From an optimization exercise on the open Yosys and OpenROAD flow, aimed at small area, a short achievable clock period and few clock cycles; shortcuts taken in it are not production practice. Function was checked by simulation only, so behaviour that the tests miss may differ from the original. Not every run is shown, and edits may drop behaviour that the tests do not exercise.

[flow/run.sh]
#!/bin/bash
# synth_recipe.tcl (not shown) runs the flow's synth.tcl, then flattens the netlist and writes it again
# the make line also repeats each setting of config.mk as NAME=value (left out here)
make -C /OpenROAD-flow-scripts/flow DESIGN_CONFIG=/design/flow/config.mk WORK_HOME=/design/flow/orfs CLKGATE_MAP_FILE= SYNTH_SCRIPT=/design/flow/synth_recipe.tcl finish
[flow/config.mk]
export PLATFORM = sky130hd
export DESIGN_NAME = rv32i_core
export DESIGN_NICKNAME = rv32i_core
export VERILOG_FILES = /design/flow/design.v
export SDC_FILE = /design/flow/constraint.sdc
export NUM_CORES = 4
export LEC_CHECK = 0
export CAP_MARGIN = 20
export CORE_MARGIN = 2
export CORE_UTILIZATION = 45
export PLACE_DENSITY = 0.6
export SLEW_MARGIN = 20
[flow/constraint.sdc]
create_clock -name core_clock -period 8.0 [get_ports {clk_i}]
set_input_delay 1.6000 -clock core_clock [delete_from_list [all_inputs] [get_ports {clk_i}]]
set_output_delay 1.6000 -clock core_clock [all_outputs]
set_load 0.01 [all_outputs]
[flow/design.v]
`timescale 1ns/1ps
package rv32i_core_pkg;
  localparam int unsigned XLEN = 32;
  typedef enum logic [4:0] {
    ALU_OP_ADD   = 5'd0,
    ALU_OP_SUB   = 5'd1,
    ALU_OP_AND   = 5'd2,
    ALU_OP_OR    = 5'd3,
    ALU_OP_XOR   = 5'd4,
    ALU_OP_SLL   = 5'd5,
    ALU_OP_SRL   = 5'd6,
    ALU_OP_SRA   = 5'd7,
    ALU_OP_SLT   = 5'd8,
    ALU_OP_SLTU  = 5'd9,
    ALU_OP_PASS_B= 5'd10
  } alu_op_e;
  typedef enum logic [2:0] {
    IMM_NONE = 3'd0,
    IMM_I    = 3'd1,
    IMM_S    = 3'd2,
    IMM_B    = 3'd3,
    IMM_U    = 3'd4,
    IMM_J    = 3'd5
  } imm_type_e;
  typedef enum logic [1:0] {
    OP_A_RS1  = 2'b00,
    OP_A_PC   = 2'b01,
    OP_A_ZERO = 2'b10
  } op_a_sel_e;
  typedef enum logic [1:0] {
    OP_B_RS2    = 2'b00,
    OP_B_IMM    = 2'b01,
    OP_B_CONST4 = 2'b10,
    OP_B_ZERO   = 2'b11
  } op_b_sel_e;
  typedef enum logic [2:0] {
    BR_NONE = 3'd0,
    BR_EQ   = 3'd1,
    BR_NE   = 3'd2,
    BR_LT   = 3'd3,
    BR_GE   = 3'd4,
    BR_LTU  = 3'd5,
    BR_GEU  = 3'd6
  } branch_type_e;
  typedef enum logic [1:0] {
    MEM_SIZE_BYTE = 2'b00,
    MEM_SIZE_HALF = 2'b01,
    MEM_SIZE_WORD = 2'b10
  } mem_size_e;
  typedef enum logic [1:0] {
    WB_FROM_ALU = 2'b00,
    WB_FROM_MEM = 2'b01,
    WB_FROM_PC4 = 2'b10,
    WB_FROM_NONE= 2'b11
  } wb_sel_e;
  typedef struct packed {
    logic [31:0] pc;
    logic [31:0] instr;
  } if_id_payload_t;
  typedef struct packed {
    logic [31:0] pc;
    logic [31:0] pc_plus4;
    logic [31:0] instr;
    logic [31:0] imm;
    logic [31:0] rs1_data;
    logic [31:0] rs2_data;
    logic [4:0]  rs1_addr;
    logic [4:0]  rs2_addr;
    logic [4:0]  rd_addr;
    op_a_sel_e   op_a_sel;
    op_b_sel_e   op_b_sel;
    alu_op_e     alu_op;
    wb_sel_e     wb_sel;
    branch_type_e branch_type;
    logic        branch;
    logic        jump;
    logic        jalr;
    logic        mem_read;
    logic        mem_write;
    mem_size_e   mem_size;
    logic        mem_unsigned;
    logic        reg_write;
  } id_ex_payload_t;
  typedef struct packed {
    logic [31:0] pc;
    logic [31:0] pc_plus4;
    logic [31:0] alu_result;
    logic [31:0] rs2_data;
    logic [4:0]  rd_addr;
    wb_sel_e     wb_sel;
    logic        mem_read;
    logic        mem_write;
    mem_size_e   mem_size;
    logic        mem_unsigned;
    logic        reg_write;
    branch_type_e branch_type;
    logic        branch;
    logic        jump;
    logic        jalr;
  } ex_mem_payload_t;
  typedef struct packed {
    logic [31:0] pc;
    logic [31:0] pc_plus4;
    logic [31:0] alu_result;
    logic [31:0] mem_rdata;
    logic [4:0]  rd_addr;
    wb_sel_e     wb_sel;
    logic        reg_write;
  } mem_wb_payload_t;
  typedef struct packed {
    logic        valid;
    logic [4:0]  rd;
    logic [4:0]  rs1;
    logic [4:0]  rs2;
    op_a_sel_e   op_a_sel;
    op_b_sel_e   op_b_sel;
    alu_op_e     alu_op;
    imm_type_e   imm_type;
    wb_sel_e     wb_sel;
    branch_type_e branch_type;
    logic        branch;
    logic        jump;
    logic        jalr;
    logic        mem_read;
    logic        mem_write;
    mem_size_e   mem_size;
    logic        mem_unsigned;
    logic        reg_write;
  } decode_ctrl_t;
  function automatic logic [3:0] mem_size_to_be(input mem_size_e size, input logic [1:0] addr);
    logic [3:0] be;
    case (size)
      rv32i_core_pkg::MEM_SIZE_BYTE: be = 4'b0001 << addr;
      rv32i_core_pkg::MEM_SIZE_HALF: be = addr[1] ? 4'b1100 : 4'b0011;
      default:       be = 4'b1111;
    endcase
    mem_size_to_be = be;
  endfunction
endpackage
`timescale 1ns/1ps
module rv32i_alu #(
  parameter int unsigned XLEN_P = rv32i_core_pkg::XLEN
) (
  input  logic [XLEN_P-1:0] operand_a_i,
  input  logic [XLEN_P-1:0] operand_b_i,
  input  rv32i_core_pkg::alu_op_e           op_i,
  output logic [XLEN_P-1:0] result_o,
  output logic              cmp_eq_o,
  output logic              cmp_lt_o,
  output logic              cmp_ltu_o,
  output logic              result_ready_o,
  output logic              cmp_ready_o
);
  localparam int unsigned SHIFT_WIDTH_P = (XLEN_P > 1) ? $clog2(XLEN_P) : 1;
  logic [SHIFT_WIDTH_P-1:0] shamt;
  logic [XLEN_P-1:0]        add_result;
  logic [XLEN_P-1:0]        sub_result;
  logic [XLEN_P-1:0]        shift_left;
  logic [XLEN_P-1:0]        shift_right_logical;
  logic [XLEN_P-1:0]        shift_right_arith;
  logic [XLEN_P-1:0]        result;
  logic                     cmp_eq;
  logic                     cmp_lt_signed;
  logic                     cmp_lt_unsigned;
  assign shamt               = operand_b_i[SHIFT_WIDTH_P-1:0];
  assign add_result          = operand_a_i + operand_b_i;
  assign sub_result          = operand_a_i - operand_b_i;
  assign shift_left          = operand_a_i << shamt;
  assign shift_right_logical = operand_a_i >> shamt;
  assign shift_right_arith   = $signed(operand_a_i) >>> shamt;
  assign cmp_eq          = (operand_a_i == operand_b_i);
  assign cmp_lt_signed   = ($signed(operand_a_i) < $signed(operand_b_i));
  assign cmp_lt_unsigned = (operand_a_i < operand_b_i);
  always_comb begin
    result = '0;
    unique case (op_i)
      rv32i_core_pkg::ALU_OP_ADD:    result = add_result;
      rv32i_core_pkg::ALU_OP_SUB:    result = sub_result;
      rv32i_core_pkg::ALU_OP_AND:    result = operand_a_i & operand_b_i;
      rv32i_core_pkg::ALU_OP_OR:     result = operand_a_i | operand_b_i;
      rv32i_core_pkg::ALU_OP_XOR:    result = operand_a_i ^ operand_b_i;
      rv32i_core_pkg::ALU_OP_SLL:    result = shift_left;
      rv32i_core_pkg::ALU_OP_SRL:    result = shift_right_logical;
      rv32i_core_pkg::ALU_OP_SRA:    result = shift_right_arith;
      rv32i_core_pkg::ALU_OP_SLT:    result = {{(XLEN_P-1){1'b0}}, cmp_lt_signed};
      rv32i_core_pkg::ALU_OP_SLTU:   result = {{(XLEN_P-1){1'b0}}, cmp_lt_unsigned};
      rv32i_core_pkg::ALU_OP_PASS_B: result = operand_b_i;
      default:       result = '0;
    endcase
  end
  assign result_o     = result;
  assign cmp_eq_o     = cmp_eq;
  assign cmp_lt_o     = cmp_lt_signed;
  assign cmp_ltu_o    = cmp_lt_unsigned;
  assign result_ready_o = 1'b1;
  assign cmp_ready_o    = 1'b1;
endmodule
`timescale 1ns/1ps
module rv32i_imm_gen #(
  parameter int unsigned XLEN_P = rv32i_core_pkg::XLEN
) (
  input  logic [31:0] instr_i,
  input  rv32i_core_pkg::imm_type_e   imm_type_i,
  output logic [XLEN_P-1:0] imm_o
);
  logic [XLEN_P-1:0] imm_value;
  initial begin
    if (XLEN_P != 32) begin
      $fatal(1, "[rv32i_imm_gen] Only rv32i_core_pkg::XLEN=32 is supported in this implementation (got %0d)", XLEN_P);
    end
  end
  always_comb begin
    unique case (imm_type_i)
      rv32i_core_pkg::IMM_I: imm_value = {{20{instr_i[31]}}, instr_i[31:20]};
      rv32i_core_pkg::IMM_S: imm_value = {{20{instr_i[31]}}, instr_i[31:25], instr_i[11:7]};
      rv32i_core_pkg::IMM_B: imm_value = {{19{instr_i[31]}}, instr_i[31], instr_i[7],
                          instr_i[30:25], instr_i[11:8], 1'b0};
      rv32i_core_pkg::IMM_U: imm_value = {instr_i[31:12], 12'b0};
      rv32i_core_pkg::IMM_J: imm_value = {{11{instr_i[31]}}, instr_i[31], instr_i[19:12],
                          instr_i[20], instr_i[30:21], 1'b0};
      default: imm_value = '0;
    endcase
  end
  assign imm_o = imm_value;
endmodule
`timescale 1ns/1ps
module rv32i_decoder (
  input  logic [31:0]  instr_i,
  output rv32i_core_pkg::decode_ctrl_t ctrl_o,
  output logic         illegal_o
);
  logic [6:0] opcode;
  logic [2:0] funct3;
  logic [6:0] funct7;
  logic [4:0] rd;
  logic [4:0] rs1;
  logic [4:0] rs2;
  rv32i_core_pkg::decode_ctrl_t ctrl;
  logic         illegal;
  assign opcode = instr_i[6:0];
  assign funct3 = instr_i[14:12];
  assign funct7 = instr_i[31:25];
  assign rd     = instr_i[11:7];
  assign rs1    = instr_i[19:15];
  assign rs2    = instr_i[24:20];
  always_comb begin
    ctrl = '0;
    ctrl.valid = 1'b0;
    ctrl.rd = 5'd0;
    ctrl.rs1 = 5'd0;
    ctrl.rs2 = 5'd0;
    ctrl.op_a_sel = rv32i_core_pkg::OP_A_ZERO;
    ctrl.op_b_sel = rv32i_core_pkg::OP_B_ZERO;
    ctrl.alu_op = rv32i_core_pkg::ALU_OP_ADD;
    ctrl.imm_type = rv32i_core_pkg::IMM_NONE;
    ctrl.wb_sel = rv32i_core_pkg::WB_FROM_ALU;
    ctrl.branch_type = rv32i_core_pkg::BR_NONE;
    ctrl.branch = 1'b0;
    ctrl.jump = 1'b0;
    ctrl.jalr = 1'b0;
    ctrl.mem_read = 1'b0;
    ctrl.mem_write = 1'b0;
    ctrl.mem_size = rv32i_core_pkg::MEM_SIZE_WORD;
    ctrl.mem_unsigned = 1'b0;
    ctrl.reg_write = 1'b0;
    illegal = 1'b0;
    unique case (opcode)
      7'b0110111: begin  
        ctrl.valid        = 1'b1;
        ctrl.rd           = rd;
        ctrl.alu_op       = rv32i_core_pkg::ALU_OP_PASS_B;
        ctrl.op_a_sel     = rv32i_core_pkg::OP_A_ZERO;
        ctrl.op_b_sel     = rv32i_core_pkg::OP_B_IMM;
        ctrl.imm_type     = rv32i_core_pkg::IMM_U;
        ctrl.wb_sel       = rv32i_core_pkg::WB_FROM_ALU;
        ctrl.reg_write    = 1'b1;
      end
      7'b0010111: begin  
        ctrl.valid        = 1'b1;
        ctrl.rd           = rd;
        ctrl.op_a_sel     = rv32i_core_pkg::OP_A_PC;
        ctrl.op_b_sel     = rv32i_core_pkg::OP_B_IMM;
        ctrl.alu_op       = rv32i_core_pkg::ALU_OP_ADD;
        ctrl.imm_type     = rv32i_core_pkg::IMM_U;
        ctrl.wb_sel       = rv32i_core_pkg::WB_FROM_ALU;
        ctrl.reg_write    = 1'b1;
      end
      7'b1101111: begin  
        ctrl.valid        = 1'b1;
        ctrl.rd           = rd;
        ctrl.op_a_sel     = rv32i_core_pkg::OP_A_PC;
        ctrl.op_b_sel     = rv32i_core_pkg::OP_B_IMM;
        ctrl.alu_op       = rv32i_core_pkg::ALU_OP_ADD;
        ctrl.imm_type     = rv32i_core_pkg::IMM_J;
        ctrl.jump         = 1'b1;
        ctrl.wb_sel       = rv32i_core_pkg::WB_FROM_PC4;
        ctrl.reg_write    = 1'b1;
      end
      7'b1100111: begin  
        ctrl.valid        = 1'b1;
        ctrl.rd           = rd;
        ctrl.rs1          = rs1;
        ctrl.op_a_sel     = rv32i_core_pkg::OP_A_RS1;
        ctrl.op_b_sel     = rv32i_core_pkg::OP_B_IMM;
        ctrl.alu_op       = rv32i_core_pkg::ALU_OP_ADD;
        ctrl.imm_type     = rv32i_core_pkg::IMM_I;
        ctrl.jump         = 1'b1;
        ctrl.jalr         = 1'b1;
        ctrl.wb_sel       = rv32i_core_pkg::WB_FROM_PC4;
        ctrl.reg_write    = 1'b1;
      end
      7'b1100011: begin  
        ctrl.valid     = 1'b1;
        ctrl.rs1       = rs1;
        ctrl.rs2       = rs2;
        ctrl.op_a_sel  = rv32i_core_pkg::OP_A_PC;
        ctrl.op_b_sel  = rv32i_core_pkg::OP_B_IMM;
        ctrl.alu_op    = rv32i_core_pkg::ALU_OP_ADD;
        ctrl.imm_type  = rv32i_core_pkg::IMM_B;
        ctrl.branch    = 1'b1;
        unique case (funct3)
          3'b000: ctrl.branch_type = rv32i_core_pkg::BR_EQ;
          3'b001: ctrl.branch_type = rv32i_core_pkg::BR_NE;
          3'b100: ctrl.branch_type = rv32i_core_pkg::BR_LT;
          3'b101: ctrl.branch_type = rv32i_core_pkg::BR_GE;
          3'b110: ctrl.branch_type = rv32i_core_pkg::BR_LTU;
          3'b111: ctrl.branch_type = rv32i_core_pkg::BR_GEU;
          default: begin
            ctrl.valid  = 1'b0;
            illegal     = 1'b1;
          end
        endcase
      end
      7'b0000011: begin  
        ctrl.valid        = 1'b1;
        ctrl.rd           = rd;
        ctrl.rs1          = rs1;
        ctrl.op_a_sel     = rv32i_core_pkg::OP_A_RS1;
        ctrl.op_b_sel     = rv32i_core_pkg::OP_B_IMM;
        ctrl.alu_op       = rv32i_core_pkg::ALU_OP_ADD;
        ctrl.imm_type     = rv32i_core_pkg::IMM_I;
        ctrl.mem_read     = 1'b1;
        ctrl.wb_sel       = rv32i_core_pkg::WB_FROM_MEM;
        ctrl.reg_write    = 1'b1;
        unique case (funct3)
          3'b000: begin ctrl.mem_size = rv32i_core_pkg::MEM_SIZE_BYTE; ctrl.mem_unsigned = 1'b0; end  
          3'b001: begin ctrl.mem_size = rv32i_core_pkg::MEM_SIZE_HALF; ctrl.mem_unsigned = 1'b0; end  
          3'b010: begin ctrl.mem_size = rv32i_core_pkg::MEM_SIZE_WORD; ctrl.mem_unsigned = 1'b0; end  
          3'b100: begin ctrl.mem_size = rv32i_core_pkg::MEM_SIZE_BYTE; ctrl.mem_unsigned = 1'b1; end  
          3'b101: begin ctrl.mem_size = rv32i_core_pkg::MEM_SIZE_HALF; ctrl.mem_unsigned = 1'b1; end  
          default: begin
            ctrl.valid  = 1'b0;
            illegal     = 1'b1;
          end
        endcase
      end
      7'b0100011: begin  
        ctrl.valid        = 1'b1;
        ctrl.rs1          = rs1;
        ctrl.rs2          = rs2;
        ctrl.op_a_sel     = rv32i_core_pkg::OP_A_RS1;
        ctrl.op_b_sel     = rv32i_core_pkg::OP_B_IMM;
        ctrl.alu_op       = rv32i_core_pkg::ALU_OP_ADD;
        ctrl.imm_type     = rv32i_core_pkg::IMM_S;
        ctrl.mem_write    = 1'b1;
        ctrl.wb_sel       = rv32i_core_pkg::WB_FROM_NONE;
        unique case (funct3)
          3'b000: ctrl.mem_size = rv32i_core_pkg::MEM_SIZE_BYTE;  
          3'b001: ctrl.mem_size = rv32i_core_pkg::MEM_SIZE_HALF;  
          3'b010: ctrl.mem_size = rv32i_core_pkg::MEM_SIZE_WORD;  
          default: begin
            ctrl.valid  = 1'b0;
            illegal     = 1'b1;
          end
        endcase
      end
      7'b0010011: begin  
        ctrl.valid        = 1'b1;
        ctrl.rd           = rd;
        ctrl.rs1          = rs1;
        ctrl.op_a_sel     = rv32i_core_pkg::OP_A_RS1;
        ctrl.op_b_sel     = rv32i_core_pkg::OP_B_IMM;
        ctrl.imm_type     = rv32i_core_pkg::IMM_I;
        ctrl.wb_sel       = rv32i_core_pkg::WB_FROM_ALU;
        ctrl.reg_write    = 1'b1;
        unique case (funct3)
          3'b000: ctrl.alu_op = rv32i_core_pkg::ALU_OP_ADD;   
          3'b010: ctrl.alu_op = rv32i_core_pkg::ALU_OP_SLT;   
          3'b011: ctrl.alu_op = rv32i_core_pkg::ALU_OP_SLTU;  
          3'b100: ctrl.alu_op = rv32i_core_pkg::ALU_OP_XOR;   
          3'b110: ctrl.alu_op = rv32i_core_pkg::ALU_OP_OR;    
          3'b111: ctrl.alu_op = rv32i_core_pkg::ALU_OP_AND;   
          3'b001: begin  
            if (funct7 == 7'b0000000) begin
              ctrl.alu_op = rv32i_core_pkg::ALU_OP_SLL;
            end else begin
              ctrl.valid  = 1'b0;
              illegal     = 1'b1;
            end
          end
          3'b101: begin
            if (funct7 == 7'b0000000) begin
              ctrl.alu_op = rv32i_core_pkg::ALU_OP_SRL;  
            end else if (funct7 == 7'b0100000) begin
              ctrl.alu_op = rv32i_core_pkg::ALU_OP_SRA;  
            end else begin
              ctrl.valid  = 1'b0;
              illegal     = 1'b1;
            end
          end
          default: begin
            ctrl.valid  = 1'b0;
            illegal     = 1'b1;
          end
        endcase
      end
      7'b0110011: begin  
        ctrl.valid        = 1'b1;
        ctrl.rd           = rd;
        ctrl.rs1          = rs1;
        ctrl.rs2          = rs2;
        ctrl.op_a_sel     = rv32i_core_pkg::OP_A_RS1;
        ctrl.op_b_sel     = rv32i_core_pkg::OP_B_RS2;
        ctrl.imm_type     = rv32i_core_pkg::IMM_NONE;
        ctrl.wb_sel       = rv32i_core_pkg::WB_FROM_ALU;
        ctrl.reg_write    = 1'b1;
        unique case ({funct7, funct3})
          {7'b0000000,3'b000}: ctrl.alu_op = rv32i_core_pkg::ALU_OP_ADD;
          {7'b0100000,3'b000}: ctrl.alu_op = rv32i_core_pkg::ALU_OP_SUB;
          {7'b0000000,3'b001}: ctrl.alu_op = rv32i_core_pkg::ALU_OP_SLL;
          {7'b0000000,3'b010}: ctrl.alu_op = rv32i_core_pkg::ALU_OP_SLT;
          {7'b0000000,3'b011}: ctrl.alu_op = rv32i_core_pkg::ALU_OP_SLTU;
          {7'b0000000,3'b100}: ctrl.alu_op = rv32i_core_pkg::ALU_OP_XOR;
          {7'b0000000,3'b101}: ctrl.alu_op = rv32i_core_pkg::ALU_OP_SRL;
          {7'b0100000,3'b101}: ctrl.alu_op = rv32i_core_pkg::ALU_OP_SRA;
          {7'b0000000,3'b110}: ctrl.alu_op = rv32i_core_pkg::ALU_OP_OR;
          {7'b0000000,3'b111}: ctrl.alu_op = rv32i_core_pkg::ALU_OP_AND;
          default: begin
            ctrl.valid  = 1'b0;
            illegal     = 1'b1;
          end
        endcase
      end
      7'b0001111: begin  
        ctrl.valid        = 1'b1;
        ctrl.rd           = rd;
        ctrl.rs1          = rs1;
        ctrl.reg_write    = 1'b0;
      end
      default: begin
        ctrl.valid  = 1'b0;
        illegal     = 1'b1;
      end
    endcase
  end
  assign ctrl_o    = ctrl;
  assign illegal_o = illegal;
endmodule
`timescale 1ns/1ps
module rv32i_register_file #(
  parameter int unsigned XLEN_P       = rv32i_core_pkg::XLEN,
  parameter int unsigned DEPTH_P      = 32,
  parameter int unsigned ADDR_WIDTH_P = (DEPTH_P > 1) ? $clog2(DEPTH_P) : 1
) (
  input  logic                     clk_i,
  input  logic                     rst_ni,
  input  logic [ADDR_WIDTH_P-1:0]  rs1_addr_i,
  input  logic [ADDR_WIDTH_P-1:0]  rs2_addr_i,
  output logic [XLEN_P-1:0]        rs1_data_o,
  output logic [XLEN_P-1:0]        rs2_data_o,
  input  logic                     rd_we_i,
  input  logic [ADDR_WIDTH_P-1:0]  rd_addr_i,
  input  logic [XLEN_P-1:0]        rd_wdata_i
);
  localparam int unsigned ZERO_REG_INDEX = 0;
  logic [XLEN_P-1:0] regs_q [0:DEPTH_P-1];
  logic [XLEN_P-1:0] rs1_raw;
  logic [XLEN_P-1:0] rs2_raw;
  logic              rs1_addr_in_range;
  logic              rs2_addr_in_range;
  logic              rd_addr_in_range;
  integer idx;
  initial begin
    if (DEPTH_P < 1) begin
      $fatal(1, "[rv32i_register_file] DEPTH_P must be at least 1 (got %0d)", DEPTH_P);
    end
    if (ZERO_REG_INDEX >= DEPTH_P) begin
      $fatal(1, "[rv32i_register_file] ZERO register index %0d outside DEPTH %0d",
             ZERO_REG_INDEX, DEPTH_P);
    end
    if (ADDR_WIDTH_P < $clog2(DEPTH_P)) begin
      $fatal(1, "[rv32i_register_file] ADDR_WIDTH_P (%0d) insufficient for DEPTH_P (%0d)",
             ADDR_WIDTH_P, DEPTH_P);
    end
  end
  assign rs1_addr_in_range = (rs1_addr_i < DEPTH_P);
  assign rs2_addr_in_range = (rs2_addr_i < DEPTH_P);
  assign rd_addr_in_range  = (rd_addr_i  < DEPTH_P);
  always_ff @(posedge clk_i or negedge rst_ni) begin
    if (!rst_ni) begin
      for (idx = 0; idx < DEPTH_P; idx++) begin
        regs_q[idx] <= '0;
      end
    end else begin
      if (rd_we_i && (rd_addr_i != ZERO_REG_INDEX) && rd_addr_in_range) begin
        regs_q[rd_addr_i] <= rd_wdata_i;
      end
      regs_q[ZERO_REG_INDEX] <= '0;
    end
  end
  assign rs1_raw = (rs1_addr_i == ZERO_REG_INDEX) ? '0 :
                   (rs1_addr_in_range ? regs_q[rs1_addr_i] : '0);
  assign rs2_raw = (rs2_addr_i == ZERO_REG_INDEX) ? '0 :
                   (rs2_addr_in_range ? regs_q[rs2_addr_i] : '0);
  assign rs1_data_o = (rd_we_i && (rd_addr_i == rs1_addr_i) &&
                       (rd_addr_i != ZERO_REG_INDEX) && rd_addr_in_range)
                      ? rd_wdata_i : rs1_raw;
  assign rs2_data_o = (rd_we_i && (rd_addr_i == rs2_addr_i) &&
                       (rd_addr_i != ZERO_REG_INDEX) && rd_addr_in_range)
                      ? rd_wdata_i : rs2_raw;
endmodule
`timescale 1ns/1ps
module rv32i_pipeline_reg #(
  parameter int unsigned W = 1
) (
  input  logic         clk_i,
  input  logic         rst_ni,
  input  logic         hold_i,
  input  logic         flush_i,
  input  logic         valid_i,
  input  logic [W-1:0] data_i,
  output logic         valid_o,
  output logic [W-1:0] data_o
);
  always_ff @(posedge clk_i or negedge rst_ni) begin
    if (!rst_ni) begin
      valid_o <= 1'b0;
      data_o  <= '0;
    end else begin
      if (flush_i) begin
        valid_o <= 1'b0;
      end else if (!hold_i) begin
        valid_o <= valid_i;
        data_o  <= data_i;
      end
    end
  end
endmodule
`timescale 1ns/1ps
module rv32i_if_stage #(
  parameter logic [31:0] RESET_PC = 32'h0000_0000
) (
  input  logic        clk_i,
  input  logic        rst_ni,
  input  logic        stall_i,
  input  logic        flush_i,
  input  logic        redirect_i,
  input  logic [31:0] redirect_pc_i,
  output logic        instr_req_o,
  output logic [31:0] instr_addr_o,
  input  logic        instr_gnt_i,
  input  logic        instr_rvalid_i,
  input  logic [31:0] instr_rdata_i,
  output logic        fetch_valid_o,
  output logic [31:0] fetch_pc_o,
  output logic [31:0] fetch_instr_o,
  input  logic        fetch_ready_i
);
  logic [31:0] pc_q;
  logic [31:0] issue_pc_q;
  logic        outstanding_q;
  logic        buffer_valid_q;
  logic [31:0] buffer_pc_q;
  logic [31:0] buffer_instr_q;
  logic        drop_response_q;
  logic        request_ok;
  logic        advance_pc;
  assign instr_addr_o = pc_q;
  assign request_ok = !stall_i && !redirect_i && !buffer_valid_q && !outstanding_q;
  assign instr_req_o = request_ok;
  assign fetch_valid_o = buffer_valid_q;
  assign fetch_pc_o    = buffer_pc_q;
  assign fetch_instr_o = buffer_instr_q;
  assign advance_pc = (buffer_valid_q && fetch_ready_i && !stall_i && !redirect_i);
  always_ff @(posedge clk_i or negedge rst_ni) begin
    if (!rst_ni) begin
      pc_q           <= RESET_PC;
      outstanding_q  <= 1'b0;
      issue_pc_q     <= RESET_PC;
      buffer_valid_q <= 1'b0;
      buffer_pc_q    <= RESET_PC;
      buffer_instr_q <= 32'h00000013;  
      drop_response_q<= 1'b0;
    end else begin
      if (redirect_i) begin
        pc_q <= redirect_pc_i;
      end else if (advance_pc) begin
        pc_q <= pc_q + 32'd4;
      end
      if (request_ok && instr_gnt_i) begin
        outstanding_q <= 1'b1;
        issue_pc_q    <= pc_q;
      end
      if (instr_rvalid_i) begin
        outstanding_q <= 1'b0;
        if (drop_response_q) begin
          drop_response_q <= 1'b0;
        end else begin
          buffer_valid_q <= 1'b1;
          buffer_pc_q    <= issue_pc_q;
          buffer_instr_q <= instr_rdata_i;
        end
      end
      if (flush_i) begin
        buffer_valid_q <= 1'b0;
        if (outstanding_q) begin
          drop_response_q <= 1'b1;
        end
      end
      if (redirect_i) begin
        buffer_valid_q <= 1'b0;
        if (outstanding_q) begin
          drop_response_q <= 1'b1;
        end
      end
      if (buffer_valid_q && fetch_ready_i) begin
        buffer_valid_q <= 1'b0;
      end
      if (!outstanding_q && !drop_response_q && !buffer_valid_q && redirect_i) begin
        drop_response_q <= 1'b0;
      end
    end
  end
endmodule
`timescale 1ns/1ps
module rv32i_id_stage (
  input  logic            if_valid_i,
  input  rv32i_core_pkg::if_id_payload_t  if_payload_i,
  output logic            id_valid_o,
  output rv32i_core_pkg::id_ex_payload_t  id_payload_o,
  output logic [4:0]      rf_rs1_addr_o,
  output logic [4:0]      rf_rs2_addr_o,
  input  logic [31:0]     rf_rs1_data_i,
  input  logic [31:0]     rf_rs2_data_i
);
  rv32i_core_pkg::decode_ctrl_t decode_ctrl;
  logic         illegal_instr;
  logic [31:0]  imm_value;
  rv32i_decoder decoder_i (
    .instr_i   (if_payload_i.instr),
    .ctrl_o    (decode_ctrl),
    .illegal_o (illegal_instr)
  );
  rv32i_imm_gen imm_gen_i (
    .instr_i    (if_payload_i.instr),
    .imm_type_i (decode_ctrl.imm_type),
    .imm_o      (imm_value)
  );
  assign rf_rs1_addr_o = decode_ctrl.rs1;
  assign rf_rs2_addr_o = decode_ctrl.rs2;
  always_comb begin
    id_payload_o = '0;
    id_valid_o   = if_valid_i && decode_ctrl.valid && !illegal_instr;
    if (id_valid_o) begin
      id_payload_o.pc          = if_payload_i.pc;
      id_payload_o.pc_plus4    = if_payload_i.pc + 32'd4;
      id_payload_o.instr       = if_payload_i.instr;
      id_payload_o.imm         = imm_value;
      id_payload_o.rs1_data    = rf_rs1_data_i;
      id_payload_o.rs2_data    = rf_rs2_data_i;
      id_payload_o.rs1_addr    = decode_ctrl.rs1;
      id_payload_o.rs2_addr    = decode_ctrl.rs2;
      id_payload_o.rd_addr     = decode_ctrl.rd;
      id_payload_o.op_a_sel    = decode_ctrl.op_a_sel;
      id_payload_o.op_b_sel    = decode_ctrl.op_b_sel;
      id_payload_o.alu_op      = decode_ctrl.alu_op;
      id_payload_o.wb_sel      = decode_ctrl.wb_sel;
      id_payload_o.branch_type = decode_ctrl.branch_type;
      id_payload_o.branch      = decode_ctrl.branch;
      id_payload_o.jump        = decode_ctrl.jump;
      id_payload_o.jalr        = decode_ctrl.jalr;
      id_payload_o.mem_read    = decode_ctrl.mem_read;
      id_payload_o.mem_write   = decode_ctrl.mem_write;
      id_payload_o.mem_size    = decode_ctrl.mem_size;
      id_payload_o.mem_unsigned= decode_ctrl.mem_unsigned;
      id_payload_o.reg_write   = decode_ctrl.reg_write;
    end
  end
endmodule
`timescale 1ns/1ps
module rv32i_ex_stage (
  input  logic            id_valid_i,
  input  rv32i_core_pkg::id_ex_payload_t  id_payload_i,
  output logic            ex_valid_o,
  output rv32i_core_pkg::ex_mem_payload_t ex_payload_o,
  output logic            branch_taken_o,
  output logic [31:0]     branch_target_o
);
  logic [31:0] operand_a;
  logic [31:0] operand_b;
  logic [31:0] alu_result;
  logic        cmp_eq;
  logic        cmp_lt;
  logic        cmp_ltu;
  logic        alu_result_ready;
  logic        alu_cmp_ready;
  logic [31:0] pc_plus_imm;
  logic [31:0] jalr_target;
  logic        branch_condition_met;
  logic        branch_taken;
  logic        br_eq;
  logic        br_lt;
  logic        br_ltu;
  always_comb begin
    unique case (id_payload_i.op_a_sel)
      rv32i_core_pkg::OP_A_RS1:  operand_a = id_payload_i.rs1_data;
      rv32i_core_pkg::OP_A_PC:   operand_a = id_payload_i.pc;
      default:   operand_a = 32'd0;
    endcase
    unique case (id_payload_i.op_b_sel)
      rv32i_core_pkg::OP_B_RS2:    operand_b = id_payload_i.rs2_data;
      rv32i_core_pkg::OP_B_IMM:    operand_b = id_payload_i.imm;
      rv32i_core_pkg::OP_B_CONST4: operand_b = 32'd4;
      default:     operand_b = 32'd0;
    endcase
  end
  rv32i_alu alu_i (
    .operand_a_i     (operand_a),
    .operand_b_i     (operand_b),
    .op_i            (id_payload_i.alu_op),
    .result_o        (alu_result),
    .cmp_eq_o        (cmp_eq),
    .cmp_lt_o        (cmp_lt),
    .cmp_ltu_o       (cmp_ltu),
    .result_ready_o  (alu_result_ready),
    .cmp_ready_o     (alu_cmp_ready)
  );
  assign pc_plus_imm = id_payload_i.pc + id_payload_i.imm;
  assign br_eq  = (id_payload_i.rs1_data == id_payload_i.rs2_data);
  assign br_lt  = ($signed(id_payload_i.rs1_data) < $signed(id_payload_i.rs2_data));
  assign br_ltu = (id_payload_i.rs1_data < id_payload_i.rs2_data);
  assign jalr_target = {alu_result[31:1], 1'b0};
  always_comb begin
    branch_condition_met = 1'b0;
    if (alu_cmp_ready) begin
      unique case (id_payload_i.branch_type)
        rv32i_core_pkg::BR_EQ:  branch_condition_met = br_eq;
        rv32i_core_pkg::BR_NE:  branch_condition_met = !br_eq;
        rv32i_core_pkg::BR_LT:  branch_condition_met = br_lt;
        rv32i_core_pkg::BR_GE:  branch_condition_met = !br_lt;
        rv32i_core_pkg::BR_LTU: branch_condition_met = br_ltu;
        rv32i_core_pkg::BR_GEU: branch_condition_met = !br_ltu;
        default: branch_condition_met = 1'b0;
      endcase
    end
  end
  assign branch_taken   = id_valid_i && ((id_payload_i.branch && branch_condition_met) || id_payload_i.jump);
  assign branch_target_o= id_payload_i.jalr ? jalr_target : pc_plus_imm;
  assign branch_taken_o = branch_taken;
  always_comb begin
    ex_payload_o = '0;
    ex_payload_o.pc           = id_payload_i.pc;
    ex_payload_o.pc_plus4     = id_payload_i.pc_plus4;
    ex_payload_o.alu_result   = alu_result;
    ex_payload_o.rs2_data     = id_payload_i.rs2_data;
    ex_payload_o.rd_addr      = id_payload_i.rd_addr;
    ex_payload_o.wb_sel       = id_payload_i.wb_sel;
    ex_payload_o.mem_read     = id_payload_i.mem_read;
    ex_payload_o.mem_write    = id_payload_i.mem_write;
    ex_payload_o.mem_size     = id_payload_i.mem_size;
    ex_payload_o.mem_unsigned = id_payload_i.mem_unsigned;
    ex_payload_o.reg_write    = id_payload_i.reg_write;
    ex_payload_o.branch_type  = id_payload_i.branch_type;
    ex_payload_o.branch       = id_payload_i.branch;
    ex_payload_o.jump         = id_payload_i.jump;
    ex_payload_o.jalr         = id_payload_i.jalr;
  end
  assign ex_valid_o = id_valid_i && alu_result_ready;
endmodule
`timescale 1ns/1ps
module rv32i_mem_stage (
  input  logic            clk_i,
  input  logic            rst_ni,
  input  logic            ex_valid_i,
  input  rv32i_core_pkg::ex_mem_payload_t ex_payload_i,
  output logic            ex_hold_o,
  output logic            data_req_o,
  output logic            data_we_o,
  output logic [3:0]      data_be_o,
  output logic [31:0]     data_addr_o,
  output logic [31:0]     data_wdata_o,
  input  logic            data_rvalid_i,
  input  logic [31:0]     data_rdata_i,
  output logic            mem_valid_o,
  output rv32i_core_pkg::mem_wb_payload_t mem_payload_o
);
  logic                    load_pending_q;
  rv32i_core_pkg::ex_mem_payload_t          pending_payload_q;
  logic [1:0]               pending_addr_offset_q;
  rv32i_core_pkg::mem_wb_payload_t          mem_payload_q;
  logic                     mem_valid_q;
  logic                     start_load;
  logic                     start_store;
  logic [1:0]               curr_addr_offset;
  logic [3:0]               curr_store_be;
  logic [31:0]              curr_store_data;
  assign start_load  = ex_valid_i && ex_payload_i.mem_read  && !load_pending_q;
  assign start_store = ex_valid_i && ex_payload_i.mem_write && !load_pending_q;
  assign curr_addr_offset = ex_payload_i.alu_result[1:0];
  always_comb begin
    curr_store_data = 32'h0000_0000;
    if (ex_payload_i.mem_write) begin
      unique case (ex_payload_i.mem_size)
        rv32i_core_pkg::MEM_SIZE_BYTE: curr_store_data = {{24{1'b0}}, ex_payload_i.rs2_data[7:0]} << {curr_addr_offset, 3'b000};
        rv32i_core_pkg::MEM_SIZE_HALF: curr_store_data = {{16{1'b0}}, ex_payload_i.rs2_data[15:0]} << {curr_addr_offset, 3'b000};
        default:       curr_store_data = ex_payload_i.rs2_data;
      endcase
    end
  end
  assign curr_store_be = start_store
      ? rv32i_core_pkg::mem_size_to_be(ex_payload_i.mem_size, curr_addr_offset)
      : 4'b0000;
  function automatic logic [31:0] extend_load_data(
    input rv32i_core_pkg::mem_size_e size,
    input logic      is_unsigned,
    input logic [31:0] data,
    input logic [1:0] offset
  );
    logic [31:0] shifted;
    logic [7:0]  byte_val;
    logic [15:0] half_val;
    logic [31:0] result;
    shifted  = data >> {offset, 3'b000};
    byte_val = shifted[7:0];
    half_val = shifted[15:0];
    unique case (size)
      rv32i_core_pkg::MEM_SIZE_BYTE: result = is_unsigned ? {24'h0, byte_val} : {{24{byte_val[7]}}, byte_val};
      rv32i_core_pkg::MEM_SIZE_HALF: result = is_unsigned ? {16'h0, half_val} : {{16{half_val[15]}}, half_val};
      default:       result = shifted;
    endcase
    extend_load_data = result;
  endfunction
  assign data_req_o   = start_load || start_store;
  assign data_we_o    = start_store;
  assign data_addr_o  = ex_payload_i.alu_result;
  assign data_be_o    = curr_store_be;
  assign data_wdata_o = curr_store_data;
  always_ff @(posedge clk_i or negedge rst_ni) begin
    if (!rst_ni) begin
      load_pending_q          <= 1'b0;
      pending_payload_q       <= '0;
      pending_addr_offset_q   <= 2'b00;
      mem_payload_q           <= '0;
      mem_valid_q             <= 1'b0;
    end else begin
      mem_valid_q <= 1'b0;
      if (load_pending_q) begin
        if (data_rvalid_i) begin
          load_pending_q        <= 1'b0;
          mem_valid_q           <= 1'b1;
          mem_payload_q.pc          <= pending_payload_q.pc;
          mem_payload_q.pc_plus4    <= pending_payload_q.pc_plus4;
          mem_payload_q.alu_result  <= pending_payload_q.alu_result;
          mem_payload_q.mem_rdata   <= extend_load_data(
                                         pending_payload_q.mem_size,
                                         pending_payload_q.mem_unsigned,
                                         data_rdata_i,
                                         pending_addr_offset_q
                                       );
          mem_payload_q.rd_addr     <= pending_payload_q.rd_addr;
          mem_payload_q.wb_sel      <= pending_payload_q.wb_sel;
          mem_payload_q.reg_write   <= pending_payload_q.reg_write;
        end
      end else if (ex_valid_i) begin
        if (ex_payload_i.mem_read) begin
          load_pending_q        <= 1'b1;
          pending_payload_q     <= ex_payload_i;
          pending_addr_offset_q <= curr_addr_offset;
        end else begin
          mem_valid_q           <= 1'b1;
          mem_payload_q.pc         <= ex_payload_i.pc;
          mem_payload_q.pc_plus4   <= ex_payload_i.pc_plus4;
          mem_payload_q.alu_result <= ex_payload_i.alu_result;
          mem_payload_q.mem_rdata  <= '0;
          mem_payload_q.rd_addr    <= ex_payload_i.rd_addr;
          mem_payload_q.wb_sel     <= ex_payload_i.wb_sel;
          mem_payload_q.reg_write  <= ex_payload_i.reg_write;
        end
      end
    end
  end
  assign ex_hold_o    = start_load || (load_pending_q && !data_rvalid_i);
  assign mem_valid_o  = mem_valid_q;
  assign mem_payload_o= mem_payload_q;
endmodule
`timescale 1ns/1ps
module rv32i_wb_stage (
  input  logic            mem_valid_i,
  input  rv32i_core_pkg::mem_wb_payload_t mem_payload_i,
  output logic            rd_we_o,
  output logic [4:0]      rd_addr_o,
  output logic [31:0]     rd_wdata_o
);
  logic [31:0] wb_data;
  always_comb begin
    unique case (mem_payload_i.wb_sel)
      rv32i_core_pkg::WB_FROM_MEM: wb_data = mem_payload_i.mem_rdata;
      rv32i_core_pkg::WB_FROM_PC4: wb_data = mem_payload_i.pc_plus4;
      default:     wb_data = mem_payload_i.alu_result;
    endcase
  end
  assign rd_we_o    = mem_valid_i && mem_payload_i.reg_write && (mem_payload_i.rd_addr != 5'd0);
  assign rd_addr_o  = mem_payload_i.rd_addr;
  assign rd_wdata_o = wb_data;
endmodule
`timescale 1ns/1ps
module rv32i_core #(
  parameter logic [31:0] RESET_VECTOR = 32'h0000_0000
) (
  input  logic        clk_i,
  input  logic        rst_ni,
  output logic        instr_req_o,
  input  logic        instr_gnt_i,
  input  logic        instr_rvalid_i,
  output logic [31:0] instr_addr_o,
  input  logic [31:0] instr_rdata_i,
  output logic        data_req_o,
  output logic        data_we_o,
  output logic [3:0]  data_be_o,
  output logic [31:0] data_addr_o,
  output logic [31:0] data_wdata_o,
  input  logic        data_rvalid_i,
  input  logic [31:0] data_rdata_i,
  input  logic        irq_timer_i,
  input  logic        irq_external_i,
  input  logic        irq_soft_i,
  input  logic        dbg_req_i,
  output logic        dbg_halted_o
);
  logic             if_fetch_valid;
  logic [31:0]      if_fetch_pc;
  logic [31:0]      if_fetch_instr;
  logic             instr_req;
  logic [31:0]      instr_addr;
  logic             if_id_valid;
  rv32i_core_pkg::if_id_payload_t   if_id_payload;
  logic             id_stage_valid;
  rv32i_core_pkg::id_ex_payload_t   id_stage_payload;
  logic [4:0]       id_rs1_addr;
  logic [4:0]       id_rs2_addr;
  logic [31:0]      rf_rs1_data;
  logic [31:0]      rf_rs2_data;
  logic             id_ex_valid;
  rv32i_core_pkg::id_ex_payload_t   id_ex_payload;
  logic             ex_stage_valid;
  rv32i_core_pkg::ex_mem_payload_t  ex_stage_payload;
  logic             branch_taken;
  logic [31:0]      branch_target;
  logic             ex_mem_valid;
  rv32i_core_pkg::ex_mem_payload_t  ex_mem_payload;
  logic             mem_stage_valid;
  rv32i_core_pkg::mem_wb_payload_t  mem_stage_payload;
  logic             ex_stage_hold;
  logic             data_req;
  logic             data_we;
  logic [3:0]       data_be;
  logic [31:0]      data_addr;
  logic [31:0]      data_wdata;
  logic             mem_wb_valid;
  rv32i_core_pkg::mem_wb_payload_t  mem_wb_payload;
  logic             wb_rd_we;
  logic [4:0]       wb_rd_addr;
  logic [31:0]      wb_rd_wdata;
  logic             pipeline_hold;
  logic             pipeline_flush_if;
  logic             pipeline_flush_id;
  logic             redirect;
  logic             id_hazard;
  logic             front_hold;
  rv32i_if_stage #(
    .RESET_PC (RESET_VECTOR)
  ) if_stage_i (
    .clk_i          (clk_i),
    .rst_ni         (rst_ni),
    .stall_i        (front_hold),
    .flush_i        (pipeline_flush_if),
    .redirect_i     (redirect),
    .redirect_pc_i  (branch_target),
    .instr_req_o    (instr_req),
    .instr_addr_o   (instr_addr),
    .instr_gnt_i    (instr_gnt_i),
    .instr_rvalid_i (instr_rvalid_i),
    .instr_rdata_i  (instr_rdata_i),
    .fetch_valid_o  (if_fetch_valid),
    .fetch_pc_o     (if_fetch_pc),
    .fetch_instr_o  (if_fetch_instr),
    .fetch_ready_i  (!front_hold)
  );
  rv32i_pipeline_reg #(
    .W(64)
  ) if_id_reg_i (
    .clk_i    (clk_i),
    .rst_ni   (rst_ni),
    .hold_i   (front_hold),
    .flush_i  (pipeline_flush_if),
    .valid_i  (if_fetch_valid),
    .data_i   ({if_fetch_pc, if_fetch_instr}),
    .valid_o  (if_id_valid),
    .data_o   (if_id_payload)
  );
  rv32i_id_stage id_stage_i (
    .if_valid_i    (if_id_valid),
    .if_payload_i  (if_id_payload),
    .id_valid_o    (id_stage_valid),
    .id_payload_o  (id_stage_payload),
    .rf_rs1_addr_o (id_rs1_addr),
    .rf_rs2_addr_o (id_rs2_addr),
    .rf_rs1_data_i (rf_rs1_data),
    .rf_rs2_data_i (rf_rs2_data)
  );
  rv32i_pipeline_reg #(
    .W(230)
  ) id_ex_reg_i (
    .clk_i    (clk_i),
    .rst_ni   (rst_ni),
    .hold_i   (pipeline_hold),
    .flush_i  (pipeline_flush_id),
    .valid_i  (id_stage_valid && !id_hazard),
    .data_i   (id_stage_payload),
    .valid_o  (id_ex_valid),
    .data_o   (id_ex_payload)
  );
  rv32i_ex_stage ex_stage_i (
    .id_valid_i      (id_ex_valid),
    .id_payload_i    (id_ex_payload),
    .ex_valid_o      (ex_stage_valid),
    .ex_payload_o    (ex_stage_payload),
    .branch_taken_o  (branch_taken),
    .branch_target_o (branch_target)
  );
  rv32i_pipeline_reg #(
    .W(147)
  ) ex_mem_reg_i (
    .clk_i    (clk_i),
    .rst_ni   (rst_ni),
    .hold_i   (ex_stage_hold),
    .flush_i  (1'b0),
    .valid_i  (ex_stage_valid),
    .data_i   (ex_stage_payload),
    .valid_o  (ex_mem_valid),
    .data_o   (ex_mem_payload)
  );
  rv32i_mem_stage mem_stage_i (
    .clk_i         (clk_i),
    .rst_ni        (rst_ni),
    .ex_valid_i    (ex_mem_valid),
    .ex_payload_i  (ex_mem_payload),
    .ex_hold_o     (ex_stage_hold),
    .data_req_o    (data_req),
    .data_we_o     (data_we),
    .data_be_o     (data_be),
    .data_addr_o   (data_addr),
    .data_wdata_o  (data_wdata),
    .data_rvalid_i (data_rvalid_i),
    .data_rdata_i  (data_rdata_i),
    .mem_valid_o   (mem_stage_valid),
    .mem_payload_o (mem_stage_payload)
  );
  rv32i_pipeline_reg #(
    .W(136)
  ) mem_wb_reg_i (
    .clk_i    (clk_i),
    .rst_ni   (rst_ni),
    .hold_i   (1'b0),
    .flush_i  (1'b0),
    .valid_i  (mem_stage_valid),
    .data_i   (mem_stage_payload),
    .valid_o  (mem_wb_valid),
    .data_o   (mem_wb_payload)
  );
  rv32i_wb_stage wb_stage_i (
    .mem_valid_i  (mem_wb_valid),
    .mem_payload_i(mem_wb_payload),
    .rd_we_o      (wb_rd_we),
    .rd_addr_o    (wb_rd_addr),
    .rd_wdata_o   (wb_rd_wdata)
  );
  rv32i_register_file rf_i (
    .clk_i       (clk_i),
    .rst_ni      (rst_ni),
    .rs1_addr_i  (id_rs1_addr),
    .rs2_addr_i  (id_rs2_addr),
    .rs1_data_o  (rf_rs1_data),
    .rs2_data_o  (rf_rs2_data),
    .rd_we_i     (wb_rd_we),
    .rd_addr_i   (wb_rd_addr),
    .rd_wdata_i  (wb_rd_wdata)
  );
  assign pipeline_hold     = ex_stage_hold;
  assign redirect          = branch_taken && !pipeline_hold;
  assign pipeline_flush_if = redirect;
  assign pipeline_flush_id = redirect;
  function automatic logic rd_match(input logic v, input logic we, input logic [4:0] rd,
                                    input logic [4:0] rs);
    rd_match = v && we && (rd != 5'd0) && (rd == rs);
  endfunction
  assign id_hazard = if_id_valid && (
      rd_match(id_ex_valid, id_ex_payload.reg_write, id_ex_payload.rd_addr, id_rs1_addr) ||
      rd_match(id_ex_valid, id_ex_payload.reg_write, id_ex_payload.rd_addr, id_rs2_addr) ||
      rd_match(ex_mem_valid, ex_mem_payload.reg_write, ex_mem_payload.rd_addr, id_rs1_addr) ||
      rd_match(ex_mem_valid, ex_mem_payload.reg_write, ex_mem_payload.rd_addr, id_rs2_addr) ||
      rd_match(mem_stage_valid, mem_stage_payload.reg_write, mem_stage_payload.rd_addr, id_rs1_addr) ||
      rd_match(mem_stage_valid, mem_stage_payload.reg_write, mem_stage_payload.rd_addr, id_rs2_addr));
  assign front_hold = pipeline_hold || id_hazard;
  assign instr_req_o   = instr_req;
  assign instr_addr_o  = instr_addr;
  assign data_req_o    = data_req;
  assign data_we_o     = data_we;
  assign data_be_o     = data_be;
  assign data_addr_o   = data_addr;
  assign data_wdata_o  = data_wdata;
  assign dbg_halted_o  = 1'b0;
endmodule
run_1/critical_path.png
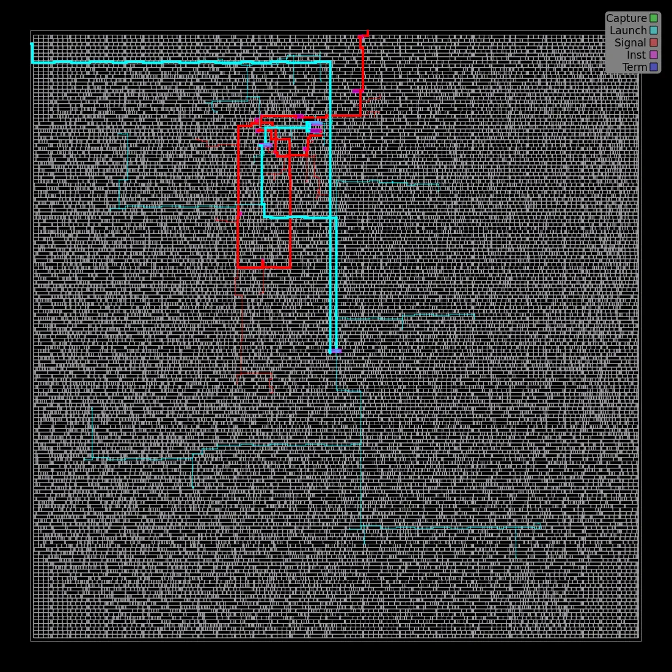
fin worst setup slack: 981 ps
min Tclk post-route: 7020 ps
Setup TNS: 0 ps

run_1/clock_wires.png
The bar under the picture is 100 µm long.
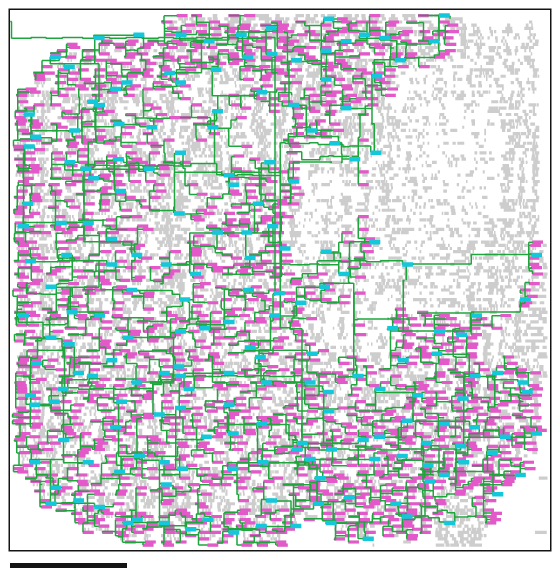
legend:
  green:
    item: clock wires
    length: 23.4 mm
  cyan:
    item: clock-net drivers
    count: 191
  magenta:
    item: flip-flops
    count: 1770
routed clock nets: 192
Max Clock Skew: 52.3 ps
worst skew pair latency: 890 ps

==> summary.txt, run 1 <==
share of layout cells above drive strength 1 0.109; Starting Density 0.453; complex-gate fraction of the synthesized area 0.240; post-synth top area share 0.472; Crit path buffers/inverters 2; fillcell total 19351; unrepaired setup endpoints after global routing no; Cell Rows 167; DR vias 89772; Non-Filler Instances 13049; DP Cell Count 12669; CTS Root Cell clkbuf_16; Post-CTS Setup Inserts 0; wire per inst 36.4 µm; Ys Warns 15; setup violators final 0; GRT Resource Usage Total 0.440; status no timing/DRC/antenna violations; Syn Std Cell Area 0.0937 mm²; die footprint 0.212 mm²; crit path cell chain nand4bb_1 -> nor2_1 -> buf_4 -> nand2_1 -> xor2_1 -> a41o_1 -> nor2_1 -> a31oi_4 -> nor4_4 -> clkdlybuf4s50_1; first-pass GRT wire length 660000 µm; Synth Area in Simple Gates 0.146; utilization after layout 0.509; CTS tree built; area of the multi-input gates 0.0458 mm²; dpl hpwl 317000 µm; Gate Count Post-Synth 10276; syn avg cell area 9.12 µm²; DIE WIDTH 460 µm; Vias/cell 6.88; drt total wl 475000 µm; Reg clk slew, reported paths 60 ps; largest net degree at the start of global routing 212; core area 0.207 mm²; Final Hold Fails 0; most common cell after layout, fill and taps aside nand2_1; Area Overhead vs Synth 12.4%; critical path's top delay family simple AND/OR/NAND/NOR gates; Arr. time, crit path 5420 ps; Critical Path End Type output pin; CTS Sinks 1770; FMAX 0.142 GHz; Initial DRT Pass Iterations 11; mux contribution to synthesized area 0.0611; CTS hold repair buffers 0; most frequent cells in the layout nand2_1 (1872), dfrtp_1 (1761), o21ai_0 (1421); Post-synth top flop dfrtp_1; post-route ant nets 0; H-tree depth 4; fin nets 10318; Max-cap violations 0; Slowest-stage cell, CP nor2_1; adder-cell area share of the yosys netlist 0.0225; EDFF count, synth 0; Register Area 0.0443 mm²; Netlist cell types 109; routability cong. 1.03; max_slew headroom 0.117; DRT iter0 DRCs 14499; Overflow after GRT 0; CTS Buffer Depth 3; chip height 460 µm; critical path peak fanout 15; CP startpoint kind flip-flop; type of the worst setup path flip-flop to output pin; main combinational cell family by area after synthesis compound AO/OA/AOI/OAI gates; pre-CTS setup slack 1950 ps; Hold/Removal Path Class flip-flop to flip-flop; DRC 0; register area share after synthesis 0.473; vias in the first global route 84856; count of state elements after synthesis 1770; Slew @ Worst Pin 1320 ps; XOR/XNOR Fraction of Synth Area 0.00934; cell mode on critical path nor2_1; Resized Gates After CTS 0; asr flop ratio synth 1.00; fin crit share 0.877; Synth area leader dfrtp_1; Worst path max stage delay 900 ps; Synth area leaders dfrtp_1 (47%), nand2_1 (7.6%), o21ai_0 (7.6%); WP data required 6400 ps; antenna violations before repair 25; Slew Viols, Final 0; cts bufs inserted 191
Testbench counts for the RTL of run 1, summed over its fixed seeds: cycles 57,901.
run_1/port_trees.png
The bar under the picture is 100 µm long.
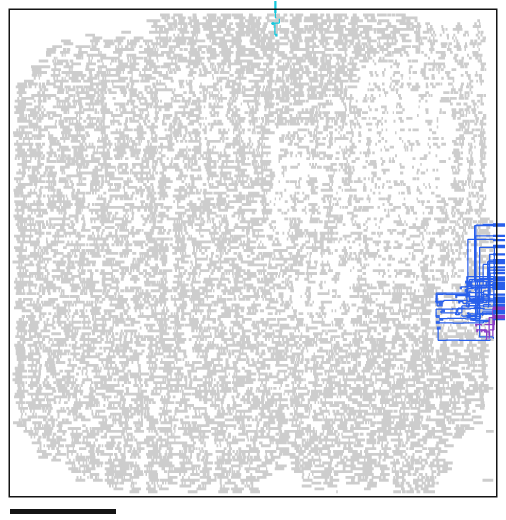
legend:
  blue:
    port: `data_wdata_o`
    bits: 32
    direction: output
    end_cells: 32
    buffers: 32
    wire: 1970 µm
  purple:
    port: `data_be_o`
    bits: 4
    direction: output
    end_cells: 4
    buffers: 4
    wire: 140 µm
  cyan:
    port: `instr_gnt_i`
    bits: 1
    direction: input
    end_cells: 2
    buffers: 1
    wire: 30.6 µm
I/O pin count: 177
port bufs: 171

## run 1: sequential cells by signal (all words and copies together) (netlist names), 32 cells and up
signal / cells
if_stage_i.buffer_instr_q: 32
mem_stage_i.mem_payload_q: 104
mem_stage_i.pending_payload_q: 74
if_stage_i.pc_q: 32
rf_i.regs_q: 992
if_stage_i.buffer_pc_q: 32
id_ex_reg_i.data_o: 185
mem_wb_reg_i.data_o: 104
if_stage_i.issue_pc_q: 32
ex_mem_reg_i.data_o: 109
if_id_reg_i.data_o: 64
## run 1: path summary, 6_finish.rpt
check / start / end / slack (ps) / depth (start not counted)
min reg2reg: mem_stage_i.mem_payload_q[96] / mem_wb_reg_i.data_o[96] / 360 / 0
max in group asynchronous: rst_ni / rf_i.regs_q[27][0] / 5370 / 3
min: mem_stage_i.mem_payload_q[96] / mem_wb_reg_i.data_o[96] / 360 / 0
max reg2reg: if_id_reg_i.data_o[5] / id_ex_reg_i.data_o[72] / 1570 / 11
min in group asynchronous: rst_ni / mem_stage_i.pending_addr_offset_q[0] / 660 / 1
max: if_id_reg_i.data_o[3] / instr_req_o / 980 / 10
## run 1: routing by layer
metal	wire length [µm]	share of wire	vias to the layer above	track usage
li1	-	-	37008	-
met1	171000	0.36	43770	0.530
met2	199000	0.42	6718	0.641
met3	56900	0.12	2260	0.151
met4	47600	0.10	16	0.350
met5	225	0.00047	-	0.00344
## run 1: layout make-up
type / count / share of cell area
Clock buffer: 285 / 0.0538
Sequential cell: 1770 / 0.420
Multi-Input combinational cell: 7420 / 0.434
Antenna cell: 30 / 0.000712
Tap cell: 2788 / 0.0331
Inverter: 173 / 0.00619
Clock inverter: 61 / 0.00793
Timing Repair Buffer: 522 / 0.0437
## run 1: synthesized netlist by cell type (164+ instances only)
cell type	count
a21oi_1	388
a22oi_1	611
clkbuf_1	665
dfrtp_1	1767
ha_1	164
inv_1	165
mux2_2	223
mux2i_1	258
nand2_1	1898
nand3_1	169
nor2_1	437
nor3_1	164
o21ai_0	1422
## run 1: per-stage QoR
step	hold WS, ps	area [µm²]
after global placement	357	98700
after global routing	364	105000
final	363	105000
after CTS	351	105000
after detailed placement	359	98700
after floorplan	352	93700
run_1/ff_map.png
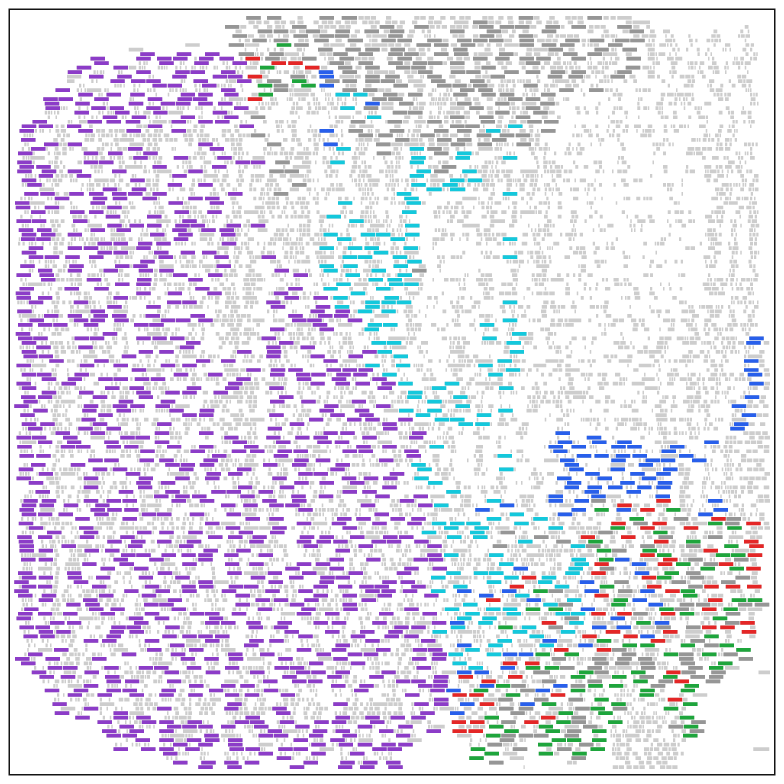

--- run 2 (changed files replaced; the others as in run 1) ---
==> flow/design.v <==
module rv32i_ks_add #(
  parameter int W = 32
) (
  input  logic [W-1:0] a,
  input  logic [W-1:0] b,
  input  logic         cin,
  output logic [W-1:0] sum,
  output logic         cout
);
  localparam int L = $clog2(W);
  logic [W-1:0] g [0:L];
  logic [W-1:0] p [0:L];
  logic [W-1:0] p0;
  logic [W:0]   c;
  assign p0 = a ^ b;
  always_comb begin
    g[0] = a & b;
    p[0] = p0;
    g[0][0] = (a[0] & b[0]) | (p0[0] & cin);
    for (int l = 1; l <= L; l++) begin
      for (int i = 0; i < W; i++) begin
        if (i >= (1 << (l - 1))) begin
          g[l][i] = g[l-1][i] | (p[l-1][i] & g[l-1][i - (1 << (l - 1))]);
          p[l][i] = p[l-1][i] & p[l-1][i - (1 << (l - 1))];
        end else begin
          g[l][i] = g[l-1][i];
          p[l][i] = p[l-1][i];
        end
      end
    end
  end
  assign c   = {g[L], cin};
  assign sum = p0 ^ c[W-1:0];
  assign cout = c[W];
endmodule
`timescale 1ns/1ps
module rv32i_core #(
  parameter logic [31:0] RESET_VECTOR = 32'h0000_0000
) (
  input  logic        clk_i,
  input  logic        rst_ni,
  output logic        instr_req_o,
  input  logic        instr_gnt_i,
  input  logic        instr_rvalid_i,
  output logic [31:0] instr_addr_o,
  input  logic [31:0] instr_rdata_i,
  output logic        data_req_o,
  output logic        data_we_o,
  output logic [3:0]  data_be_o,
  output logic [31:0] data_addr_o,
  output logic [31:0] data_wdata_o,
  input  logic        data_rvalid_i,
  input  logic [31:0] data_rdata_i,
  input  logic        irq_timer_i,
  input  logic        irq_external_i,
  input  logic        irq_soft_i,
  input  logic        dbg_req_i,
  output logic        dbg_halted_o
);
  logic [31:2] pc_q;         
  logic [1:0]  ocnt_q;       
  logic [1:0]  dcnt_q;       
  logic [1:0]  qcnt_q;       
  logic [31:0] buf0_q, buf1_q;
  logic [31:2] dpc_q;        
  logic        x_redirect_q;  
  logic        xd_redirect_q;  
  logic        e_valid_q;
  logic [31:0] e_a_q, e_b_q;
  logic [11:0] e_simm_q;
  logic [31:2] e_alt_q;
  logic [31:2] e_tgt_q;      
  logic [2:0]  e_asel_q;     
  logic [3:0]  e_bsel_q;     
  logic [2:0]  e_dsel_q;     
  logic        e_sub_q;
  logic        e_r_add_q, e_r_slt_q, e_r_sltu_q, e_r_xor_q, e_r_or_q, e_r_and_q,
               e_r_sh_q, e_r_link_q;
  logic        e_sh_left_q, e_sh_arith_q;
  logic        e_branch_q, e_jalr_q, e_pred_q;
  logic [2:0]  e_f3_q;
  logic        e_load_q, e_store_q, e_we_q;
  logic [4:0]  e_rd_q;
  logic        m_valid_q;
  logic [31:0] m_res_q;
  logic [31:0] m_wdata_q;
  logic        m_load_q, m_store_q, m_we_q, m_issued_q;
  logic [2:0]  m_f3_q;
  logic [4:0]  m_rd_q;
  logic        w_valid_q;
  logic [31:0] w_res_q;
  logic        w_load_q, w_we_q;
  logic [2:0]  w_f3_q;
  logic [4:0]  w_rd_q;
  logic [31:0] rf_q [1:31];
  logic w_wait;
  logic hold;
  assign w_wait = w_valid_q && w_load_q && !data_rvalid_i;
  assign hold   = w_wait;
  logic [31:0] ld_shift;
  logic [31:0] ld_data;
  logic [31:0] w_data;
  logic        w_write;
  always_comb begin
    ld_shift = data_rdata_i >> {w_res_q[1:0], 3'b000};
    case (w_f3_q[1:0])
      2'b00:   ld_data = {{24{ld_shift[7]  & ~w_f3_q[2]}}, ld_shift[7:0]};
      2'b01:   ld_data = {{16{ld_shift[15] & ~w_f3_q[2]}}, ld_shift[15:0]};
      default: ld_data = data_rdata_i;
    endcase
  end
  assign w_data  = w_load_q ? ld_data : w_res_q;
  assign w_write = w_valid_q && w_we_q && !w_wait;
  always_ff @(posedge clk_i) begin
    if (w_write) rf_q[w_rd_q] <= w_data;
  end
  logic        resp;          
  logic        d_valid;
  logic [31:0] d_ins;
  logic        d_adv;         
  logic        d_stall;
  logic        fetch;         
  logic        e_redirect;
  logic [31:2] e_target;
  logic        d_redirect;
  logic [31:2] d_target;
  assign instr_req_o  = ({1'b0, ocnt_q} + {1'b0, qcnt_q}) < 3'd2;
  logic [31:2] fa;
  assign fa           = x_redirect_q ? e_tgt_q : pc_q;
  assign instr_addr_o = {fa, 2'b00};
  assign fetch        = instr_req_o && instr_gnt_i;
  assign resp    = instr_rvalid_i && (dcnt_q == 2'd0);
  assign d_valid = (qcnt_q != 2'd0) || resp;
  assign d_ins   = (qcnt_q != 2'd0) ? buf0_q : instr_rdata_i;
  logic [4:0] opc;
  logic [2:0] f3;
  logic [4:0] rs1, rs2, rd;
  logic op_load, op_imm, op_auipc, op_store, op_op, op_lui, op_branch, op_jalr, op_jal;
  logic use_rs1, use_rs2, writes_rd;
  assign opc = d_ins[6:2];
  assign f3  = d_ins[14:12];
  assign rs1 = d_ins[19:15];
  assign rs2 = d_ins[24:20];
  assign rd  = d_ins[11:7];
  assign op_load   = (opc == 5'b00000);
  assign op_imm    = (opc == 5'b00100);
  assign op_auipc  = (opc == 5'b00101);
  assign op_store  = (opc == 5'b01000);
  assign op_op     = (opc == 5'b01100);
  assign op_lui    = (opc == 5'b01101);
  assign op_branch = (opc == 5'b11000);
  assign op_jalr   = (opc == 5'b11001);
  assign op_jal    = (opc == 5'b11011);
  assign use_rs1   = op_load | op_imm | op_store | op_op | op_branch | op_jalr;
  assign use_rs2   = op_store | op_op | op_branch;
  assign writes_rd = (op_load | op_imm | op_auipc | op_op | op_lui | op_jalr | op_jal)
                     && (rd != 5'd0);
  logic [31:0] imm_i, imm_u, imm_b, imm_j;
  assign imm_i = {{20{d_ins[31]}}, d_ins[31:20]};
  assign imm_u = {d_ins[31:12], 12'd0};
  assign imm_b = {{20{d_ins[31]}}, d_ins[7], d_ins[30:25], d_ins[11:8], 1'b0};
  assign imm_j = {{12{d_ins[31]}}, d_ins[19:12], d_ins[20], d_ins[30:21], 1'b0};
  logic [31:0] rf_rs1, rf_rs2, rd1, rd2;
  always_comb begin
    rf_rs1 = 32'd0;
    rf_rs2 = 32'd0;
    for (int i = 1; i < 32; i++) begin
      rf_rs1 = rf_rs1 | ({32{rs1 == 5'(i)}} & rf_q[i]);
      rf_rs2 = rf_rs2 | ({32{rs2 == 5'(i)}} & rf_q[i]);
    end
  end
  assign rd1 = (w_valid_q && w_we_q && (w_rd_q == rs1)) ? w_data : rf_rs1;
  assign rd2 = (w_valid_q && w_we_q && (w_rd_q == rs2)) ? w_data : rf_rs2;
  logic e_hit1, e_hit2, m_hit1, m_hit2;
  assign e_hit1 = e_valid_q && e_we_q && (e_rd_q == rs1);
  assign e_hit2 = e_valid_q && e_we_q && (e_rd_q == rs2);
  assign m_hit1 = m_valid_q && m_we_q && (m_rd_q == rs1);
  assign m_hit2 = m_valid_q && m_we_q && (m_rd_q == rs2);
  assign d_stall = (use_rs1 && ((e_hit1 && e_load_q) || (m_hit1 && m_load_q))) ||
                   (use_rs2 && ((e_hit2 && e_load_q) || (m_hit2 && m_load_q)));
  assign d_adv = d_valid && !d_stall && !hold && !x_redirect_q && !xd_redirect_q;
  logic        pred_taken;
  logic [31:2] d_pc4, d_tgt;
  assign pred_taken = d_ins[6] && (d_ins[3] || (!d_ins[2] && d_ins[31]));
  assign d_pc4      = dpc_q + 30'd1;
  logic d_tgt_co;
  rv32i_ks_add #(.W(30)) tgt_add_i (
    .a(dpc_q), .b(d_ins[3] ? imm_j[31:2] : imm_b[31:2]), .cin(1'b0),
    .sum(d_tgt), .cout(d_tgt_co)
  );
  assign d_redirect = d_adv && pred_taken;
  assign d_target   = d_tgt;
  logic [31:0] alu_a, alu_b, st_data;
  logic [31:0] b_x, sum;
  logic        cout;
  logic        lt_u, lt_s, eq;
  logic [31:0] sh_in, sh_out;
  logic [32:0] sh_r;
  logic [31:0] e_res;
  logic        br_cond;
  assign alu_a = ({32{e_asel_q[0]}} & e_a_q) |
                 ({32{e_asel_q[1]}} & m_res_q) |
                 ({32{e_asel_q[2]}} & w_res_q);
  assign alu_b = ({32{e_bsel_q[0]}} & e_b_q) |
                 ({32{e_bsel_q[1]}} & m_res_q) |
                 ({32{e_bsel_q[2]}} & w_res_q) |
                 ({32{e_bsel_q[3]}} & {{20{e_simm_q[11]}}, e_simm_q});
  assign st_data = ({32{e_dsel_q[0]}} & e_b_q) |
                   ({32{e_dsel_q[1]}} & m_res_q) |
                   ({32{e_dsel_q[2]}} & w_res_q);
  assign b_x = alu_b ^ {32{e_sub_q}};
  rv32i_ks_add #(.W(32)) alu_add_i (
    .a(alu_a), .b(b_x), .cin(e_sub_q), .sum(sum), .cout(cout)
  );
  assign lt_u = !cout;
  assign lt_s = (alu_a[31] ^ alu_b[31]) ? alu_a[31] : sum[31];
  assign eq   = (alu_a == alu_b);
  function automatic logic [31:0] rev32(input logic [31:0] x);
    for (int i = 0; i < 32; i++) rev32[i] = x[31-i];
  endfunction
  assign sh_in  = e_sh_left_q ? rev32(alu_a) : alu_a;
  assign sh_r   = $signed({e_sh_arith_q & alu_a[31], sh_in}) >>> alu_b[4:0];
  assign sh_out = e_sh_left_q ? rev32(sh_r[31:0]) : sh_r[31:0];
  assign e_res = ({32{e_r_add_q}}  & sum) |
                 ({32{e_r_slt_q}}  & {31'd0, lt_s}) |
                 ({32{e_r_sltu_q}} & {31'd0, lt_u}) |
                 ({32{e_r_xor_q}}  & (alu_a ^ alu_b)) |
                 ({32{e_r_or_q}}   & (alu_a | alu_b)) |
                 ({32{e_r_and_q}}  & (alu_a & alu_b)) |
                 ({32{e_r_sh_q}}   & sh_out) |
                 ({32{e_r_link_q}} & {e_alt_q, 2'b00});
  always_comb begin
    case (e_f3_q)
      3'b000:  br_cond = eq;
      3'b001:  br_cond = !eq;
      3'b100:  br_cond = lt_s;
      3'b101:  br_cond = !lt_s;
      3'b110:  br_cond = lt_u;
      default: br_cond = !lt_u;
    endcase
  end
  logic e_live;
  assign e_live     = e_valid_q && !x_redirect_q;
  assign e_redirect = e_live && !hold &&
                      ((e_branch_q && (br_cond != e_pred_q)) || e_jalr_q);
  assign e_target   = e_jalr_q ? sum[31:2] : e_alt_q;
  assign data_req_o   = m_valid_q && (m_load_q || m_store_q) && !m_issued_q;
  assign data_we_o    = m_store_q;
  assign data_addr_o  = m_res_q;
  assign data_wdata_o = m_wdata_q;
  always_comb begin
    case (m_f3_q[1:0])
      2'b00:   data_be_o = 4'b0001 << m_res_q[1:0];
      2'b01:   data_be_o = m_res_q[1] ? 4'b1100 : 4'b0011;
      default: data_be_o = 4'b1111;
    endcase
  end
  assign dbg_halted_o = 1'b0;
  logic [1:0] ocnt_n;
  assign ocnt_n = ocnt_q + {1'b0, fetch} - {1'b0, instr_rvalid_i};
  always_ff @(posedge clk_i or negedge rst_ni) begin
    if (!rst_ni) begin
      pc_q   <= RESET_VECTOR[31:2];
      dpc_q  <= RESET_VECTOR[31:2];
      ocnt_q <= 2'd0;
      dcnt_q <= 2'd0;
      qcnt_q <= 2'd0;
      x_redirect_q <= 1'b0;
      xd_redirect_q <= 1'b0;
    end else begin
      ocnt_q       <= ocnt_n;
      x_redirect_q  <= e_redirect;
      xd_redirect_q <= d_redirect;
      if (d_redirect)      pc_q <= d_target;
      else if (fetch)      pc_q <= fa + 30'd1;
      else                 pc_q <= fa;
      if (x_redirect_q || xd_redirect_q) begin
        dpc_q  <= fa;
        dcnt_q <= ocnt_q - {1'b0, instr_rvalid_i};
        qcnt_q <= 2'd0;
      end else begin
        if (d_adv) dpc_q <= d_pc4;
        if (instr_rvalid_i && dcnt_q != 2'd0) dcnt_q <= dcnt_q - 2'd1;
        qcnt_q <= qcnt_q + {1'b0, resp} - {1'b0, d_adv};
      end
    end
  end
  always_ff @(posedge clk_i) begin
    e_tgt_q <= e_target;
  end
  always_ff @(posedge clk_i) begin
    case (qcnt_q)
      2'd0: if (resp && !d_adv) buf0_q <= instr_rdata_i;
      2'd1: begin
        if (d_adv) buf0_q <= instr_rdata_i;
        else       buf1_q <= instr_rdata_i;
      end
      default: if (d_adv) buf0_q <= buf1_q;
    endcase
  end
  always_ff @(posedge clk_i or negedge rst_ni) begin
    if (!rst_ni) begin
      e_valid_q <= 1'b0;
    end else if (!hold) begin
      e_valid_q <= d_adv;
    end else if (x_redirect_q) begin
      e_valid_q <= 1'b0;
    end
  end
  always_ff @(posedge clk_i) begin
    if (!hold) begin
      e_a_q    <= op_lui ? 32'd0 : (op_auipc ? {dpc_q, 2'b00} : rd1);
      e_b_q    <= (op_op | op_branch | op_store) ? rd2 :
                  ((op_lui | op_auipc) ? imm_u : imm_i);
      e_simm_q <= {d_ins[31:25], d_ins[11:7]};
      e_alt_q  <= (op_branch && !d_ins[31]) ? d_tgt : d_pc4;
      e_asel_q[1] <= use_rs1 && e_hit1 && !op_auipc && !op_lui;
      e_asel_q[2] <= use_rs1 && !e_hit1 && m_hit1;
      e_asel_q[0] <= !(use_rs1 && (e_hit1 || m_hit1));
      e_bsel_q[3] <= op_store;
      e_bsel_q[1] <= (op_op | op_branch) && e_hit2;
      e_bsel_q[2] <= (op_op | op_branch) && !e_hit2 && m_hit2;
      e_bsel_q[0] <= !op_store && !((op_op | op_branch) && (e_hit2 || m_hit2));
      e_dsel_q[1] <= e_hit2;
      e_dsel_q[2] <= !e_hit2 && m_hit2;
      e_dsel_q[0] <= !(e_hit2 || m_hit2);
      e_sub_q      <= op_branch || (op_op && d_ins[30] && f3 == 3'b000) ||
                      ((op_op || op_imm) && (f3 == 3'b010 || f3 == 3'b011));
      e_r_add_q    <= op_load || op_store || op_lui || op_auipc ||
                      ((op_op || op_imm) && f3 == 3'b000);
      e_r_slt_q    <= (op_op || op_imm) && f3 == 3'b010;
      e_r_sltu_q   <= (op_op || op_imm) && f3 == 3'b011;
      e_r_xor_q    <= (op_op || op_imm) && f3 == 3'b100;
      e_r_or_q     <= (op_op || op_imm) && f3 == 3'b110;
      e_r_and_q    <= (op_op || op_imm) && f3 == 3'b111;
      e_r_sh_q     <= (op_op || op_imm) && f3[1:0] == 2'b01;
      e_r_link_q   <= op_jal || op_jalr;
      e_sh_left_q  <= !f3[2];
      e_sh_arith_q <= d_ins[30];
      e_branch_q   <= op_branch;
      e_jalr_q     <= op_jalr;
      e_pred_q     <= d_ins[31];
      e_f3_q       <= f3;
      e_load_q     <= op_load;
      e_store_q    <= op_store;
      e_we_q       <= writes_rd;
      e_rd_q       <= rd;
    end
  end
  always_ff @(posedge clk_i or negedge rst_ni) begin
    if (!rst_ni) begin
      m_valid_q  <= 1'b0;
      m_issued_q <= 1'b0;
      w_valid_q  <= 1'b0;
    end else begin
      if (!hold) begin
        m_valid_q  <= e_live;
        m_issued_q <= 1'b0;
        w_valid_q  <= m_valid_q;
      end else if (data_req_o) begin
        m_issued_q <= 1'b1;
      end
    end
  end
  always_ff @(posedge clk_i) begin
    if (!hold) begin
      m_res_q   <= e_res;
      case (e_f3_q[1:0])
        2'b00:   m_wdata_q <= {4{st_data[7:0]}};
        2'b01:   m_wdata_q <= {2{st_data[15:0]}};
        default: m_wdata_q <= st_data;
      endcase
      m_load_q  <= e_load_q;
      m_store_q <= e_store_q;
      m_we_q    <= e_we_q;
      m_f3_q    <= e_f3_q;
      m_rd_q    <= e_rd_q;
      w_res_q   <= m_res_q;
      w_load_q  <= m_load_q;
      w_we_q    <= m_we_q;
      w_f3_q    <= m_f3_q;
      w_rd_q    <= m_rd_q;
    end
  end
endmodule
==> flow/config.mk <==
export PLATFORM = sky130hd
export DESIGN_NAME = rv32i_core
export DESIGN_NICKNAME = rv32i_core
export VERILOG_FILES = /design/flow/design.v
export SDC_FILE = /design/flow/constraint.sdc
export NUM_CORES = 4
export LEC_CHECK = 0
export CAP_MARGIN = 20
export CORE_MARGIN = 2
export CORE_UTILIZATION = 40
export PLACE_DENSITY = 0.6
export SETUP_SLACK_MARGIN = 4.0
export SLEW_MARGIN = 20
export TNS_END_PERCENT = 100
run_2/ff_map.png
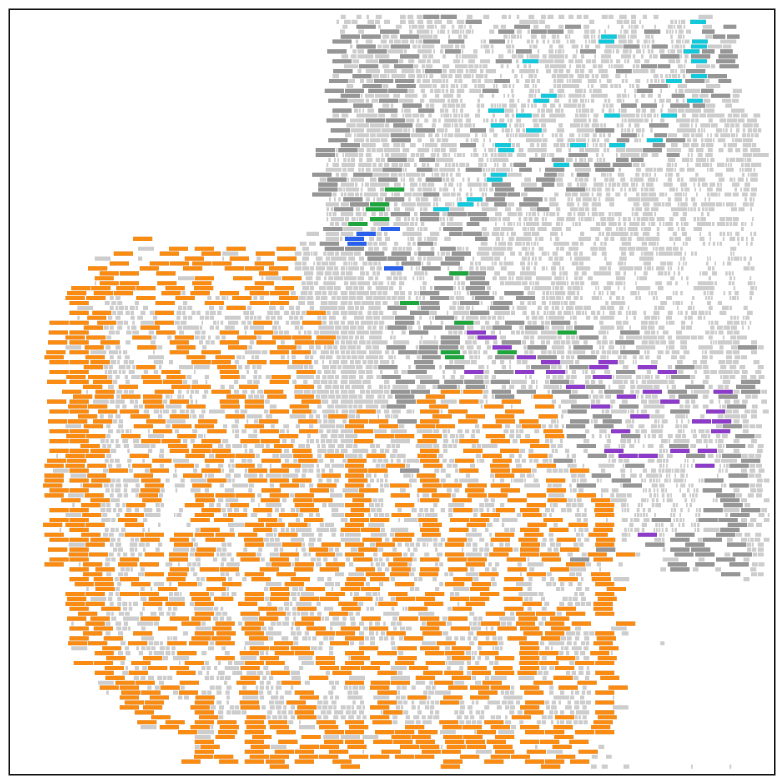
legend:
  green:
    name_in_the_netlist: `e_simm_q`
    flops: 12
  cyan:
    name_in_the_netlist: `pc_q`
    flops: 30
    where: north-east
  purple:
    name_in_the_netlist: `w_res_q`
    flops: 32
    where: east
  blue:
    name_in_the_netlist: `m_rd_q`
    flops: 5
  orange:
    name_in_the_netlist: `rf_q`
    flops: 992
not colored: 333
Seq area share: 0.471
Register Area: 0.0415 mm²
utilization after layout: 0.508

run_2/critical_path.png
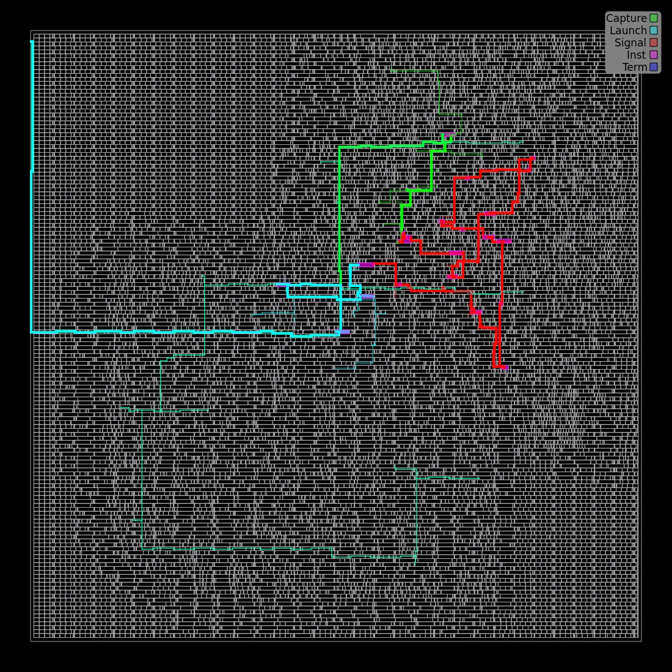
min Tclk post-route: 4340 ps
fin worst setup slack: 3660 ps
Non-Filler Instances: 8711

==> run 2 against run 1 <==
- synthesized area fell by 26%
- sequential cell count decreased by 366
- via count is 28% lower
- synthesized cell count down 45%
- critical path depth up 7
- fmax rose by 62%
==> summary.txt, run 2 <==
port bufs 167 (-2.3%); metal3 WL 62700 µm (+10%); CTS Root Cell clkbuf_16; dpl hpwl 209000 µm (-34%); Max Clock Skew 97.0 ps (+44.7 ps); max reg flops 992 (unchanged); Post-synth top flop edfxtp_1; count of state elements after synthesis 1404 (-21%); Initial DRT Pass Iterations 17 (+6); Synth area leader edfxtp_1; Top reg by flops rf_q; Hold/Removal Path Class flip-flop to flip-flop; Crit. Startpoint e_bsel_q[0]; Cell Rows 153 (-8.4%); Final Hold Fails 0 (unchanged); EDFF count, synth 1302 (+1302); DR WL met2 143000 µm (-28%); DRC 0 (unchanged); Slew Viols, Final 0 (unchanged); worst skew pair latency 870 ps (-20 ps); post-route ant nets 0 (unchanged); largest net degree at the start of global routing 160 (-25%); syn avg cell area 12.4 µm² (+36%); Routed met1 length 116000 µm (-32%); first-pass GRT wire length 474000 µm (-28%); Slowest-stage cell, CP edfxtp_1; Syn Std Cell Area 0.0697 mm² (-26%); crit path cell chain buf_6 -> buf_12 -> a22oi_2 -> nand2_2 -> xor2_4 -> fa_2 -> a21o_1 -> a221o_1 -> o211ai_1 -> o211ai_1 -> a211o_1 -> a211oi_4 -> mux2i_1 -> a21oi_2 -> o311ai_4 -> mux2i_1 -> nand3_1; Slew @ Worst Pin 1180 ps (-145 ps); WP data required 8700 ps (+2300 ps); Area Overhead vs Synth 26.5%; DP Cell Count 7988 (-37%); hold path cells 0 (unchanged); hold_ws 454 ps (+90.9 ps); unrepaired setup endpoints after global routing yes; I/O pin count 177 (unchanged); count leader, synth edfxtp_1; FMAX 0.230 GHz (+62%); Arr. time, crit path 5040 ps (-380 ps); Worst path max stage delay 450 ps (-450 ps); GRT met3 Usage 0.174 (+0.0232); CTS hold repair buffers 0 (unchanged); fin nets 6448 (-38%); R2R setup slack 3660 ps (+2090 ps); register area share after synthesis 0.596 (+0.123); RR Startpoint e_bsel_q[0]; CTS tree built; Max Used Layer met5; Netlist cell types 92 (-16%); R2R cell count 17 (+6); Max-cap violations 0 (unchanged); setup violators final 0 (unchanged); Ys Warns 7 (-8); type of the worst setup path flip-flop to flip-flop; Overflow after GRT 0 (unchanged); share of layout cells above drive strength 1 0.249 (+0.140); GR Util met2 0.538 (-0.103); Resized Gates After CTS 520 (+520); CTS Sinks 1404 (-21%); grt met1 use 0.460 (-0.0703); asr flop ratio synth 0.0513 (-0.949); most common cell after layout, fill and taps aside edfxtp_1; chip height 421 µm (-8.5%); die footprint 0.178 mm² (-16%); core area 0.173 mm² (-16%); Synth area leaders edfxtp_1 (56%), a22oi_1 (6.0%), a221oi_1 (2.6%); Setup TNS 0 ps (unchanged); DRT iter0 DRCs 14687 (+1.3%); CP Capture Point x_redirect_q; antenna violations before repair 25 (unchanged); Reg clk slew, reported paths 60 ps (about the same); max_slew headroom 0.213 (+0.0959); RR Endpoint x_redirect_q; vias in the first global route 58166 (-31%); Vias/cell 7.37 (+7.2%); H-tree depth 4 (unchanged); DIE WIDTH 421 µm (-8.5%); post-synth top area share 0.561 (+0.0895); fin crit share 0.543 (-0.335); Starting Density 0.402 (-0.0510); most frequent cells in the layout edfxtp_1 (1302), a22oi_1 (546), buf_4 (493); routability cong. 1.02 (-0.43%); grt peak-use layer met2; CTS Buffer Depth 3 (unchanged); Post-CTS Setup Inserts 275 (+275); CP startpoint kind flip-flop; cts bufs inserted 151 (-21%); Critical Path End Type flip-flop; critical path peak fanout 6 (-9); synth cell count leaders edfxtp_1 (1302), a22oi_1 (554), nand2_1 (335), nor2_1 (335), o21ai_0 (245); status no timing/DRC/antenna violations; Gate Count Post-Synth 5613 (-45%)
Testbench counts for the RTL of run 2, summed over its fixed seeds: cycles 18,927.
run_2/layers.png
The bar under the picture is 100 µm long.
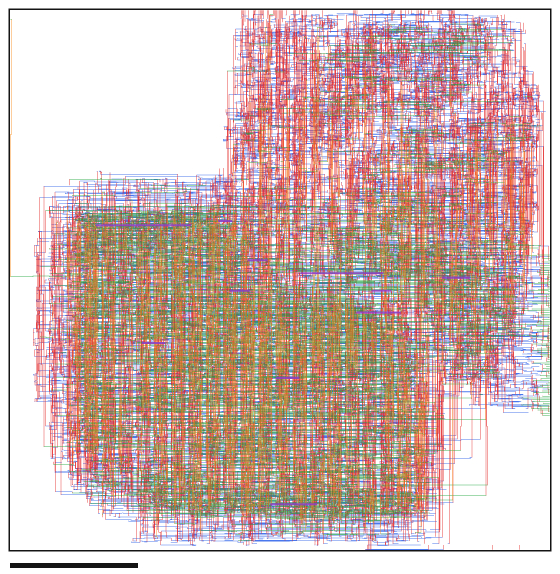
legend:
  purple:
    layer: M5
    wire_length: 307 µm
  green:
    layer: M3
    wire_length: 62.7 mm
  red:
    layer: M2
    wire_length: 143 mm
  orange:
    layer: M4
    wire_length: 35.8 mm
  blue:
    layer: M1
    wire_length: 116 mm
DR vias: 64239
wire per inst: 41.1 µm
drt total wl: 358000 µm
GRT Resource Usage Total: 0.382

[run 2: cell count changes after synthesis, moves of 93 or more]
cell      change
nor2_1      -102
a21oi_1     -189
clkbuf_1    -443
mux2i_1     -119
mux2_2      -132
dfrtp_1    -1695
edfxtp_1   +1302
nand2_1    -1563
o21ai_0    -1177
o31ai_1      -93
[run 2: worst max-delay path: cells and delay by family (launching register included)]
family / cells / cell delay (ps)
xor+xnor: 1 / 200
compound gates: 9 / 2130
flops: 1 / 450
buf+inv: 2 / 300
fa+ha+maj: 1 / 400
mux: 2 / 490
simple gates: 2 / 240
[run 2: logic make-up (layout without fill, tap and decap cells)]
family | Yosys count | count (layout) | synth area share
XOR/XNOR | 177 | 177 | 0.0223
adder cells (fa/ha/maj) | 136 | 136 | 0.0248
buffers and inverters | 540 | 1283 | 0.0321
other | 1 | 26 | 0.0000538
AO/OA/AOI/OAI | 1829 | 1833 | 0.196
AND/OR/NAND/NOR | 1275 | 1276 | 0.0874
flip-flops | 1404 | 1404 | 0.596
multiplexers | 251 | 251 | 0.0412
[run 2: worst min-delay path by stage]
stage / to / slack (ps) / from
2_1_floorplan: w_f3_q[2] / 400 / m_f3_q[2]
3_3_place_gp: w_f3_q[2] / 420 / m_f3_q[2]
3_5_place_dp: w_f3_q[2] / 430 / m_f3_q[2]
4_1_cts: m_load_q / 450 / e_load_q
5_1_grt: m_load_q / 470 / e_load_q
6_report: m_load_q / 450 / e_load_q
[run 2: layout make-up]
cell class                      instances  area [µm²]
Antenna cell                           23        57.6
Clock buffer                          178        3920
Multi-Input combinational cell       3676       29500
Timing Repair inverter                  3        18.8
Sequential cell                      1404       41500
Timing Repair Buffer                  857        8480
Fill cell                           14795       85300
Tap cell                             2325        2910
Inverter                              146         594
Clock inverter                         99        1110
[run 2: stage by stage]
stage | area [µm²] | worst slack [ps]
floorplan | 70000 | 1600
global placement | 75700 | 1420
detailed placement | 75700 | 1360
CTS | 85400 | 3570
global route | 88000 | 3540
finish | 88100 | 3660
run_2/clock_wires.png
The bar under the picture is 100 µm long.
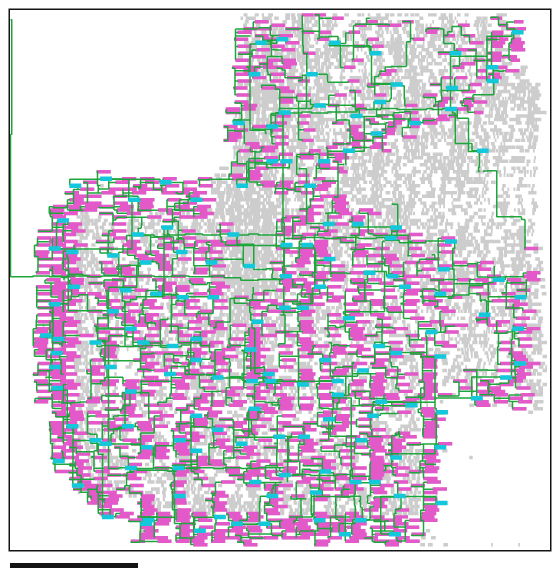

## Run 3: what changed since run 2
--- a/flow/design.v
+++ b/flow/design.v
@@ -60,8 +60,8 @@
   logic [31:2] pc_q;         
   logic [1:0]  ocnt_q;       
   logic [1:0]  dcnt_q;       
-  logic [1:0]  qcnt_q;       
-  logic [31:0] buf0_q, buf1_q;
+  logic        bvalid_q;     
+  logic [31:0] buf_q;
   logic [31:2] dpc_q;        
   logic        x_redirect_q;  
   logic        xd_redirect_q;  
@@ -124,14 +124,14 @@
   logic [31:2] e_target;
   logic        d_redirect;
   logic [31:2] d_target;
-  assign instr_req_o  = ({1'b0, ocnt_q} + {1'b0, qcnt_q}) < 3'd2;
+  assign instr_req_o  = ({1'b0, ocnt_q} + {2'b00, bvalid_q}) < 3'd2;
   logic [31:2] fa;
   assign fa           = x_redirect_q ? e_tgt_q : pc_q;
   assign instr_addr_o = {fa, 2'b00};
   assign fetch        = instr_req_o && instr_gnt_i;
   assign resp    = instr_rvalid_i && (dcnt_q == 2'd0);
-  assign d_valid = (qcnt_q != 2'd0) || resp;
-  assign d_ins   = (qcnt_q != 2'd0) ? buf0_q : instr_rdata_i;
+  assign d_valid = bvalid_q || resp;
+  assign d_ins   = bvalid_q ? buf_q : instr_rdata_i;
   logic [4:0] opc;
   logic [2:0] f3;
   logic [4:0] rs1, rs2, rd;
@@ -258,45 +258,45 @@
   assign dbg_halted_o = 1'b0;
   logic [1:0] ocnt_n;
   assign ocnt_n = ocnt_q + {1'b0, fetch} - {1'b0, instr_rvalid_i};
+  logic cleanup, overflow;
+  assign cleanup  = x_redirect_q || xd_redirect_q;
+  assign overflow = bvalid_q && resp && !d_adv && !cleanup;
   always_ff @(posedge clk_i or negedge rst_ni) begin
     if (!rst_ni) begin
-      pc_q   <= RESET_VECTOR[31:2];
-      dpc_q  <= RESET_VECTOR[31:2];
-      ocnt_q <= 2'd0;
-      dcnt_q <= 2'd0;
-      qcnt_q <= 2'd0;
-      x_redirect_q <= 1'b0;
-      xd_redirect_q <= 1'b0;
+      pc_q          <= RESET_VECTOR[31:2];
+      ocnt_q        <= 2'd0;
+      dcnt_q        <= 2'd0;
+      bvalid_q      <= 1'b0;
+      x_redirect_q  <= 1'b0;
+      xd_redirect_q <= 1'b1;
     end else begin
-      ocnt_q       <= ocnt_n;
+      ocnt_q        <= ocnt_n;
       x_redirect_q  <= e_redirect;
       xd_redirect_q <= d_redirect;
       if (d_redirect)      pc_q <= d_target;
+      else if (overflow)   pc_q <= d_pc4;
       else if (fetch)      pc_q <= fa + 30'd1;
       else                 pc_q <= fa;
-      if (x_redirect_q || xd_redirect_q) begin
-        dpc_q  <= fa;
-        dcnt_q <= ocnt_q - {1'b0, instr_rvalid_i};
-        qcnt_q <= 2'd0;
+      if (cleanup) begin
+        dcnt_q   <= ocnt_q - {1'b0, instr_rvalid_i};
+        bvalid_q <= 1'b0;
+      end else if (overflow) begin
+        dcnt_q   <= ocnt_n;
       end else begin
-        if (d_adv) dpc_q <= d_pc4;
         if (instr_rvalid_i && dcnt_q != 2'd0) dcnt_q <= dcnt_q - 2'd1;
-        qcnt_q <= qcnt_q + {1'b0, resp} - {1'b0, d_adv};
+        bvalid_q <= bvalid_q ? (!d_adv || resp) : (resp && !d_adv);
       end
     end
   end
   always_ff @(posedge clk_i) begin
+    if (cleanup)    dpc_q <= fa;
+    else if (d_adv) dpc_q <= d_pc4;
+  end
+  always_ff @(posedge clk_i) begin
     e_tgt_q <= e_target;
   end
   always_ff @(posedge clk_i) begin
-    case (qcnt_q)
-      2'd0: if (resp && !d_adv) buf0_q <= instr_rdata_i;
-      2'd1: begin
-        if (d_adv) buf0_q <= instr_rdata_i;
-        else       buf1_q <= instr_rdata_i;
-      end
-      default: if (d_adv) buf0_q <= buf1_q;
-    endcase
+    if (resp && (bvalid_q ? d_adv : !d_adv)) buf_q <= instr_rdata_i;
   end
   always_ff @(posedge clk_i or negedge rst_ni) begin
     if (!rst_ni) begin
@@ -313,7 +313,7 @@
       e_b_q    <= (op_op | op_branch | op_store) ? rd2 :
                   ((op_lui | op_auipc) ? imm_u : imm_i);
       e_simm_q <= {d_ins[31:25], d_ins[11:7]};
-      e_alt_q  <= (op_branch && !d_ins[31]) ? d_tgt : d_pc4;
+      e_alt_q  <= (!d_ins[31] && !d_ins[2]) ? d_tgt : d_pc4;
       e_asel_q[1] <= use_rs1 && e_hit1 && !op_auipc && !op_lui;
       e_asel_q[2] <= use_rs1 && !e_hit1 && m_hit1;
       e_asel_q[0] <= !(use_rs1 && (e_hit1 || m_hit1));
run_3/clock_wires.png
The bar under the picture is 100 µm long.
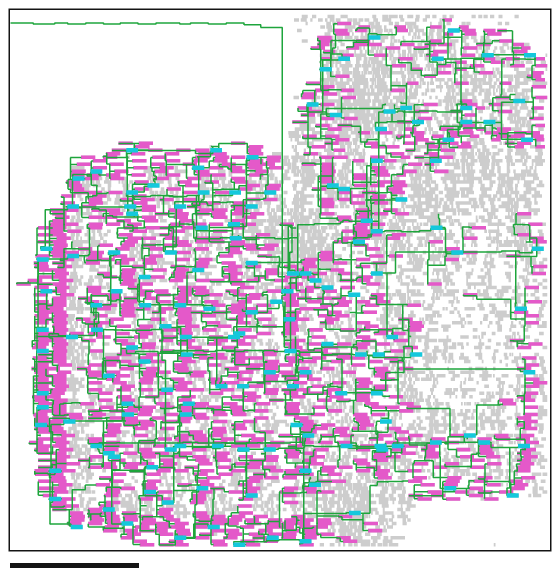
legend:
  cyan:
    item: clock-net drivers
    count: 148
  magenta:
    item: flip-flops
    count: 1373
  green:
    item: clock wires
    length: 17400 µm
flops lie: all over the die
worst skew pair latency: 830 ps
Max Clock Skew: 61.2 ps

run_3/critical_path.png
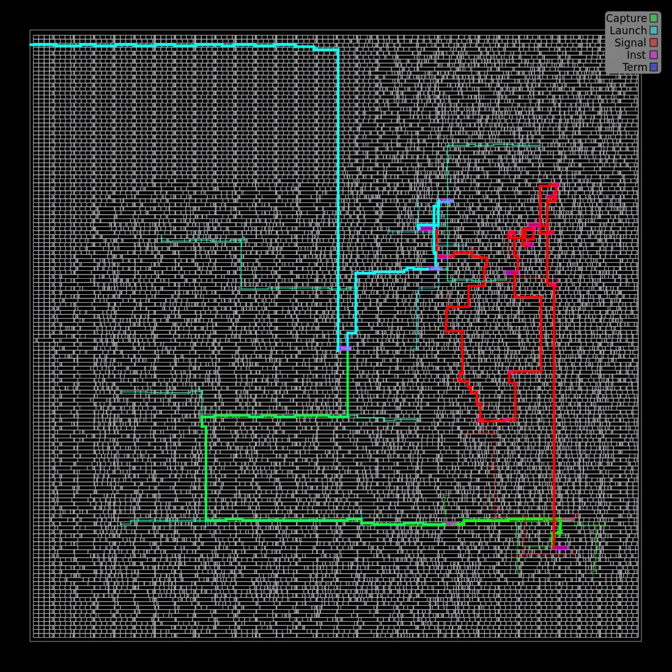
fin worst setup slack: 3700 ps
utilization after layout: 0.507
Non-Filler Instances: 8396
min Tclk post-route: 4300 ps

run_3/ff_map.png
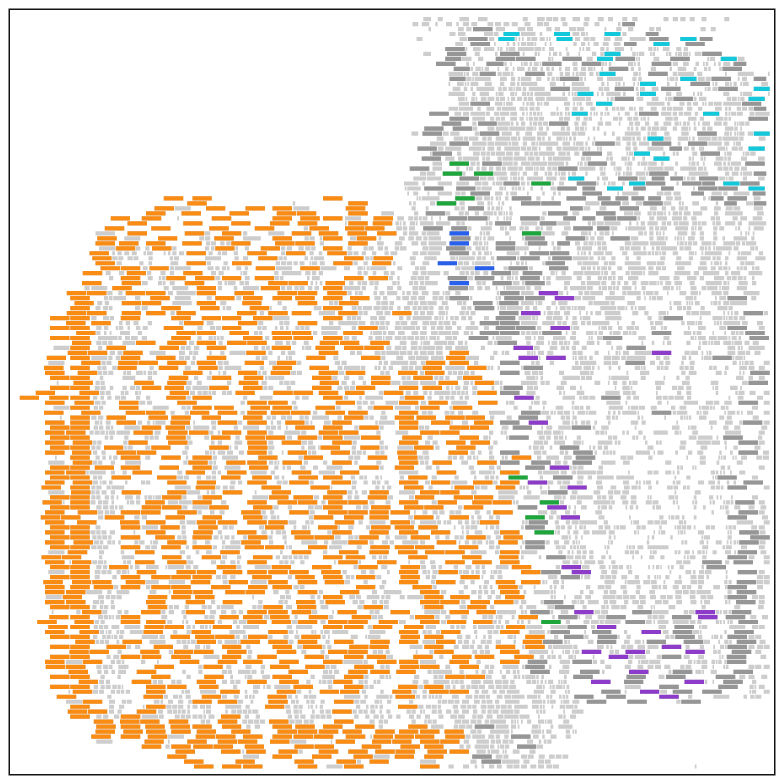
legend:
  cyan:
    name_in_the_netlist: `pc_q`
    flops: 30
    where: north-east
  orange:
    name_in_the_netlist: `rf_q`
    flops: 992
  purple:
    name_in_the_netlist: `w_res_q`
    flops: 32
  green:
    name_in_the_netlist: `e_simm_q`
    flops: 12
  blue:
    name_in_the_netlist: `m_rd_q`
    flops: 5
Seq area share: 0.474
Register Area: 0.0407 mm²

==> run 3 against run 2 <==
- utilization decreased by 0.10 points
- fmax increased by 0.90%
- non-clock buffer count is 44 lower
- routed wire length grew 2.6%
- critical path type unchanged
==> summary.txt, run 3 <==
status no timing/DRC/antenna violations; most common cell after layout, fill and taps aside edfxtp_1; setup violators final 0 (unchanged); H-tree depth 4 (unchanged); EDFF count, synth 1302 (unchanged); Gate Count Post-Synth 5451 (-2.9%); Top reg by flops rf_q; synth cell count leaders edfxtp_1 (1302), a22oi_1 (529), nor2_1 (297); DP Cell Count 7745 (-3.0%); hold_ws 420 ps (-33.5 ps); CTS hold repair buffers 0 (unchanged); post-route ant nets 0 (unchanged); critical path peak fanout 32 (+26); unrepaired setup endpoints after global routing yes; CTS Sinks 1373 (-2.2%); area of the multi-input gates 0.0290 mm² (-1.9%); Hold/Removal Path Class flip-flop to flip-flop; most frequent cells in the layout edfxtp_1 (1302), a22oi_1 (512), buf_4 (478); pre-CTS setup slack 1680 ps (+315 ps); max_slew headroom 0.129 (-0.0838); fin nets 6239 (-3.2%); Overflow after GRT 0 (unchanged); Cell Rows 151 (-1.3%); count of state elements after synthesis 1373 (-2.2%); placed cell areas 0.0743 mm² (-1.9%); port bufs 167 (unchanged); Arr. time, crit path 4720 ps (-320 ps); largest net degree at the start of global routing 76 (-53%); type of the worst setup path flip-flop to flip-flop; fillcell total 14383 (-2.8%); Final Hold Fails 0 (unchanged); dpl hpwl 223000 µm (+6.6%); Vias/cell 7.50 (+1.6%); max reg flops 992 (unchanged); wire per inst 43.8 µm (+6.5%); register area share after synthesis 0.597 (+0.00108); DRC 0 (unchanged); die footprint 0.174 mm² (-2.0%); drt total wl 367000 µm (+2.6%); Slew @ Worst Pin 1310 ps (+130 ps); Slew Viols, Final 0 (unchanged); CTS tree built; GRT Resource Usage Total 0.407 (+0.0253); R2R cell count 16 (-1); Starting Density 0.403 (+0.00100); R2R setup slack 3700 ps (+40 ps); Max-cap violations 0 (unchanged); post-synth top area share 0.573 (+0.0117); DR vias 62934 (-2.0%); Syn Std Cell Area 0.0682 mm² (-2.0%); I/O pin count 177 (unchanged); Critical Path End Type flip-flop; routability cong. 1.05 (+3.0%); DRT iter0 DRCs 15085 (+2.7%); CTS Root Cell clkbuf_16; FMAX 0.232 GHz (+0.90%); Synth area leaders edfxtp_1 (57%), a22oi_1 (5.8%), a221oi_1 (2.9%); DIE WIDTH 417 µm (-1.0%); CP startpoint kind flip-flop; core area 0.169 mm² (-2.3%); Synth area leader edfxtp_1; Post-synth top flop edfxtp_1; CTS Buffer Depth 3 (unchanged); antenna violations before repair 28 (+12%); share of layout cells above drive strength 1 0.242 (-0.00739); asr flop ratio synth 0.0299 (-0.0214); hold path cells 0 (unchanged); syn avg cell area 12.5 µm² (+0.87%); Area Overhead vs Synth 25.9%; cts bufs inserted 148 (-2.0%); fin crit share 0.538 (-0.00482); Ys Warns 7 (unchanged); WP data required 8420 ps (-280 ps); Reg clk slew, reported paths 60 ps (about the same); chip height 417 µm (-1.0%); Initial DRT Pass Iterations 16 (-1); first-pass GRT wire length 486000 µm (+2.5%); vias in the first global route 57927 (-0.41%); count leader, synth edfxtp_1; Netlist cell types 95 (+3.3%); Setup TNS 0 ps (unchanged); Finished Cell Area 0.0859 mm² (-2.5%)
Testbench counts for the RTL of run 3, summed over its fixed seeds: cycles 18,927.
[run 3: cell count changes in the layout (fill, tap and decap cells not counted), sizes merged, moves of 24 or more]
cell and change:
nor2 -37, dfrtp -32, buf -38, o21ai -32, o22ai +24, a22oi -27
nand2 -90
[run 3: path summary, 6_finish.rpt]
kind	end	from
max	m_res_q[19]	e_asel_q[2]
min	w_f3_q[2]	m_f3_q[2]
max reg2reg	m_res_q[19]	e_asel_q[2]
min reg2reg	w_f3_q[2]	m_f3_q[2]
max in group asynchronous	x_redirect_q	rst_ni
min in group asynchronous	pc_q[9]	rst_ni
[run 3: cells by family after synthesis]
family,share of synthesized area
compound gates,0.201
flops,0.597
simple gates,0.0803
buf+inv,0.0303
mux,0.0439
xor+xnor,0.0228
fa+ha+maj,0.0246
other cells,0.0000550
[run 3: routing by layer]
| layer | global-route usage | vias up | part of all wire |
|---|---|---|---|
| met4 | 0.351 | 18 | 0.11 |
| met5 | 0.0183 | - | 0.00079 |
| li1 | - | 23437 | - |
| met2 | 0.579 | 6923 | 0.41 |
| met3 | 0.189 | 2226 | 0.17 |
| met1 | 0.459 | 30330 | 0.31 |
[run 3: area by class of cell]
| cell class | count | share of cell area |
|---|---|---|
| clock inverter | 83 | 0.0122 |
| sequential | 1373 | 0.474 |
| antenna | 26 | 0.000757 |
| clock buffer | 185 | 0.0453 |
| tap | 2218 | 0.0323 |
| timing repair buffer | 813 | 0.0921 |
| multi-input combinational | 3570 | 0.337 |
| inverter | 128 | 0.00615 |
[run 3: critical path, stage by stage, from the launching register on]
cell	delay (ps)
edfxtp_1	430
buf_12	200
a222oi_1	410
buf_4	210
clkinvlp_4	160
ha_4	210
or3_4	390
nand4_1	150
buf_4	150
a21oi_4	40
nor4_4	330
a211oi_2	150
o31ai_2	240
nand2_1	140
xor2_2	220
nand2_1	80
nand4_1	380
[run 3: repair_timing]
action / CTS / global route
gates cloned: 9 / 4
buffers inserted: 250 / 93
pin swaps: 136 / 138
gates resized for setup: 492 / 267
setup endpoints to repair: 1031 / 279
run_3/port_trees.png
The bar under the picture is 100 µm long.
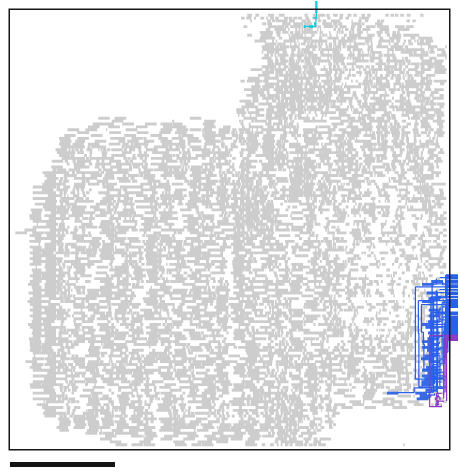

## Run 4: what changed since run 3
--- a/flow/config.mk
+++ b/flow/config.mk
@@ -8,6 +8,7 @@
 export CAP_MARGIN = 20
 export CORE_MARGIN = 2
 export CORE_UTILIZATION = 40
+export CTS_BUF_LIST = sky130_fd_sc_hd__clkbuf_8
 export PLACE_DENSITY = 0.6
 export SETUP_SLACK_MARGIN = 4.0
 export SLEW_MARGIN = 20
run_4/port_trees.png
The bar under the picture is 100 µm long.
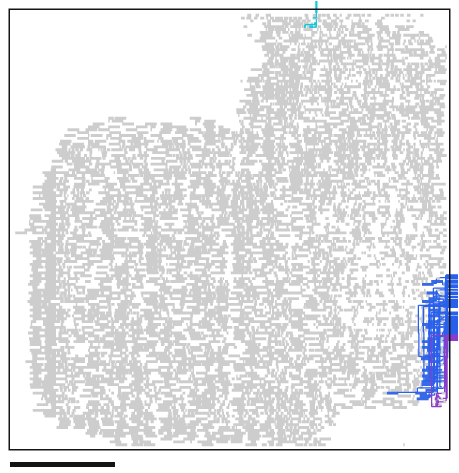
legend:
  purple:
    port: `data_be_o`
    bits: 4
    direction: output
    end_cells: 4
    buffers: 4
    wire: 295 µm
  blue:
    port: `data_wdata_o`
    bits: 32
    direction: output
    end_cells: 32
    buffers: 32
    wire: 1780 µm
  cyan:
    port: `instr_gnt_i`
    bits: 1
    direction: input
    end_cells: 3
    buffers: 1
    wire: 36.7 µm
port bufs: 167

run_4/clock_wires.png
The bar under the picture is 100 µm long.
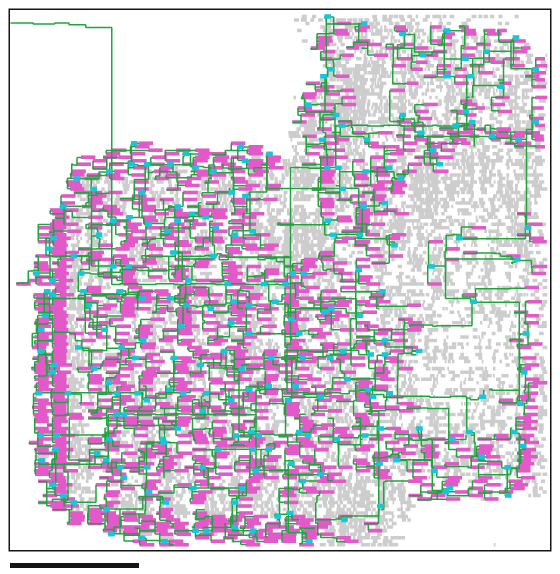
legend:
  magenta:
    item: flip-flops
    count: 1373
  green:
    item: clock wires
    length: 18400 µm
  cyan:
    item: clock-net drivers
    count: 225
routed clock nets: 226
flops lie: all over the die
Max Clock Skew: 76.5 ps

==> run 4 against run 3 <==
- global-route usage is 0.48 points lower
- critical path depth grew 1
- register-to-register slack is essentially flat
- synthesized area unchanged
- count of clock-buffer cells in the layout up 47
- hold slack better by 1.9 ps
- die area unchanged
- fmax rose by 0.32%
- sequential cell count is the same
- final cell count increased by 0.95%
- largest cell class unchanged
==> summary.txt, run 4 <==
status no timing/DRC/antenna violations; Netlist cell types 95 (unchanged); Top reg by flops rf_q; antenna violations before repair 32 (+14%); Non-Filler Instances 8476 (+0.95%); dpl hpwl 223000 µm (unchanged); first-pass GRT wire length 481000 µm (-0.93%); Slew @ Worst Pin 1290 ps (-17.5 ps); Slew Viols, Final 0 (unchanged); Initial DRT Pass Iterations 15 (-1); post-synth top area share 0.573 (unchanged); CTS Root Cell clkbuf_8; Final Hold Fails 0 (unchanged); most frequent cells in the layout edfxtp_1 (1302), a22oi_1 (517), buf_4 (460); largest net degree at the start of global routing 76 (unchanged); fin nets 6263 (+0.38%); DRT iter0 DRCs 14369 (-4.7%); WP data required 8570 ps (+150 ps); CTS Buffer Depth 3 (unchanged); share of layout cells above drive strength 1 0.241 (-0.000836); count of state elements after synthesis 1373 (unchanged); critical path's top delay family simple AND/OR/NAND/NOR gates; Hold/Removal Path Class flip-flop to flip-flop; synth cell count leaders edfxtp_1 (1302), a22oi_1 (529), nor2_1 (297); H-tree depth 4 (unchanged); max reg flops 992 (unchanged); setup violators final 0 (unchanged); I/O pin count 177 (unchanged); drt total wl 364000 µm (-1.0%); worst skew pair latency 1030 ps (+200 ps); FMAX 0.233 GHz (+0.32%); critical path peak fanout 5 (-84%); Crit path buffers/inverters 5 (+1); count leader, synth edfxtp_1; Setup TNS 0 ps (unchanged); die footprint 0.174 mm² (unchanged); core area 0.169 mm² (unchanged); DRC 0 (unchanged); min Tclk post-route 4290 ps (-13.9 ps); Area Overhead vs Synth 24.0%; Ys Warns 7 (unchanged); Overflow after GRT 0 (unchanged); wire per inst 42.9 µm (-1.9%); Gate Count Post-Synth 5451 (unchanged); Cell Rows 151 (unchanged); post-route ant nets 0 (unchanged); routability cong. 1.05 (unchanged); CTS tree built; vias in the first global route 57795 (-0.23%); type of the worst setup path flip-flop to flip-flop; syn avg cell area 12.5 µm² (unchanged); chip height 417 µm (unchanged); CTS hold repair buffers 0 (unchanged); Synth area leader edfxtp_1; Critical Path End Type flip-flop; Max-cap violations 0 (unchanged); DIE WIDTH 417 µm (unchanged); Vias/cell 7.40 (-1.3%)
run_4/ff_map.png
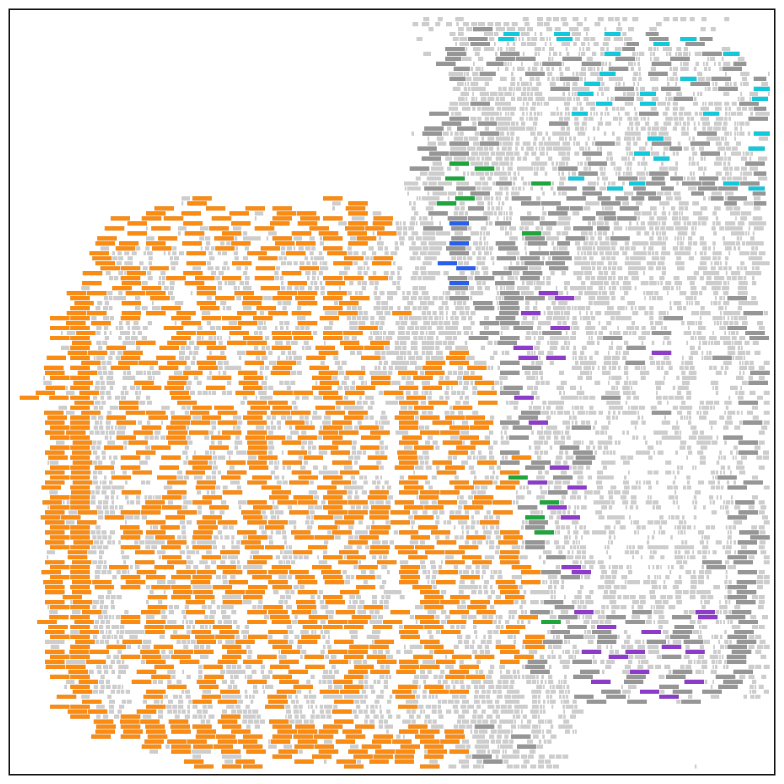
legend:
  blue:
    name_in_the_netlist: `m_rd_q`
    flops: 5
  purple:
    name_in_the_netlist: `w_res_q`
    flops: 32
  green:
    name_in_the_netlist: `e_simm_q`
    flops: 12
  orange:
    name_in_the_netlist: `rf_q`
    flops: 992
  cyan:
    name_in_the_netlist: `pc_q`
    flops: 30
    where: north-east
not colored: 302
utilization after layout: 0.499
Seq area share: 0.481

==> run 4: cell counts after synthesis <==
Identical to the previous run, type by type.
==> run 4: layout make-up <==
cell class	instances	area [µm²]
Timing Repair Buffer	761	7350
Clock inverter	181	1500
Fill cell	14690	84800
Clock buffer	232	3190
Sequential cell	1373	40700
Multi-Input combinational cell	3569	28500
Inverter	128	528
Antenna cell	14	35.0
Tap cell	2218	2780
==> run 4: layer usage <==
layer | wire, µm | up-vias | global-route usage
li1 | - | 23526 | -
met1 | 115000 | 30259 | 0.456
met2 | 148000 | 6700 | 0.573
met3 | 59500 | 2182 | 0.188
met4 | 41000 | 33 | 0.340
met5 | 441 | - | 0.00250
==> run 4: worst paths after layout <==
path                        startpoint          end  slack [ps]  depth (start not counted)
max                        e_asel_q[0]  m_res_q[19]        3710                         17
min                             m_we_q       w_we_q         420                          0
max reg2reg                e_asel_q[0]  m_res_q[19]        3710                         17
min reg2reg                     m_we_q       w_we_q         420                          0
max in group asynchronous       rst_ni     bvalid_q        6700                          2
min in group asynchronous       rst_ni    m_valid_q         740                          2
==> run 4: stage by stage <==
step                instance area, µm²  setup slack [ps]
floorplan                        68300              1270
global placement                 74200              1590
detailed placement               74300              1680
CTS                              82400              3690
global route                     84600              3690
finish                           84600              3710
==> run 4: logic make-up (layout without fill, tap and decap cells) <==
| family | count (synthesis) | count (layout) | share of synthesized area |
|---|---|---|---|
| compound gates | 1845 | 1845 | 0.201 |
| xor+xnor | 178 | 178 | 0.0228 |
| fa+ha+maj | 133 | 133 | 0.0246 |
| buf+inv | 514 | 1302 | 0.0303 |
| flops | 1373 | 1373 | 0.597 |
| mux | 265 | 267 | 0.0439 |
| other cells | 1 | 17 | 0.0000550 |
| simple gates | 1142 | 1143 | 0.0803 |
==> run 4: what timing repair did <==
item                                    CTS  global route
endpoints found under the setup margin  711           392
pin swaps                                94           130
setup buffers                           182           110
gates cloned                              7             4
resized for setup                       372           283
run_4/critical_path.png
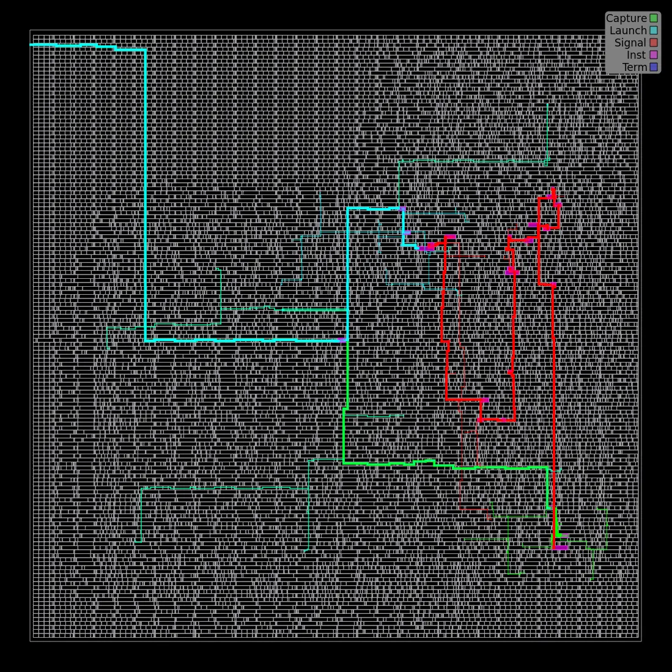

## Run 5: what changed since run 4
--- a/flow/design.v
+++ b/flow/design.v
@@ -70,6 +70,7 @@
   logic [11:0] e_simm_q;
   logic [31:2] e_alt_q;
   logic [31:2] e_tgt_q;      
+  logic [4:0]  e_sh_q;       
   logic [2:0]  e_asel_q;     
   logic [3:0]  e_bsel_q;     
   logic [2:0]  e_dsel_q;     
@@ -77,7 +78,8 @@
   logic        e_r_add_q, e_r_slt_q, e_r_sltu_q, e_r_xor_q, e_r_or_q, e_r_and_q,
                e_r_sh_q, e_r_link_q;
   logic        e_sh_left_q, e_sh_arith_q;
-  logic        e_branch_q, e_jalr_q, e_pred_q;
+  logic        e_jalr_q;
+  logic        e_br_eq_q, e_br_lts_q, e_br_ltu_q, e_br_inv_q;
   logic [2:0]  e_f3_q;
   logic        e_load_q, e_store_q, e_we_q;
   logic [4:0]  e_rd_q;
@@ -219,7 +221,11 @@
     for (int i = 0; i < 32; i++) rev32[i] = x[31-i];
   endfunction
   assign sh_in  = e_sh_left_q ? rev32(alu_a) : alu_a;
-  assign sh_r   = $signed({e_sh_arith_q & alu_a[31], sh_in}) >>> alu_b[4:0];
+  logic [4:0] shamt;
+  assign shamt  = ({5{e_bsel_q[0]}} & e_sh_q) |
+                  ({5{e_bsel_q[1]}} & m_res_q[4:0]) |
+                  ({5{e_bsel_q[2]}} & w_res_q[4:0]);
+  assign sh_r   = $signed({e_sh_arith_q & alu_a[31], sh_in}) >>> shamt;
   assign sh_out = e_sh_left_q ? rev32(sh_r[31:0]) : sh_r[31:0];
   assign e_res = ({32{e_r_add_q}}  & sum) |
                  ({32{e_r_slt_q}}  & {31'd0, lt_s}) |
@@ -229,20 +235,11 @@
                  ({32{e_r_and_q}}  & (alu_a & alu_b)) |
                  ({32{e_r_sh_q}}   & sh_out) |
                  ({32{e_r_link_q}} & {e_alt_q, 2'b00});
-  always_comb begin
-    case (e_f3_q)
-      3'b000:  br_cond = eq;
-      3'b001:  br_cond = !eq;
-      3'b100:  br_cond = lt_s;
-      3'b101:  br_cond = !lt_s;
-      3'b110:  br_cond = lt_u;
-      default: br_cond = !lt_u;
-    endcase
-  end
+  assign br_cond = ((e_br_eq_q & eq) | (e_br_lts_q & lt_s) | (e_br_ltu_q & lt_u)) ^ e_br_inv_q;
   logic e_live;
   assign e_live     = e_valid_q && !x_redirect_q;
   assign e_redirect = e_live && !hold &&
-                      ((e_branch_q && (br_cond != e_pred_q)) || e_jalr_q);
+                      (br_cond || e_jalr_q);
   assign e_target   = e_jalr_q ? sum[31:2] : e_alt_q;
   assign data_req_o   = m_valid_q && (m_load_q || m_store_q) && !m_issued_q;
   assign data_we_o    = m_store_q;
@@ -310,6 +307,7 @@
   always_ff @(posedge clk_i) begin
     if (!hold) begin
       e_a_q    <= op_lui ? 32'd0 : (op_auipc ? {dpc_q, 2'b00} : rd1);
+      e_sh_q   <= op_op ? rd2[4:0] : d_ins[24:20];
       e_b_q    <= (op_op | op_branch | op_store) ? rd2 :
                   ((op_lui | op_auipc) ? imm_u : imm_i);
       e_simm_q <= {d_ins[31:25], d_ins[11:7]};
@@ -337,9 +335,11 @@
       e_r_link_q   <= op_jal || op_jalr;
       e_sh_left_q  <= !f3[2];
       e_sh_arith_q <= d_ins[30];
-      e_branch_q   <= op_branch;
+      e_br_eq_q    <= op_branch && !f3[2];
+      e_br_lts_q   <= op_branch && f3[2:1] == 2'b10;
+      e_br_ltu_q   <= op_branch && f3[2:1] == 2'b11;
+      e_br_inv_q   <= op_branch && (f3[0] ^ d_ins[31]);
       e_jalr_q     <= op_jalr;
-      e_pred_q     <= d_ins[31];
       e_f3_q       <= f3;
       e_load_q     <= op_load;
       e_store_q    <= op_store;
--- a/flow/config.mk
+++ b/flow/config.mk
@@ -8,7 +8,6 @@
 export CAP_MARGIN = 20
 export CORE_MARGIN = 2
 export CORE_UTILIZATION = 40
-export CTS_BUF_LIST = sky130_fd_sc_hd__clkbuf_8
 export PLACE_DENSITY = 0.6
 export SETUP_SLACK_MARGIN = 4.0
 export SLEW_MARGIN = 20
run_5/critical_path.png
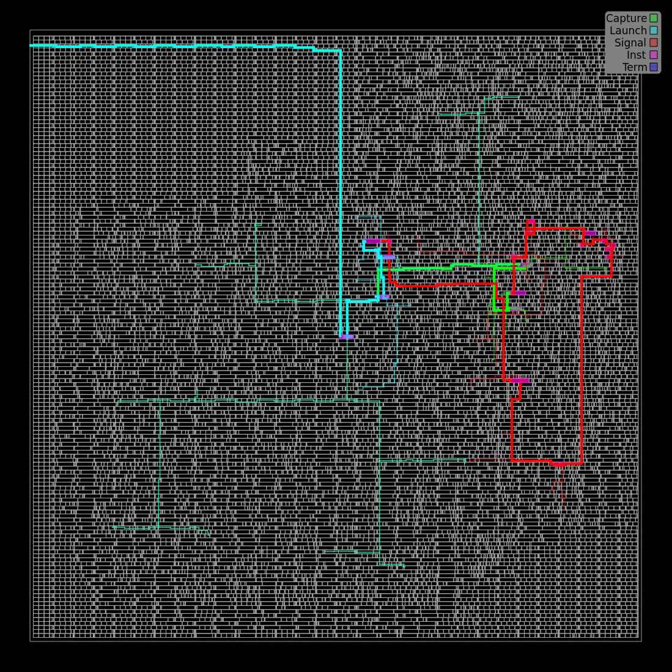
fin worst setup slack: 3730 ps
utilization after layout: 0.500
Non-Filler Instances: 8322
min Tclk post-route: 4270 ps

run_5/port_trees.png
The bar under the picture is 100 µm long.
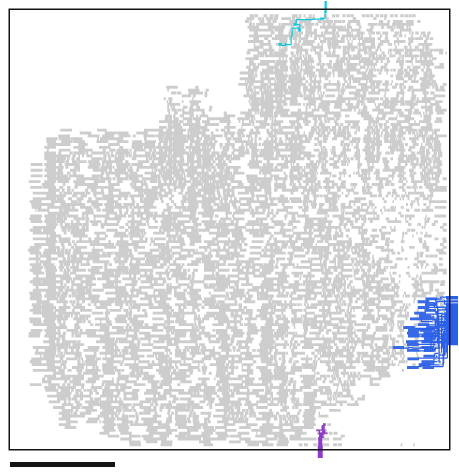

==> run 5 against run 4 <==
- fmax rose by 0.41%
- global-route usage is 1.4 points lower
- via count is 0.73% lower
- final cell count fell by 1.8%
- largest cell class unchanged
- still clean
==> summary.txt, run 5 <==
Crit path buffers/inverters 3 (-2); Top reg by flops rf_q; Syn Std Cell Area 0.0684 mm²; die footprint 0.174 mm² (+0.27%); syn avg cell area 12.6 µm² (+0.64%); Gate Count Post-Synth 5431 (-0.37%); synth cell count leaders edfxtp_1 (1310), a22oi_1 (427), nor2_1 (358); fin nets 6180 (-1.3%); Worst Hold Launch e_f3_q[2]; Critical Path End Type flip-flop; DRT iter0 DRCs 13751 (-4.3%); Final Hold Fails 0 (unchanged); first-pass GRT wire length 469000 µm (-2.6%); count leader, synth edfxtp_1; Cell Rows 151 (unchanged); Slowest-stage cell, CP a221o_1; Max-cap violations 0 (unchanged); CTS tree built; asr flop ratio synth 0.0297; count of state elements after synthesis 1381 (+0.58%); CTS Buffer Depth 3 (unchanged); critical path peak fanout 17 (+12); R2R cell count 13 (-4); critical path's top delay family compound AO/OA/AOI/OAI gates; Synth area leader edfxtp_1; I/O pin count 177 (unchanged); Ys Warns 7 (unchanged); Finished Cell Area 0.0848 mm² (+0.24%); CTS Root Cell clkbuf_16; unrepaired setup endpoints after global routing yes; post-synth top area share 0.575 (+0.00196); R2R setup slack 3730 ps (+20 ps); RR Endpoint m_res_q[0]; fillcell total 14543 (-1.0%); RR Startpoint e_bsel_q[2]; FMAX 0.234 GHz (+0.41%); CP startpoint kind flip-flop; status no timing/DRC/antenna violations; Vias/cell 7.48 (+1.1%); DIE WIDTH 418 µm (+0.13%); most frequent cells in the layout edfxtp_1 (1310), buf_4 (477), a22oi_1 (423); vias in the first global route 57281 (-0.89%); Max Clock Skew 72.8 ps (-3.72 ps); setup violators final 0 (unchanged); largest net degree at the start of global routing 139 (+83%); Post-synth top flop edfxtp_1; max reg flops 992 (unchanged); Arr. time, crit path 4820 ps; Crit. Startpoint e_bsel_q[2]; Slew @ Worst Pin 1190 ps (-101 ps); core area 0.170 mm² (+0.11%); Synth area leaders edfxtp_1 (57%), a22oi_1 (4.7%), a22o_1 (3.4%); CTS hold repair buffers 0 (unchanged); worst skew pair latency 860 ps (-170 ps); EDFF count, synth 1310; cts bufs inserted 148; Netlist cell types 94 (-1.1%); H-tree depth 4 (unchanged); hold path cells 0 (unchanged); Initial DRT Pass Iterations 15 (unchanged); Worst path max stage delay 450 ps; Hold/Removal Path Class flip-flop to flip-flop; DRC 0 (unchanged); placed cell areas 0.0743 mm² (about the same); Slew Viols, Final 0 (unchanged); dpl hpwl 211000 µm (-5.6%); antenna violations before repair 33 (+3.1%); Area Overhead vs Synth 24.0% (about the same); Reg clk slew, reported paths 60 ps; routability cong. 1.01 (-3.8%); share of layout cells above drive strength 1 0.229 (-0.0118); most common cell after layout, fill and taps aside edfxtp_1; port bufs 167 (unchanged); Worst Hold Path EP m_f3_q[2]; chip height 418 µm (+0.13%); Overflow after GRT 0 (unchanged); type of the worst setup path flip-flop to flip-flop; post-route ant nets 0 (unchanged); WP data required 8550 ps (-20 ps)
Testbench counts for the RTL of run 5, summed over its fixed seeds: cycles 18,927.
run_5/layers.png
The bar under the picture is 100 µm long.
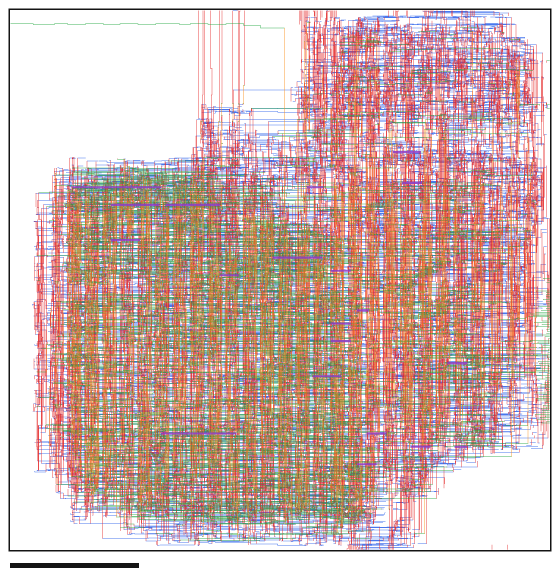
legend:
  green:
    layer: M3
    wire_length: 57.8 mm
  orange:
    layer: M4
    wire_length: 39.1 mm
  purple:
    layer: M5
    wire_length: 449 µm
  red:
    layer: M2
    wire_length: 145 mm
  blue:
    layer: M1
    wire_length: 113 mm
GRT Resource Usage Total: 0.389
wire per inst: 42.7 µm
drt total wl: 356000 µm
DR vias: 62244

## run 5: cell count changes after synthesis, moves of 21 or more
cell,previous run,this run
mux2i_1,141,93
xnor2_1,99,130
a22oi_1,529,427
a21oi_1,223,274
a221oi_1,225,266
o21ai_0,219,172
mux2_2,104,83
xor2_1,79,46
nand3_1,215,173
a22o_1,217,269
buf_2,82,57
clkbuf_1,254,278
nor2_1,297,358
## run 5: per-layer routing
layer / wire length (µm) / share of wire / global-route usage / vias up
met3: 57800 / 0.16 / 0.169 / 2172
met5: 448 / 0.0013 / 0.00222 / -
li1: - / - / - / 23349
met2: 145000 / 0.41 / 0.560 / 6584
met1: 113000 / 0.32 / 0.448 / 30099
met4: 39100 / 0.11 / 0.316 / 40
## run 5: area by class of cell
class / count / area (µm²) / area share
repair inverters: 1 / 5.00 / 0.0000590
flip-flops and latches: 1381 / 41000 / 0.483
well taps: 2218 / 2780 / 0.0327
clock buffers: 172 / 3820 / 0.0451
multi-input cells: 3552 / 28500 / 0.336
diodes: 10 / 25.0 / 0.000295
inverters: 122 / 472 / 0.00556
repair buffers: 769 / 7280 / 0.0858
clock inverters: 97 / 1010 / 0.0119
## run 5: timing repair
action | in CTS | in global routing
endpoints found under the setup margin | 834 | 385
setup buffers | 213 | 116
cloned | 13 | 10
pin swaps | 131 | 145
gates resized for setup | 368 | 262
## run 5: how the worst max path moves through the flow
stage / to / slack [ps] / cells after the start
finish: m_res_q[0] / 3730 / 13
global route: x_redirect_q / 3670 / 16
CTS: m_res_q[30] / 3740 / 16
detailed placement: e_alt_q[28] / 2010 / 14
global placement: e_alt_q[28] / 2000 / 14
floorplan: dpc_q[10] / -2460 / 4
## run 5: logic make-up after synthesis
group / after synthesis / share of synthesized area
AOI/OAI and AO/OA: 1857 / 0.204
xor gates and xnor gates: 176 / 0.0225
other: 1 / 0.0000548
adders and majority gates: 132 / 0.0244
DFF: 1381 / 0.599
and+or+nand+nor: 1162 / 0.0808
muxes: 213 / 0.0390
buffers and inverters: 509 / 0.0305
## run 5: through the flow
step	setup slack, ps	cells	TNS, ps	utilization	hold WS, ps
after detailed placement	2010	7689	0	0.438	406
final	3730	8322	0	0.500	421
after global routing	3670	8312	0	0.500	424
after CTS	3740	8184	0	0.487	419
after global placement	2000	7688	0	0.437	403
after floorplan	-2460	5433	-3020330	-	400
run_5/ff_map.png
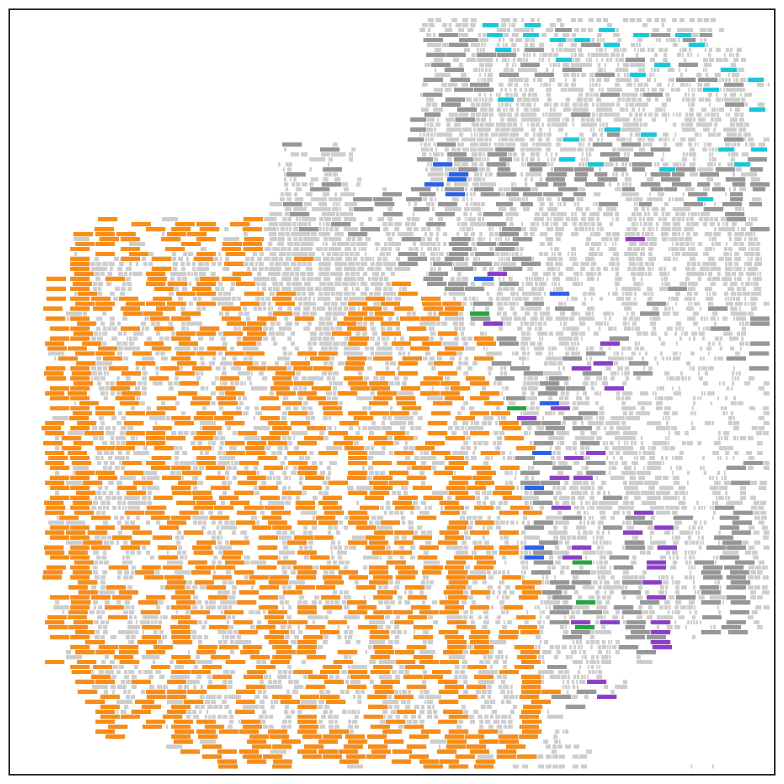

## Run 6: what changed since run 5
--- a/flow/config.mk
+++ b/flow/config.mk
@@ -8,6 +8,7 @@
 export CAP_MARGIN = 20
 export CORE_MARGIN = 2
 export CORE_UTILIZATION = 40
+export CTS_BUF_LIST = sky130_fd_sc_hd__clkbuf_8
 export PLACE_DENSITY = 0.6
 export SETUP_SLACK_MARGIN = 4.0
 export SLEW_MARGIN = 20
run_6/ff_map.png
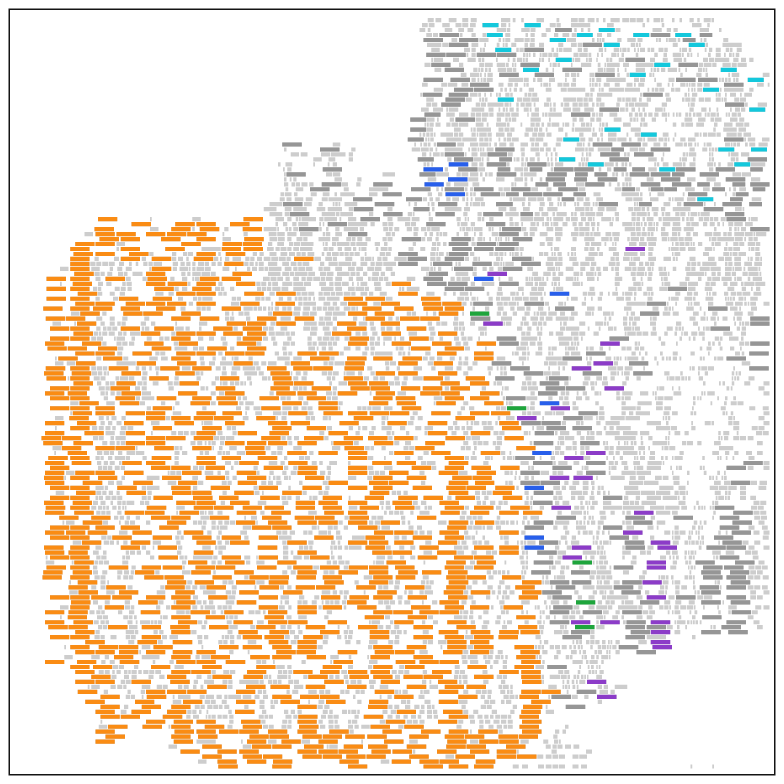
legend:
  purple:
    name_in_the_netlist: `w_res_q`
    flops: 32
  cyan:
    name_in_the_netlist: `pc_q`
    flops: 30
    where: north-east
  orange:
    name_in_the_netlist: `rf_q`
    flops: 992
  green:
    name_in_the_netlist: `e_sh_q`
    flops: 5
  blue:
    name_in_the_netlist: `e_simm_q`
    flops: 12
not colored: 310
Register Area: 0.0410 mm²
utilization after layout: 0.493
Seq area share: 0.489

run_6/critical_path.png
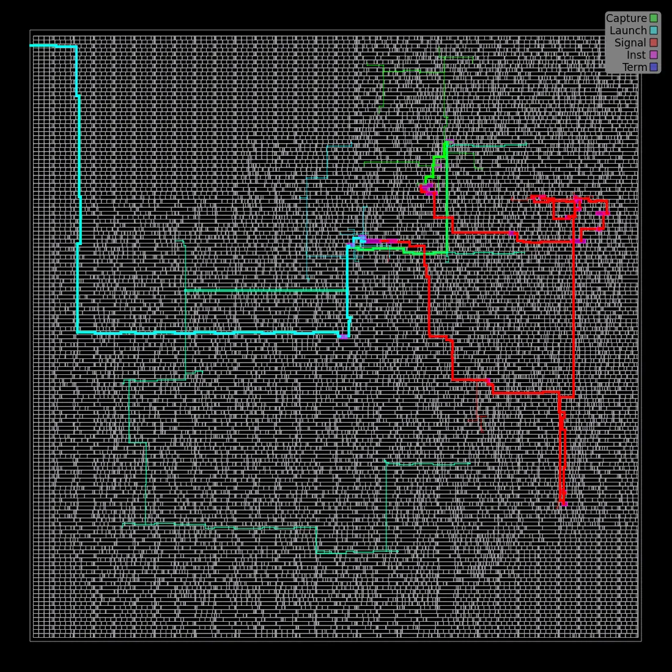
min Tclk post-route: 4280 ps
fin worst setup slack: 3720 ps

==> run 6 against run 5 <==
- critical path type unchanged
- via count fell by 0.41%
- still clean
- count of clock-buffer cells in the layout up 61
- register-to-register slack about the same
- first-iteration DRC count down 1.5%
- die area is the same
- synthesized cell count unchanged
- utilization decreased by 0.67 points
- sequential cell count unchanged
==> summary.txt, run 6 <==
status no timing/DRC/antenna violations; EDFF count, synth 1310 (unchanged); count of state elements after synthesis 1381 (unchanged); CTS Root Cell clkbuf_8; DRC 0 (unchanged); comb_multi_in 3550 (-0.056%); dpl hpwl 211000 µm (unchanged); vias in the first global route 57657 (+0.66%); Critical Path End Type flip-flop; synth cell count leaders edfxtp_1 (1310), a22oi_1 (427), nor2_1 (358); count leader, synth edfxtp_1; most common cell after layout, fill and taps aside edfxtp_1; Buffers excl. clock 723 (-6.0%); Final Hold Fails 0 (unchanged); fillcell total 14801 (+1.8%); mux contribution to synthesized area 0.0390 (unchanged); die footprint 0.174 mm² (unchanged); hold_ws 420 ps (-1.00 ps); Netlist cell types 94 (unchanged); Post-CTS Setup Inserts 189 (-11%); post-synth top area share 0.575 (unchanged)
run_6/port_trees.png
The bar under the picture is 100 µm long.
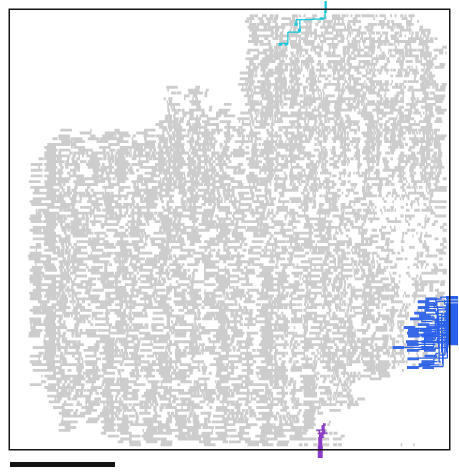

## run 6: stage by stage
step                      instance area [µm²]  utilization  setup slack (ps)
final                                   83700        0.493              3720
after global routing                    83700        0.493              3610
after CTS                               81900        0.483              3710
after detailed placement                74300        0.438              2010
after global placement                  74200        0.437              2000
after floorplan                         68700            -             -2460
## run 6: worst paths after layout
check | end | slack (ps) | cells after the start
worst min register to register | m_f3_q[2] | 420 | 0
worst max register to register | x_redirect_q | 3720 | 16
max in group asynchronous | bvalid_q | 6690 | 2
worst max-delay path | x_redirect_q | 3720 | 16
min in group asynchronous | pc_q[20] | 750 | 2
worst min-delay path | m_f3_q[2] | 420 | 0
## run 6: layer usage
metal | routed length, µm | share of wire | track usage
met5 | 424 | 0.0012 | 0.00861
met4 | 38000 | 0.11 | 0.313
met3 | 56300 | 0.16 | 0.169
met2 | 144000 | 0.41 | 0.562
met1 | 114000 | 0.32 | 0.452

-- separate check: timing with driven ports --
The flow's constraints put no driver on any port. The routed layouts listed below were extracted and timed again, unchanged, in two steps.
Step 1, drivers: a clkbuf_16 drives clk_i and a buf_2 each remaining input, both assumed.
Step 2 adds t to the input delays and takes it off the output delays; t is the mean of the earliest and latest rising clock arrival at the registers after step 1. Input paths then give back, and output paths get back, about the clock's delay inside the block.
a / b / c = no drivers / after step 1 / after step 2; a / b = the first two.
run | shift t [ns] | slack for setup (ns) | pins driven straight from the clock port
run 1 | 0.973 | 0.981 / 0.880 / 1.575 | 1
run 2 | 0.907 | 3.659 / 3.659 / 2.808 | 1
run 3 | 0.892 | 3.697 / 3.697 / 2.983 | 1
run 4 | 1.083 | 3.711 / 3.654 / 2.874 | 1
run 5 | 0.902 | 3.729 / 3.729 / 3.005 | 1
run 6 | 1.090 | 3.717 / 3.717 / 2.865 | 1
After both steps every run listed still meets setup and hold. For run 6, which loses most, drivers alone change the setup slack by 0.000 ns; drivers and shift together by -0.852 ns.
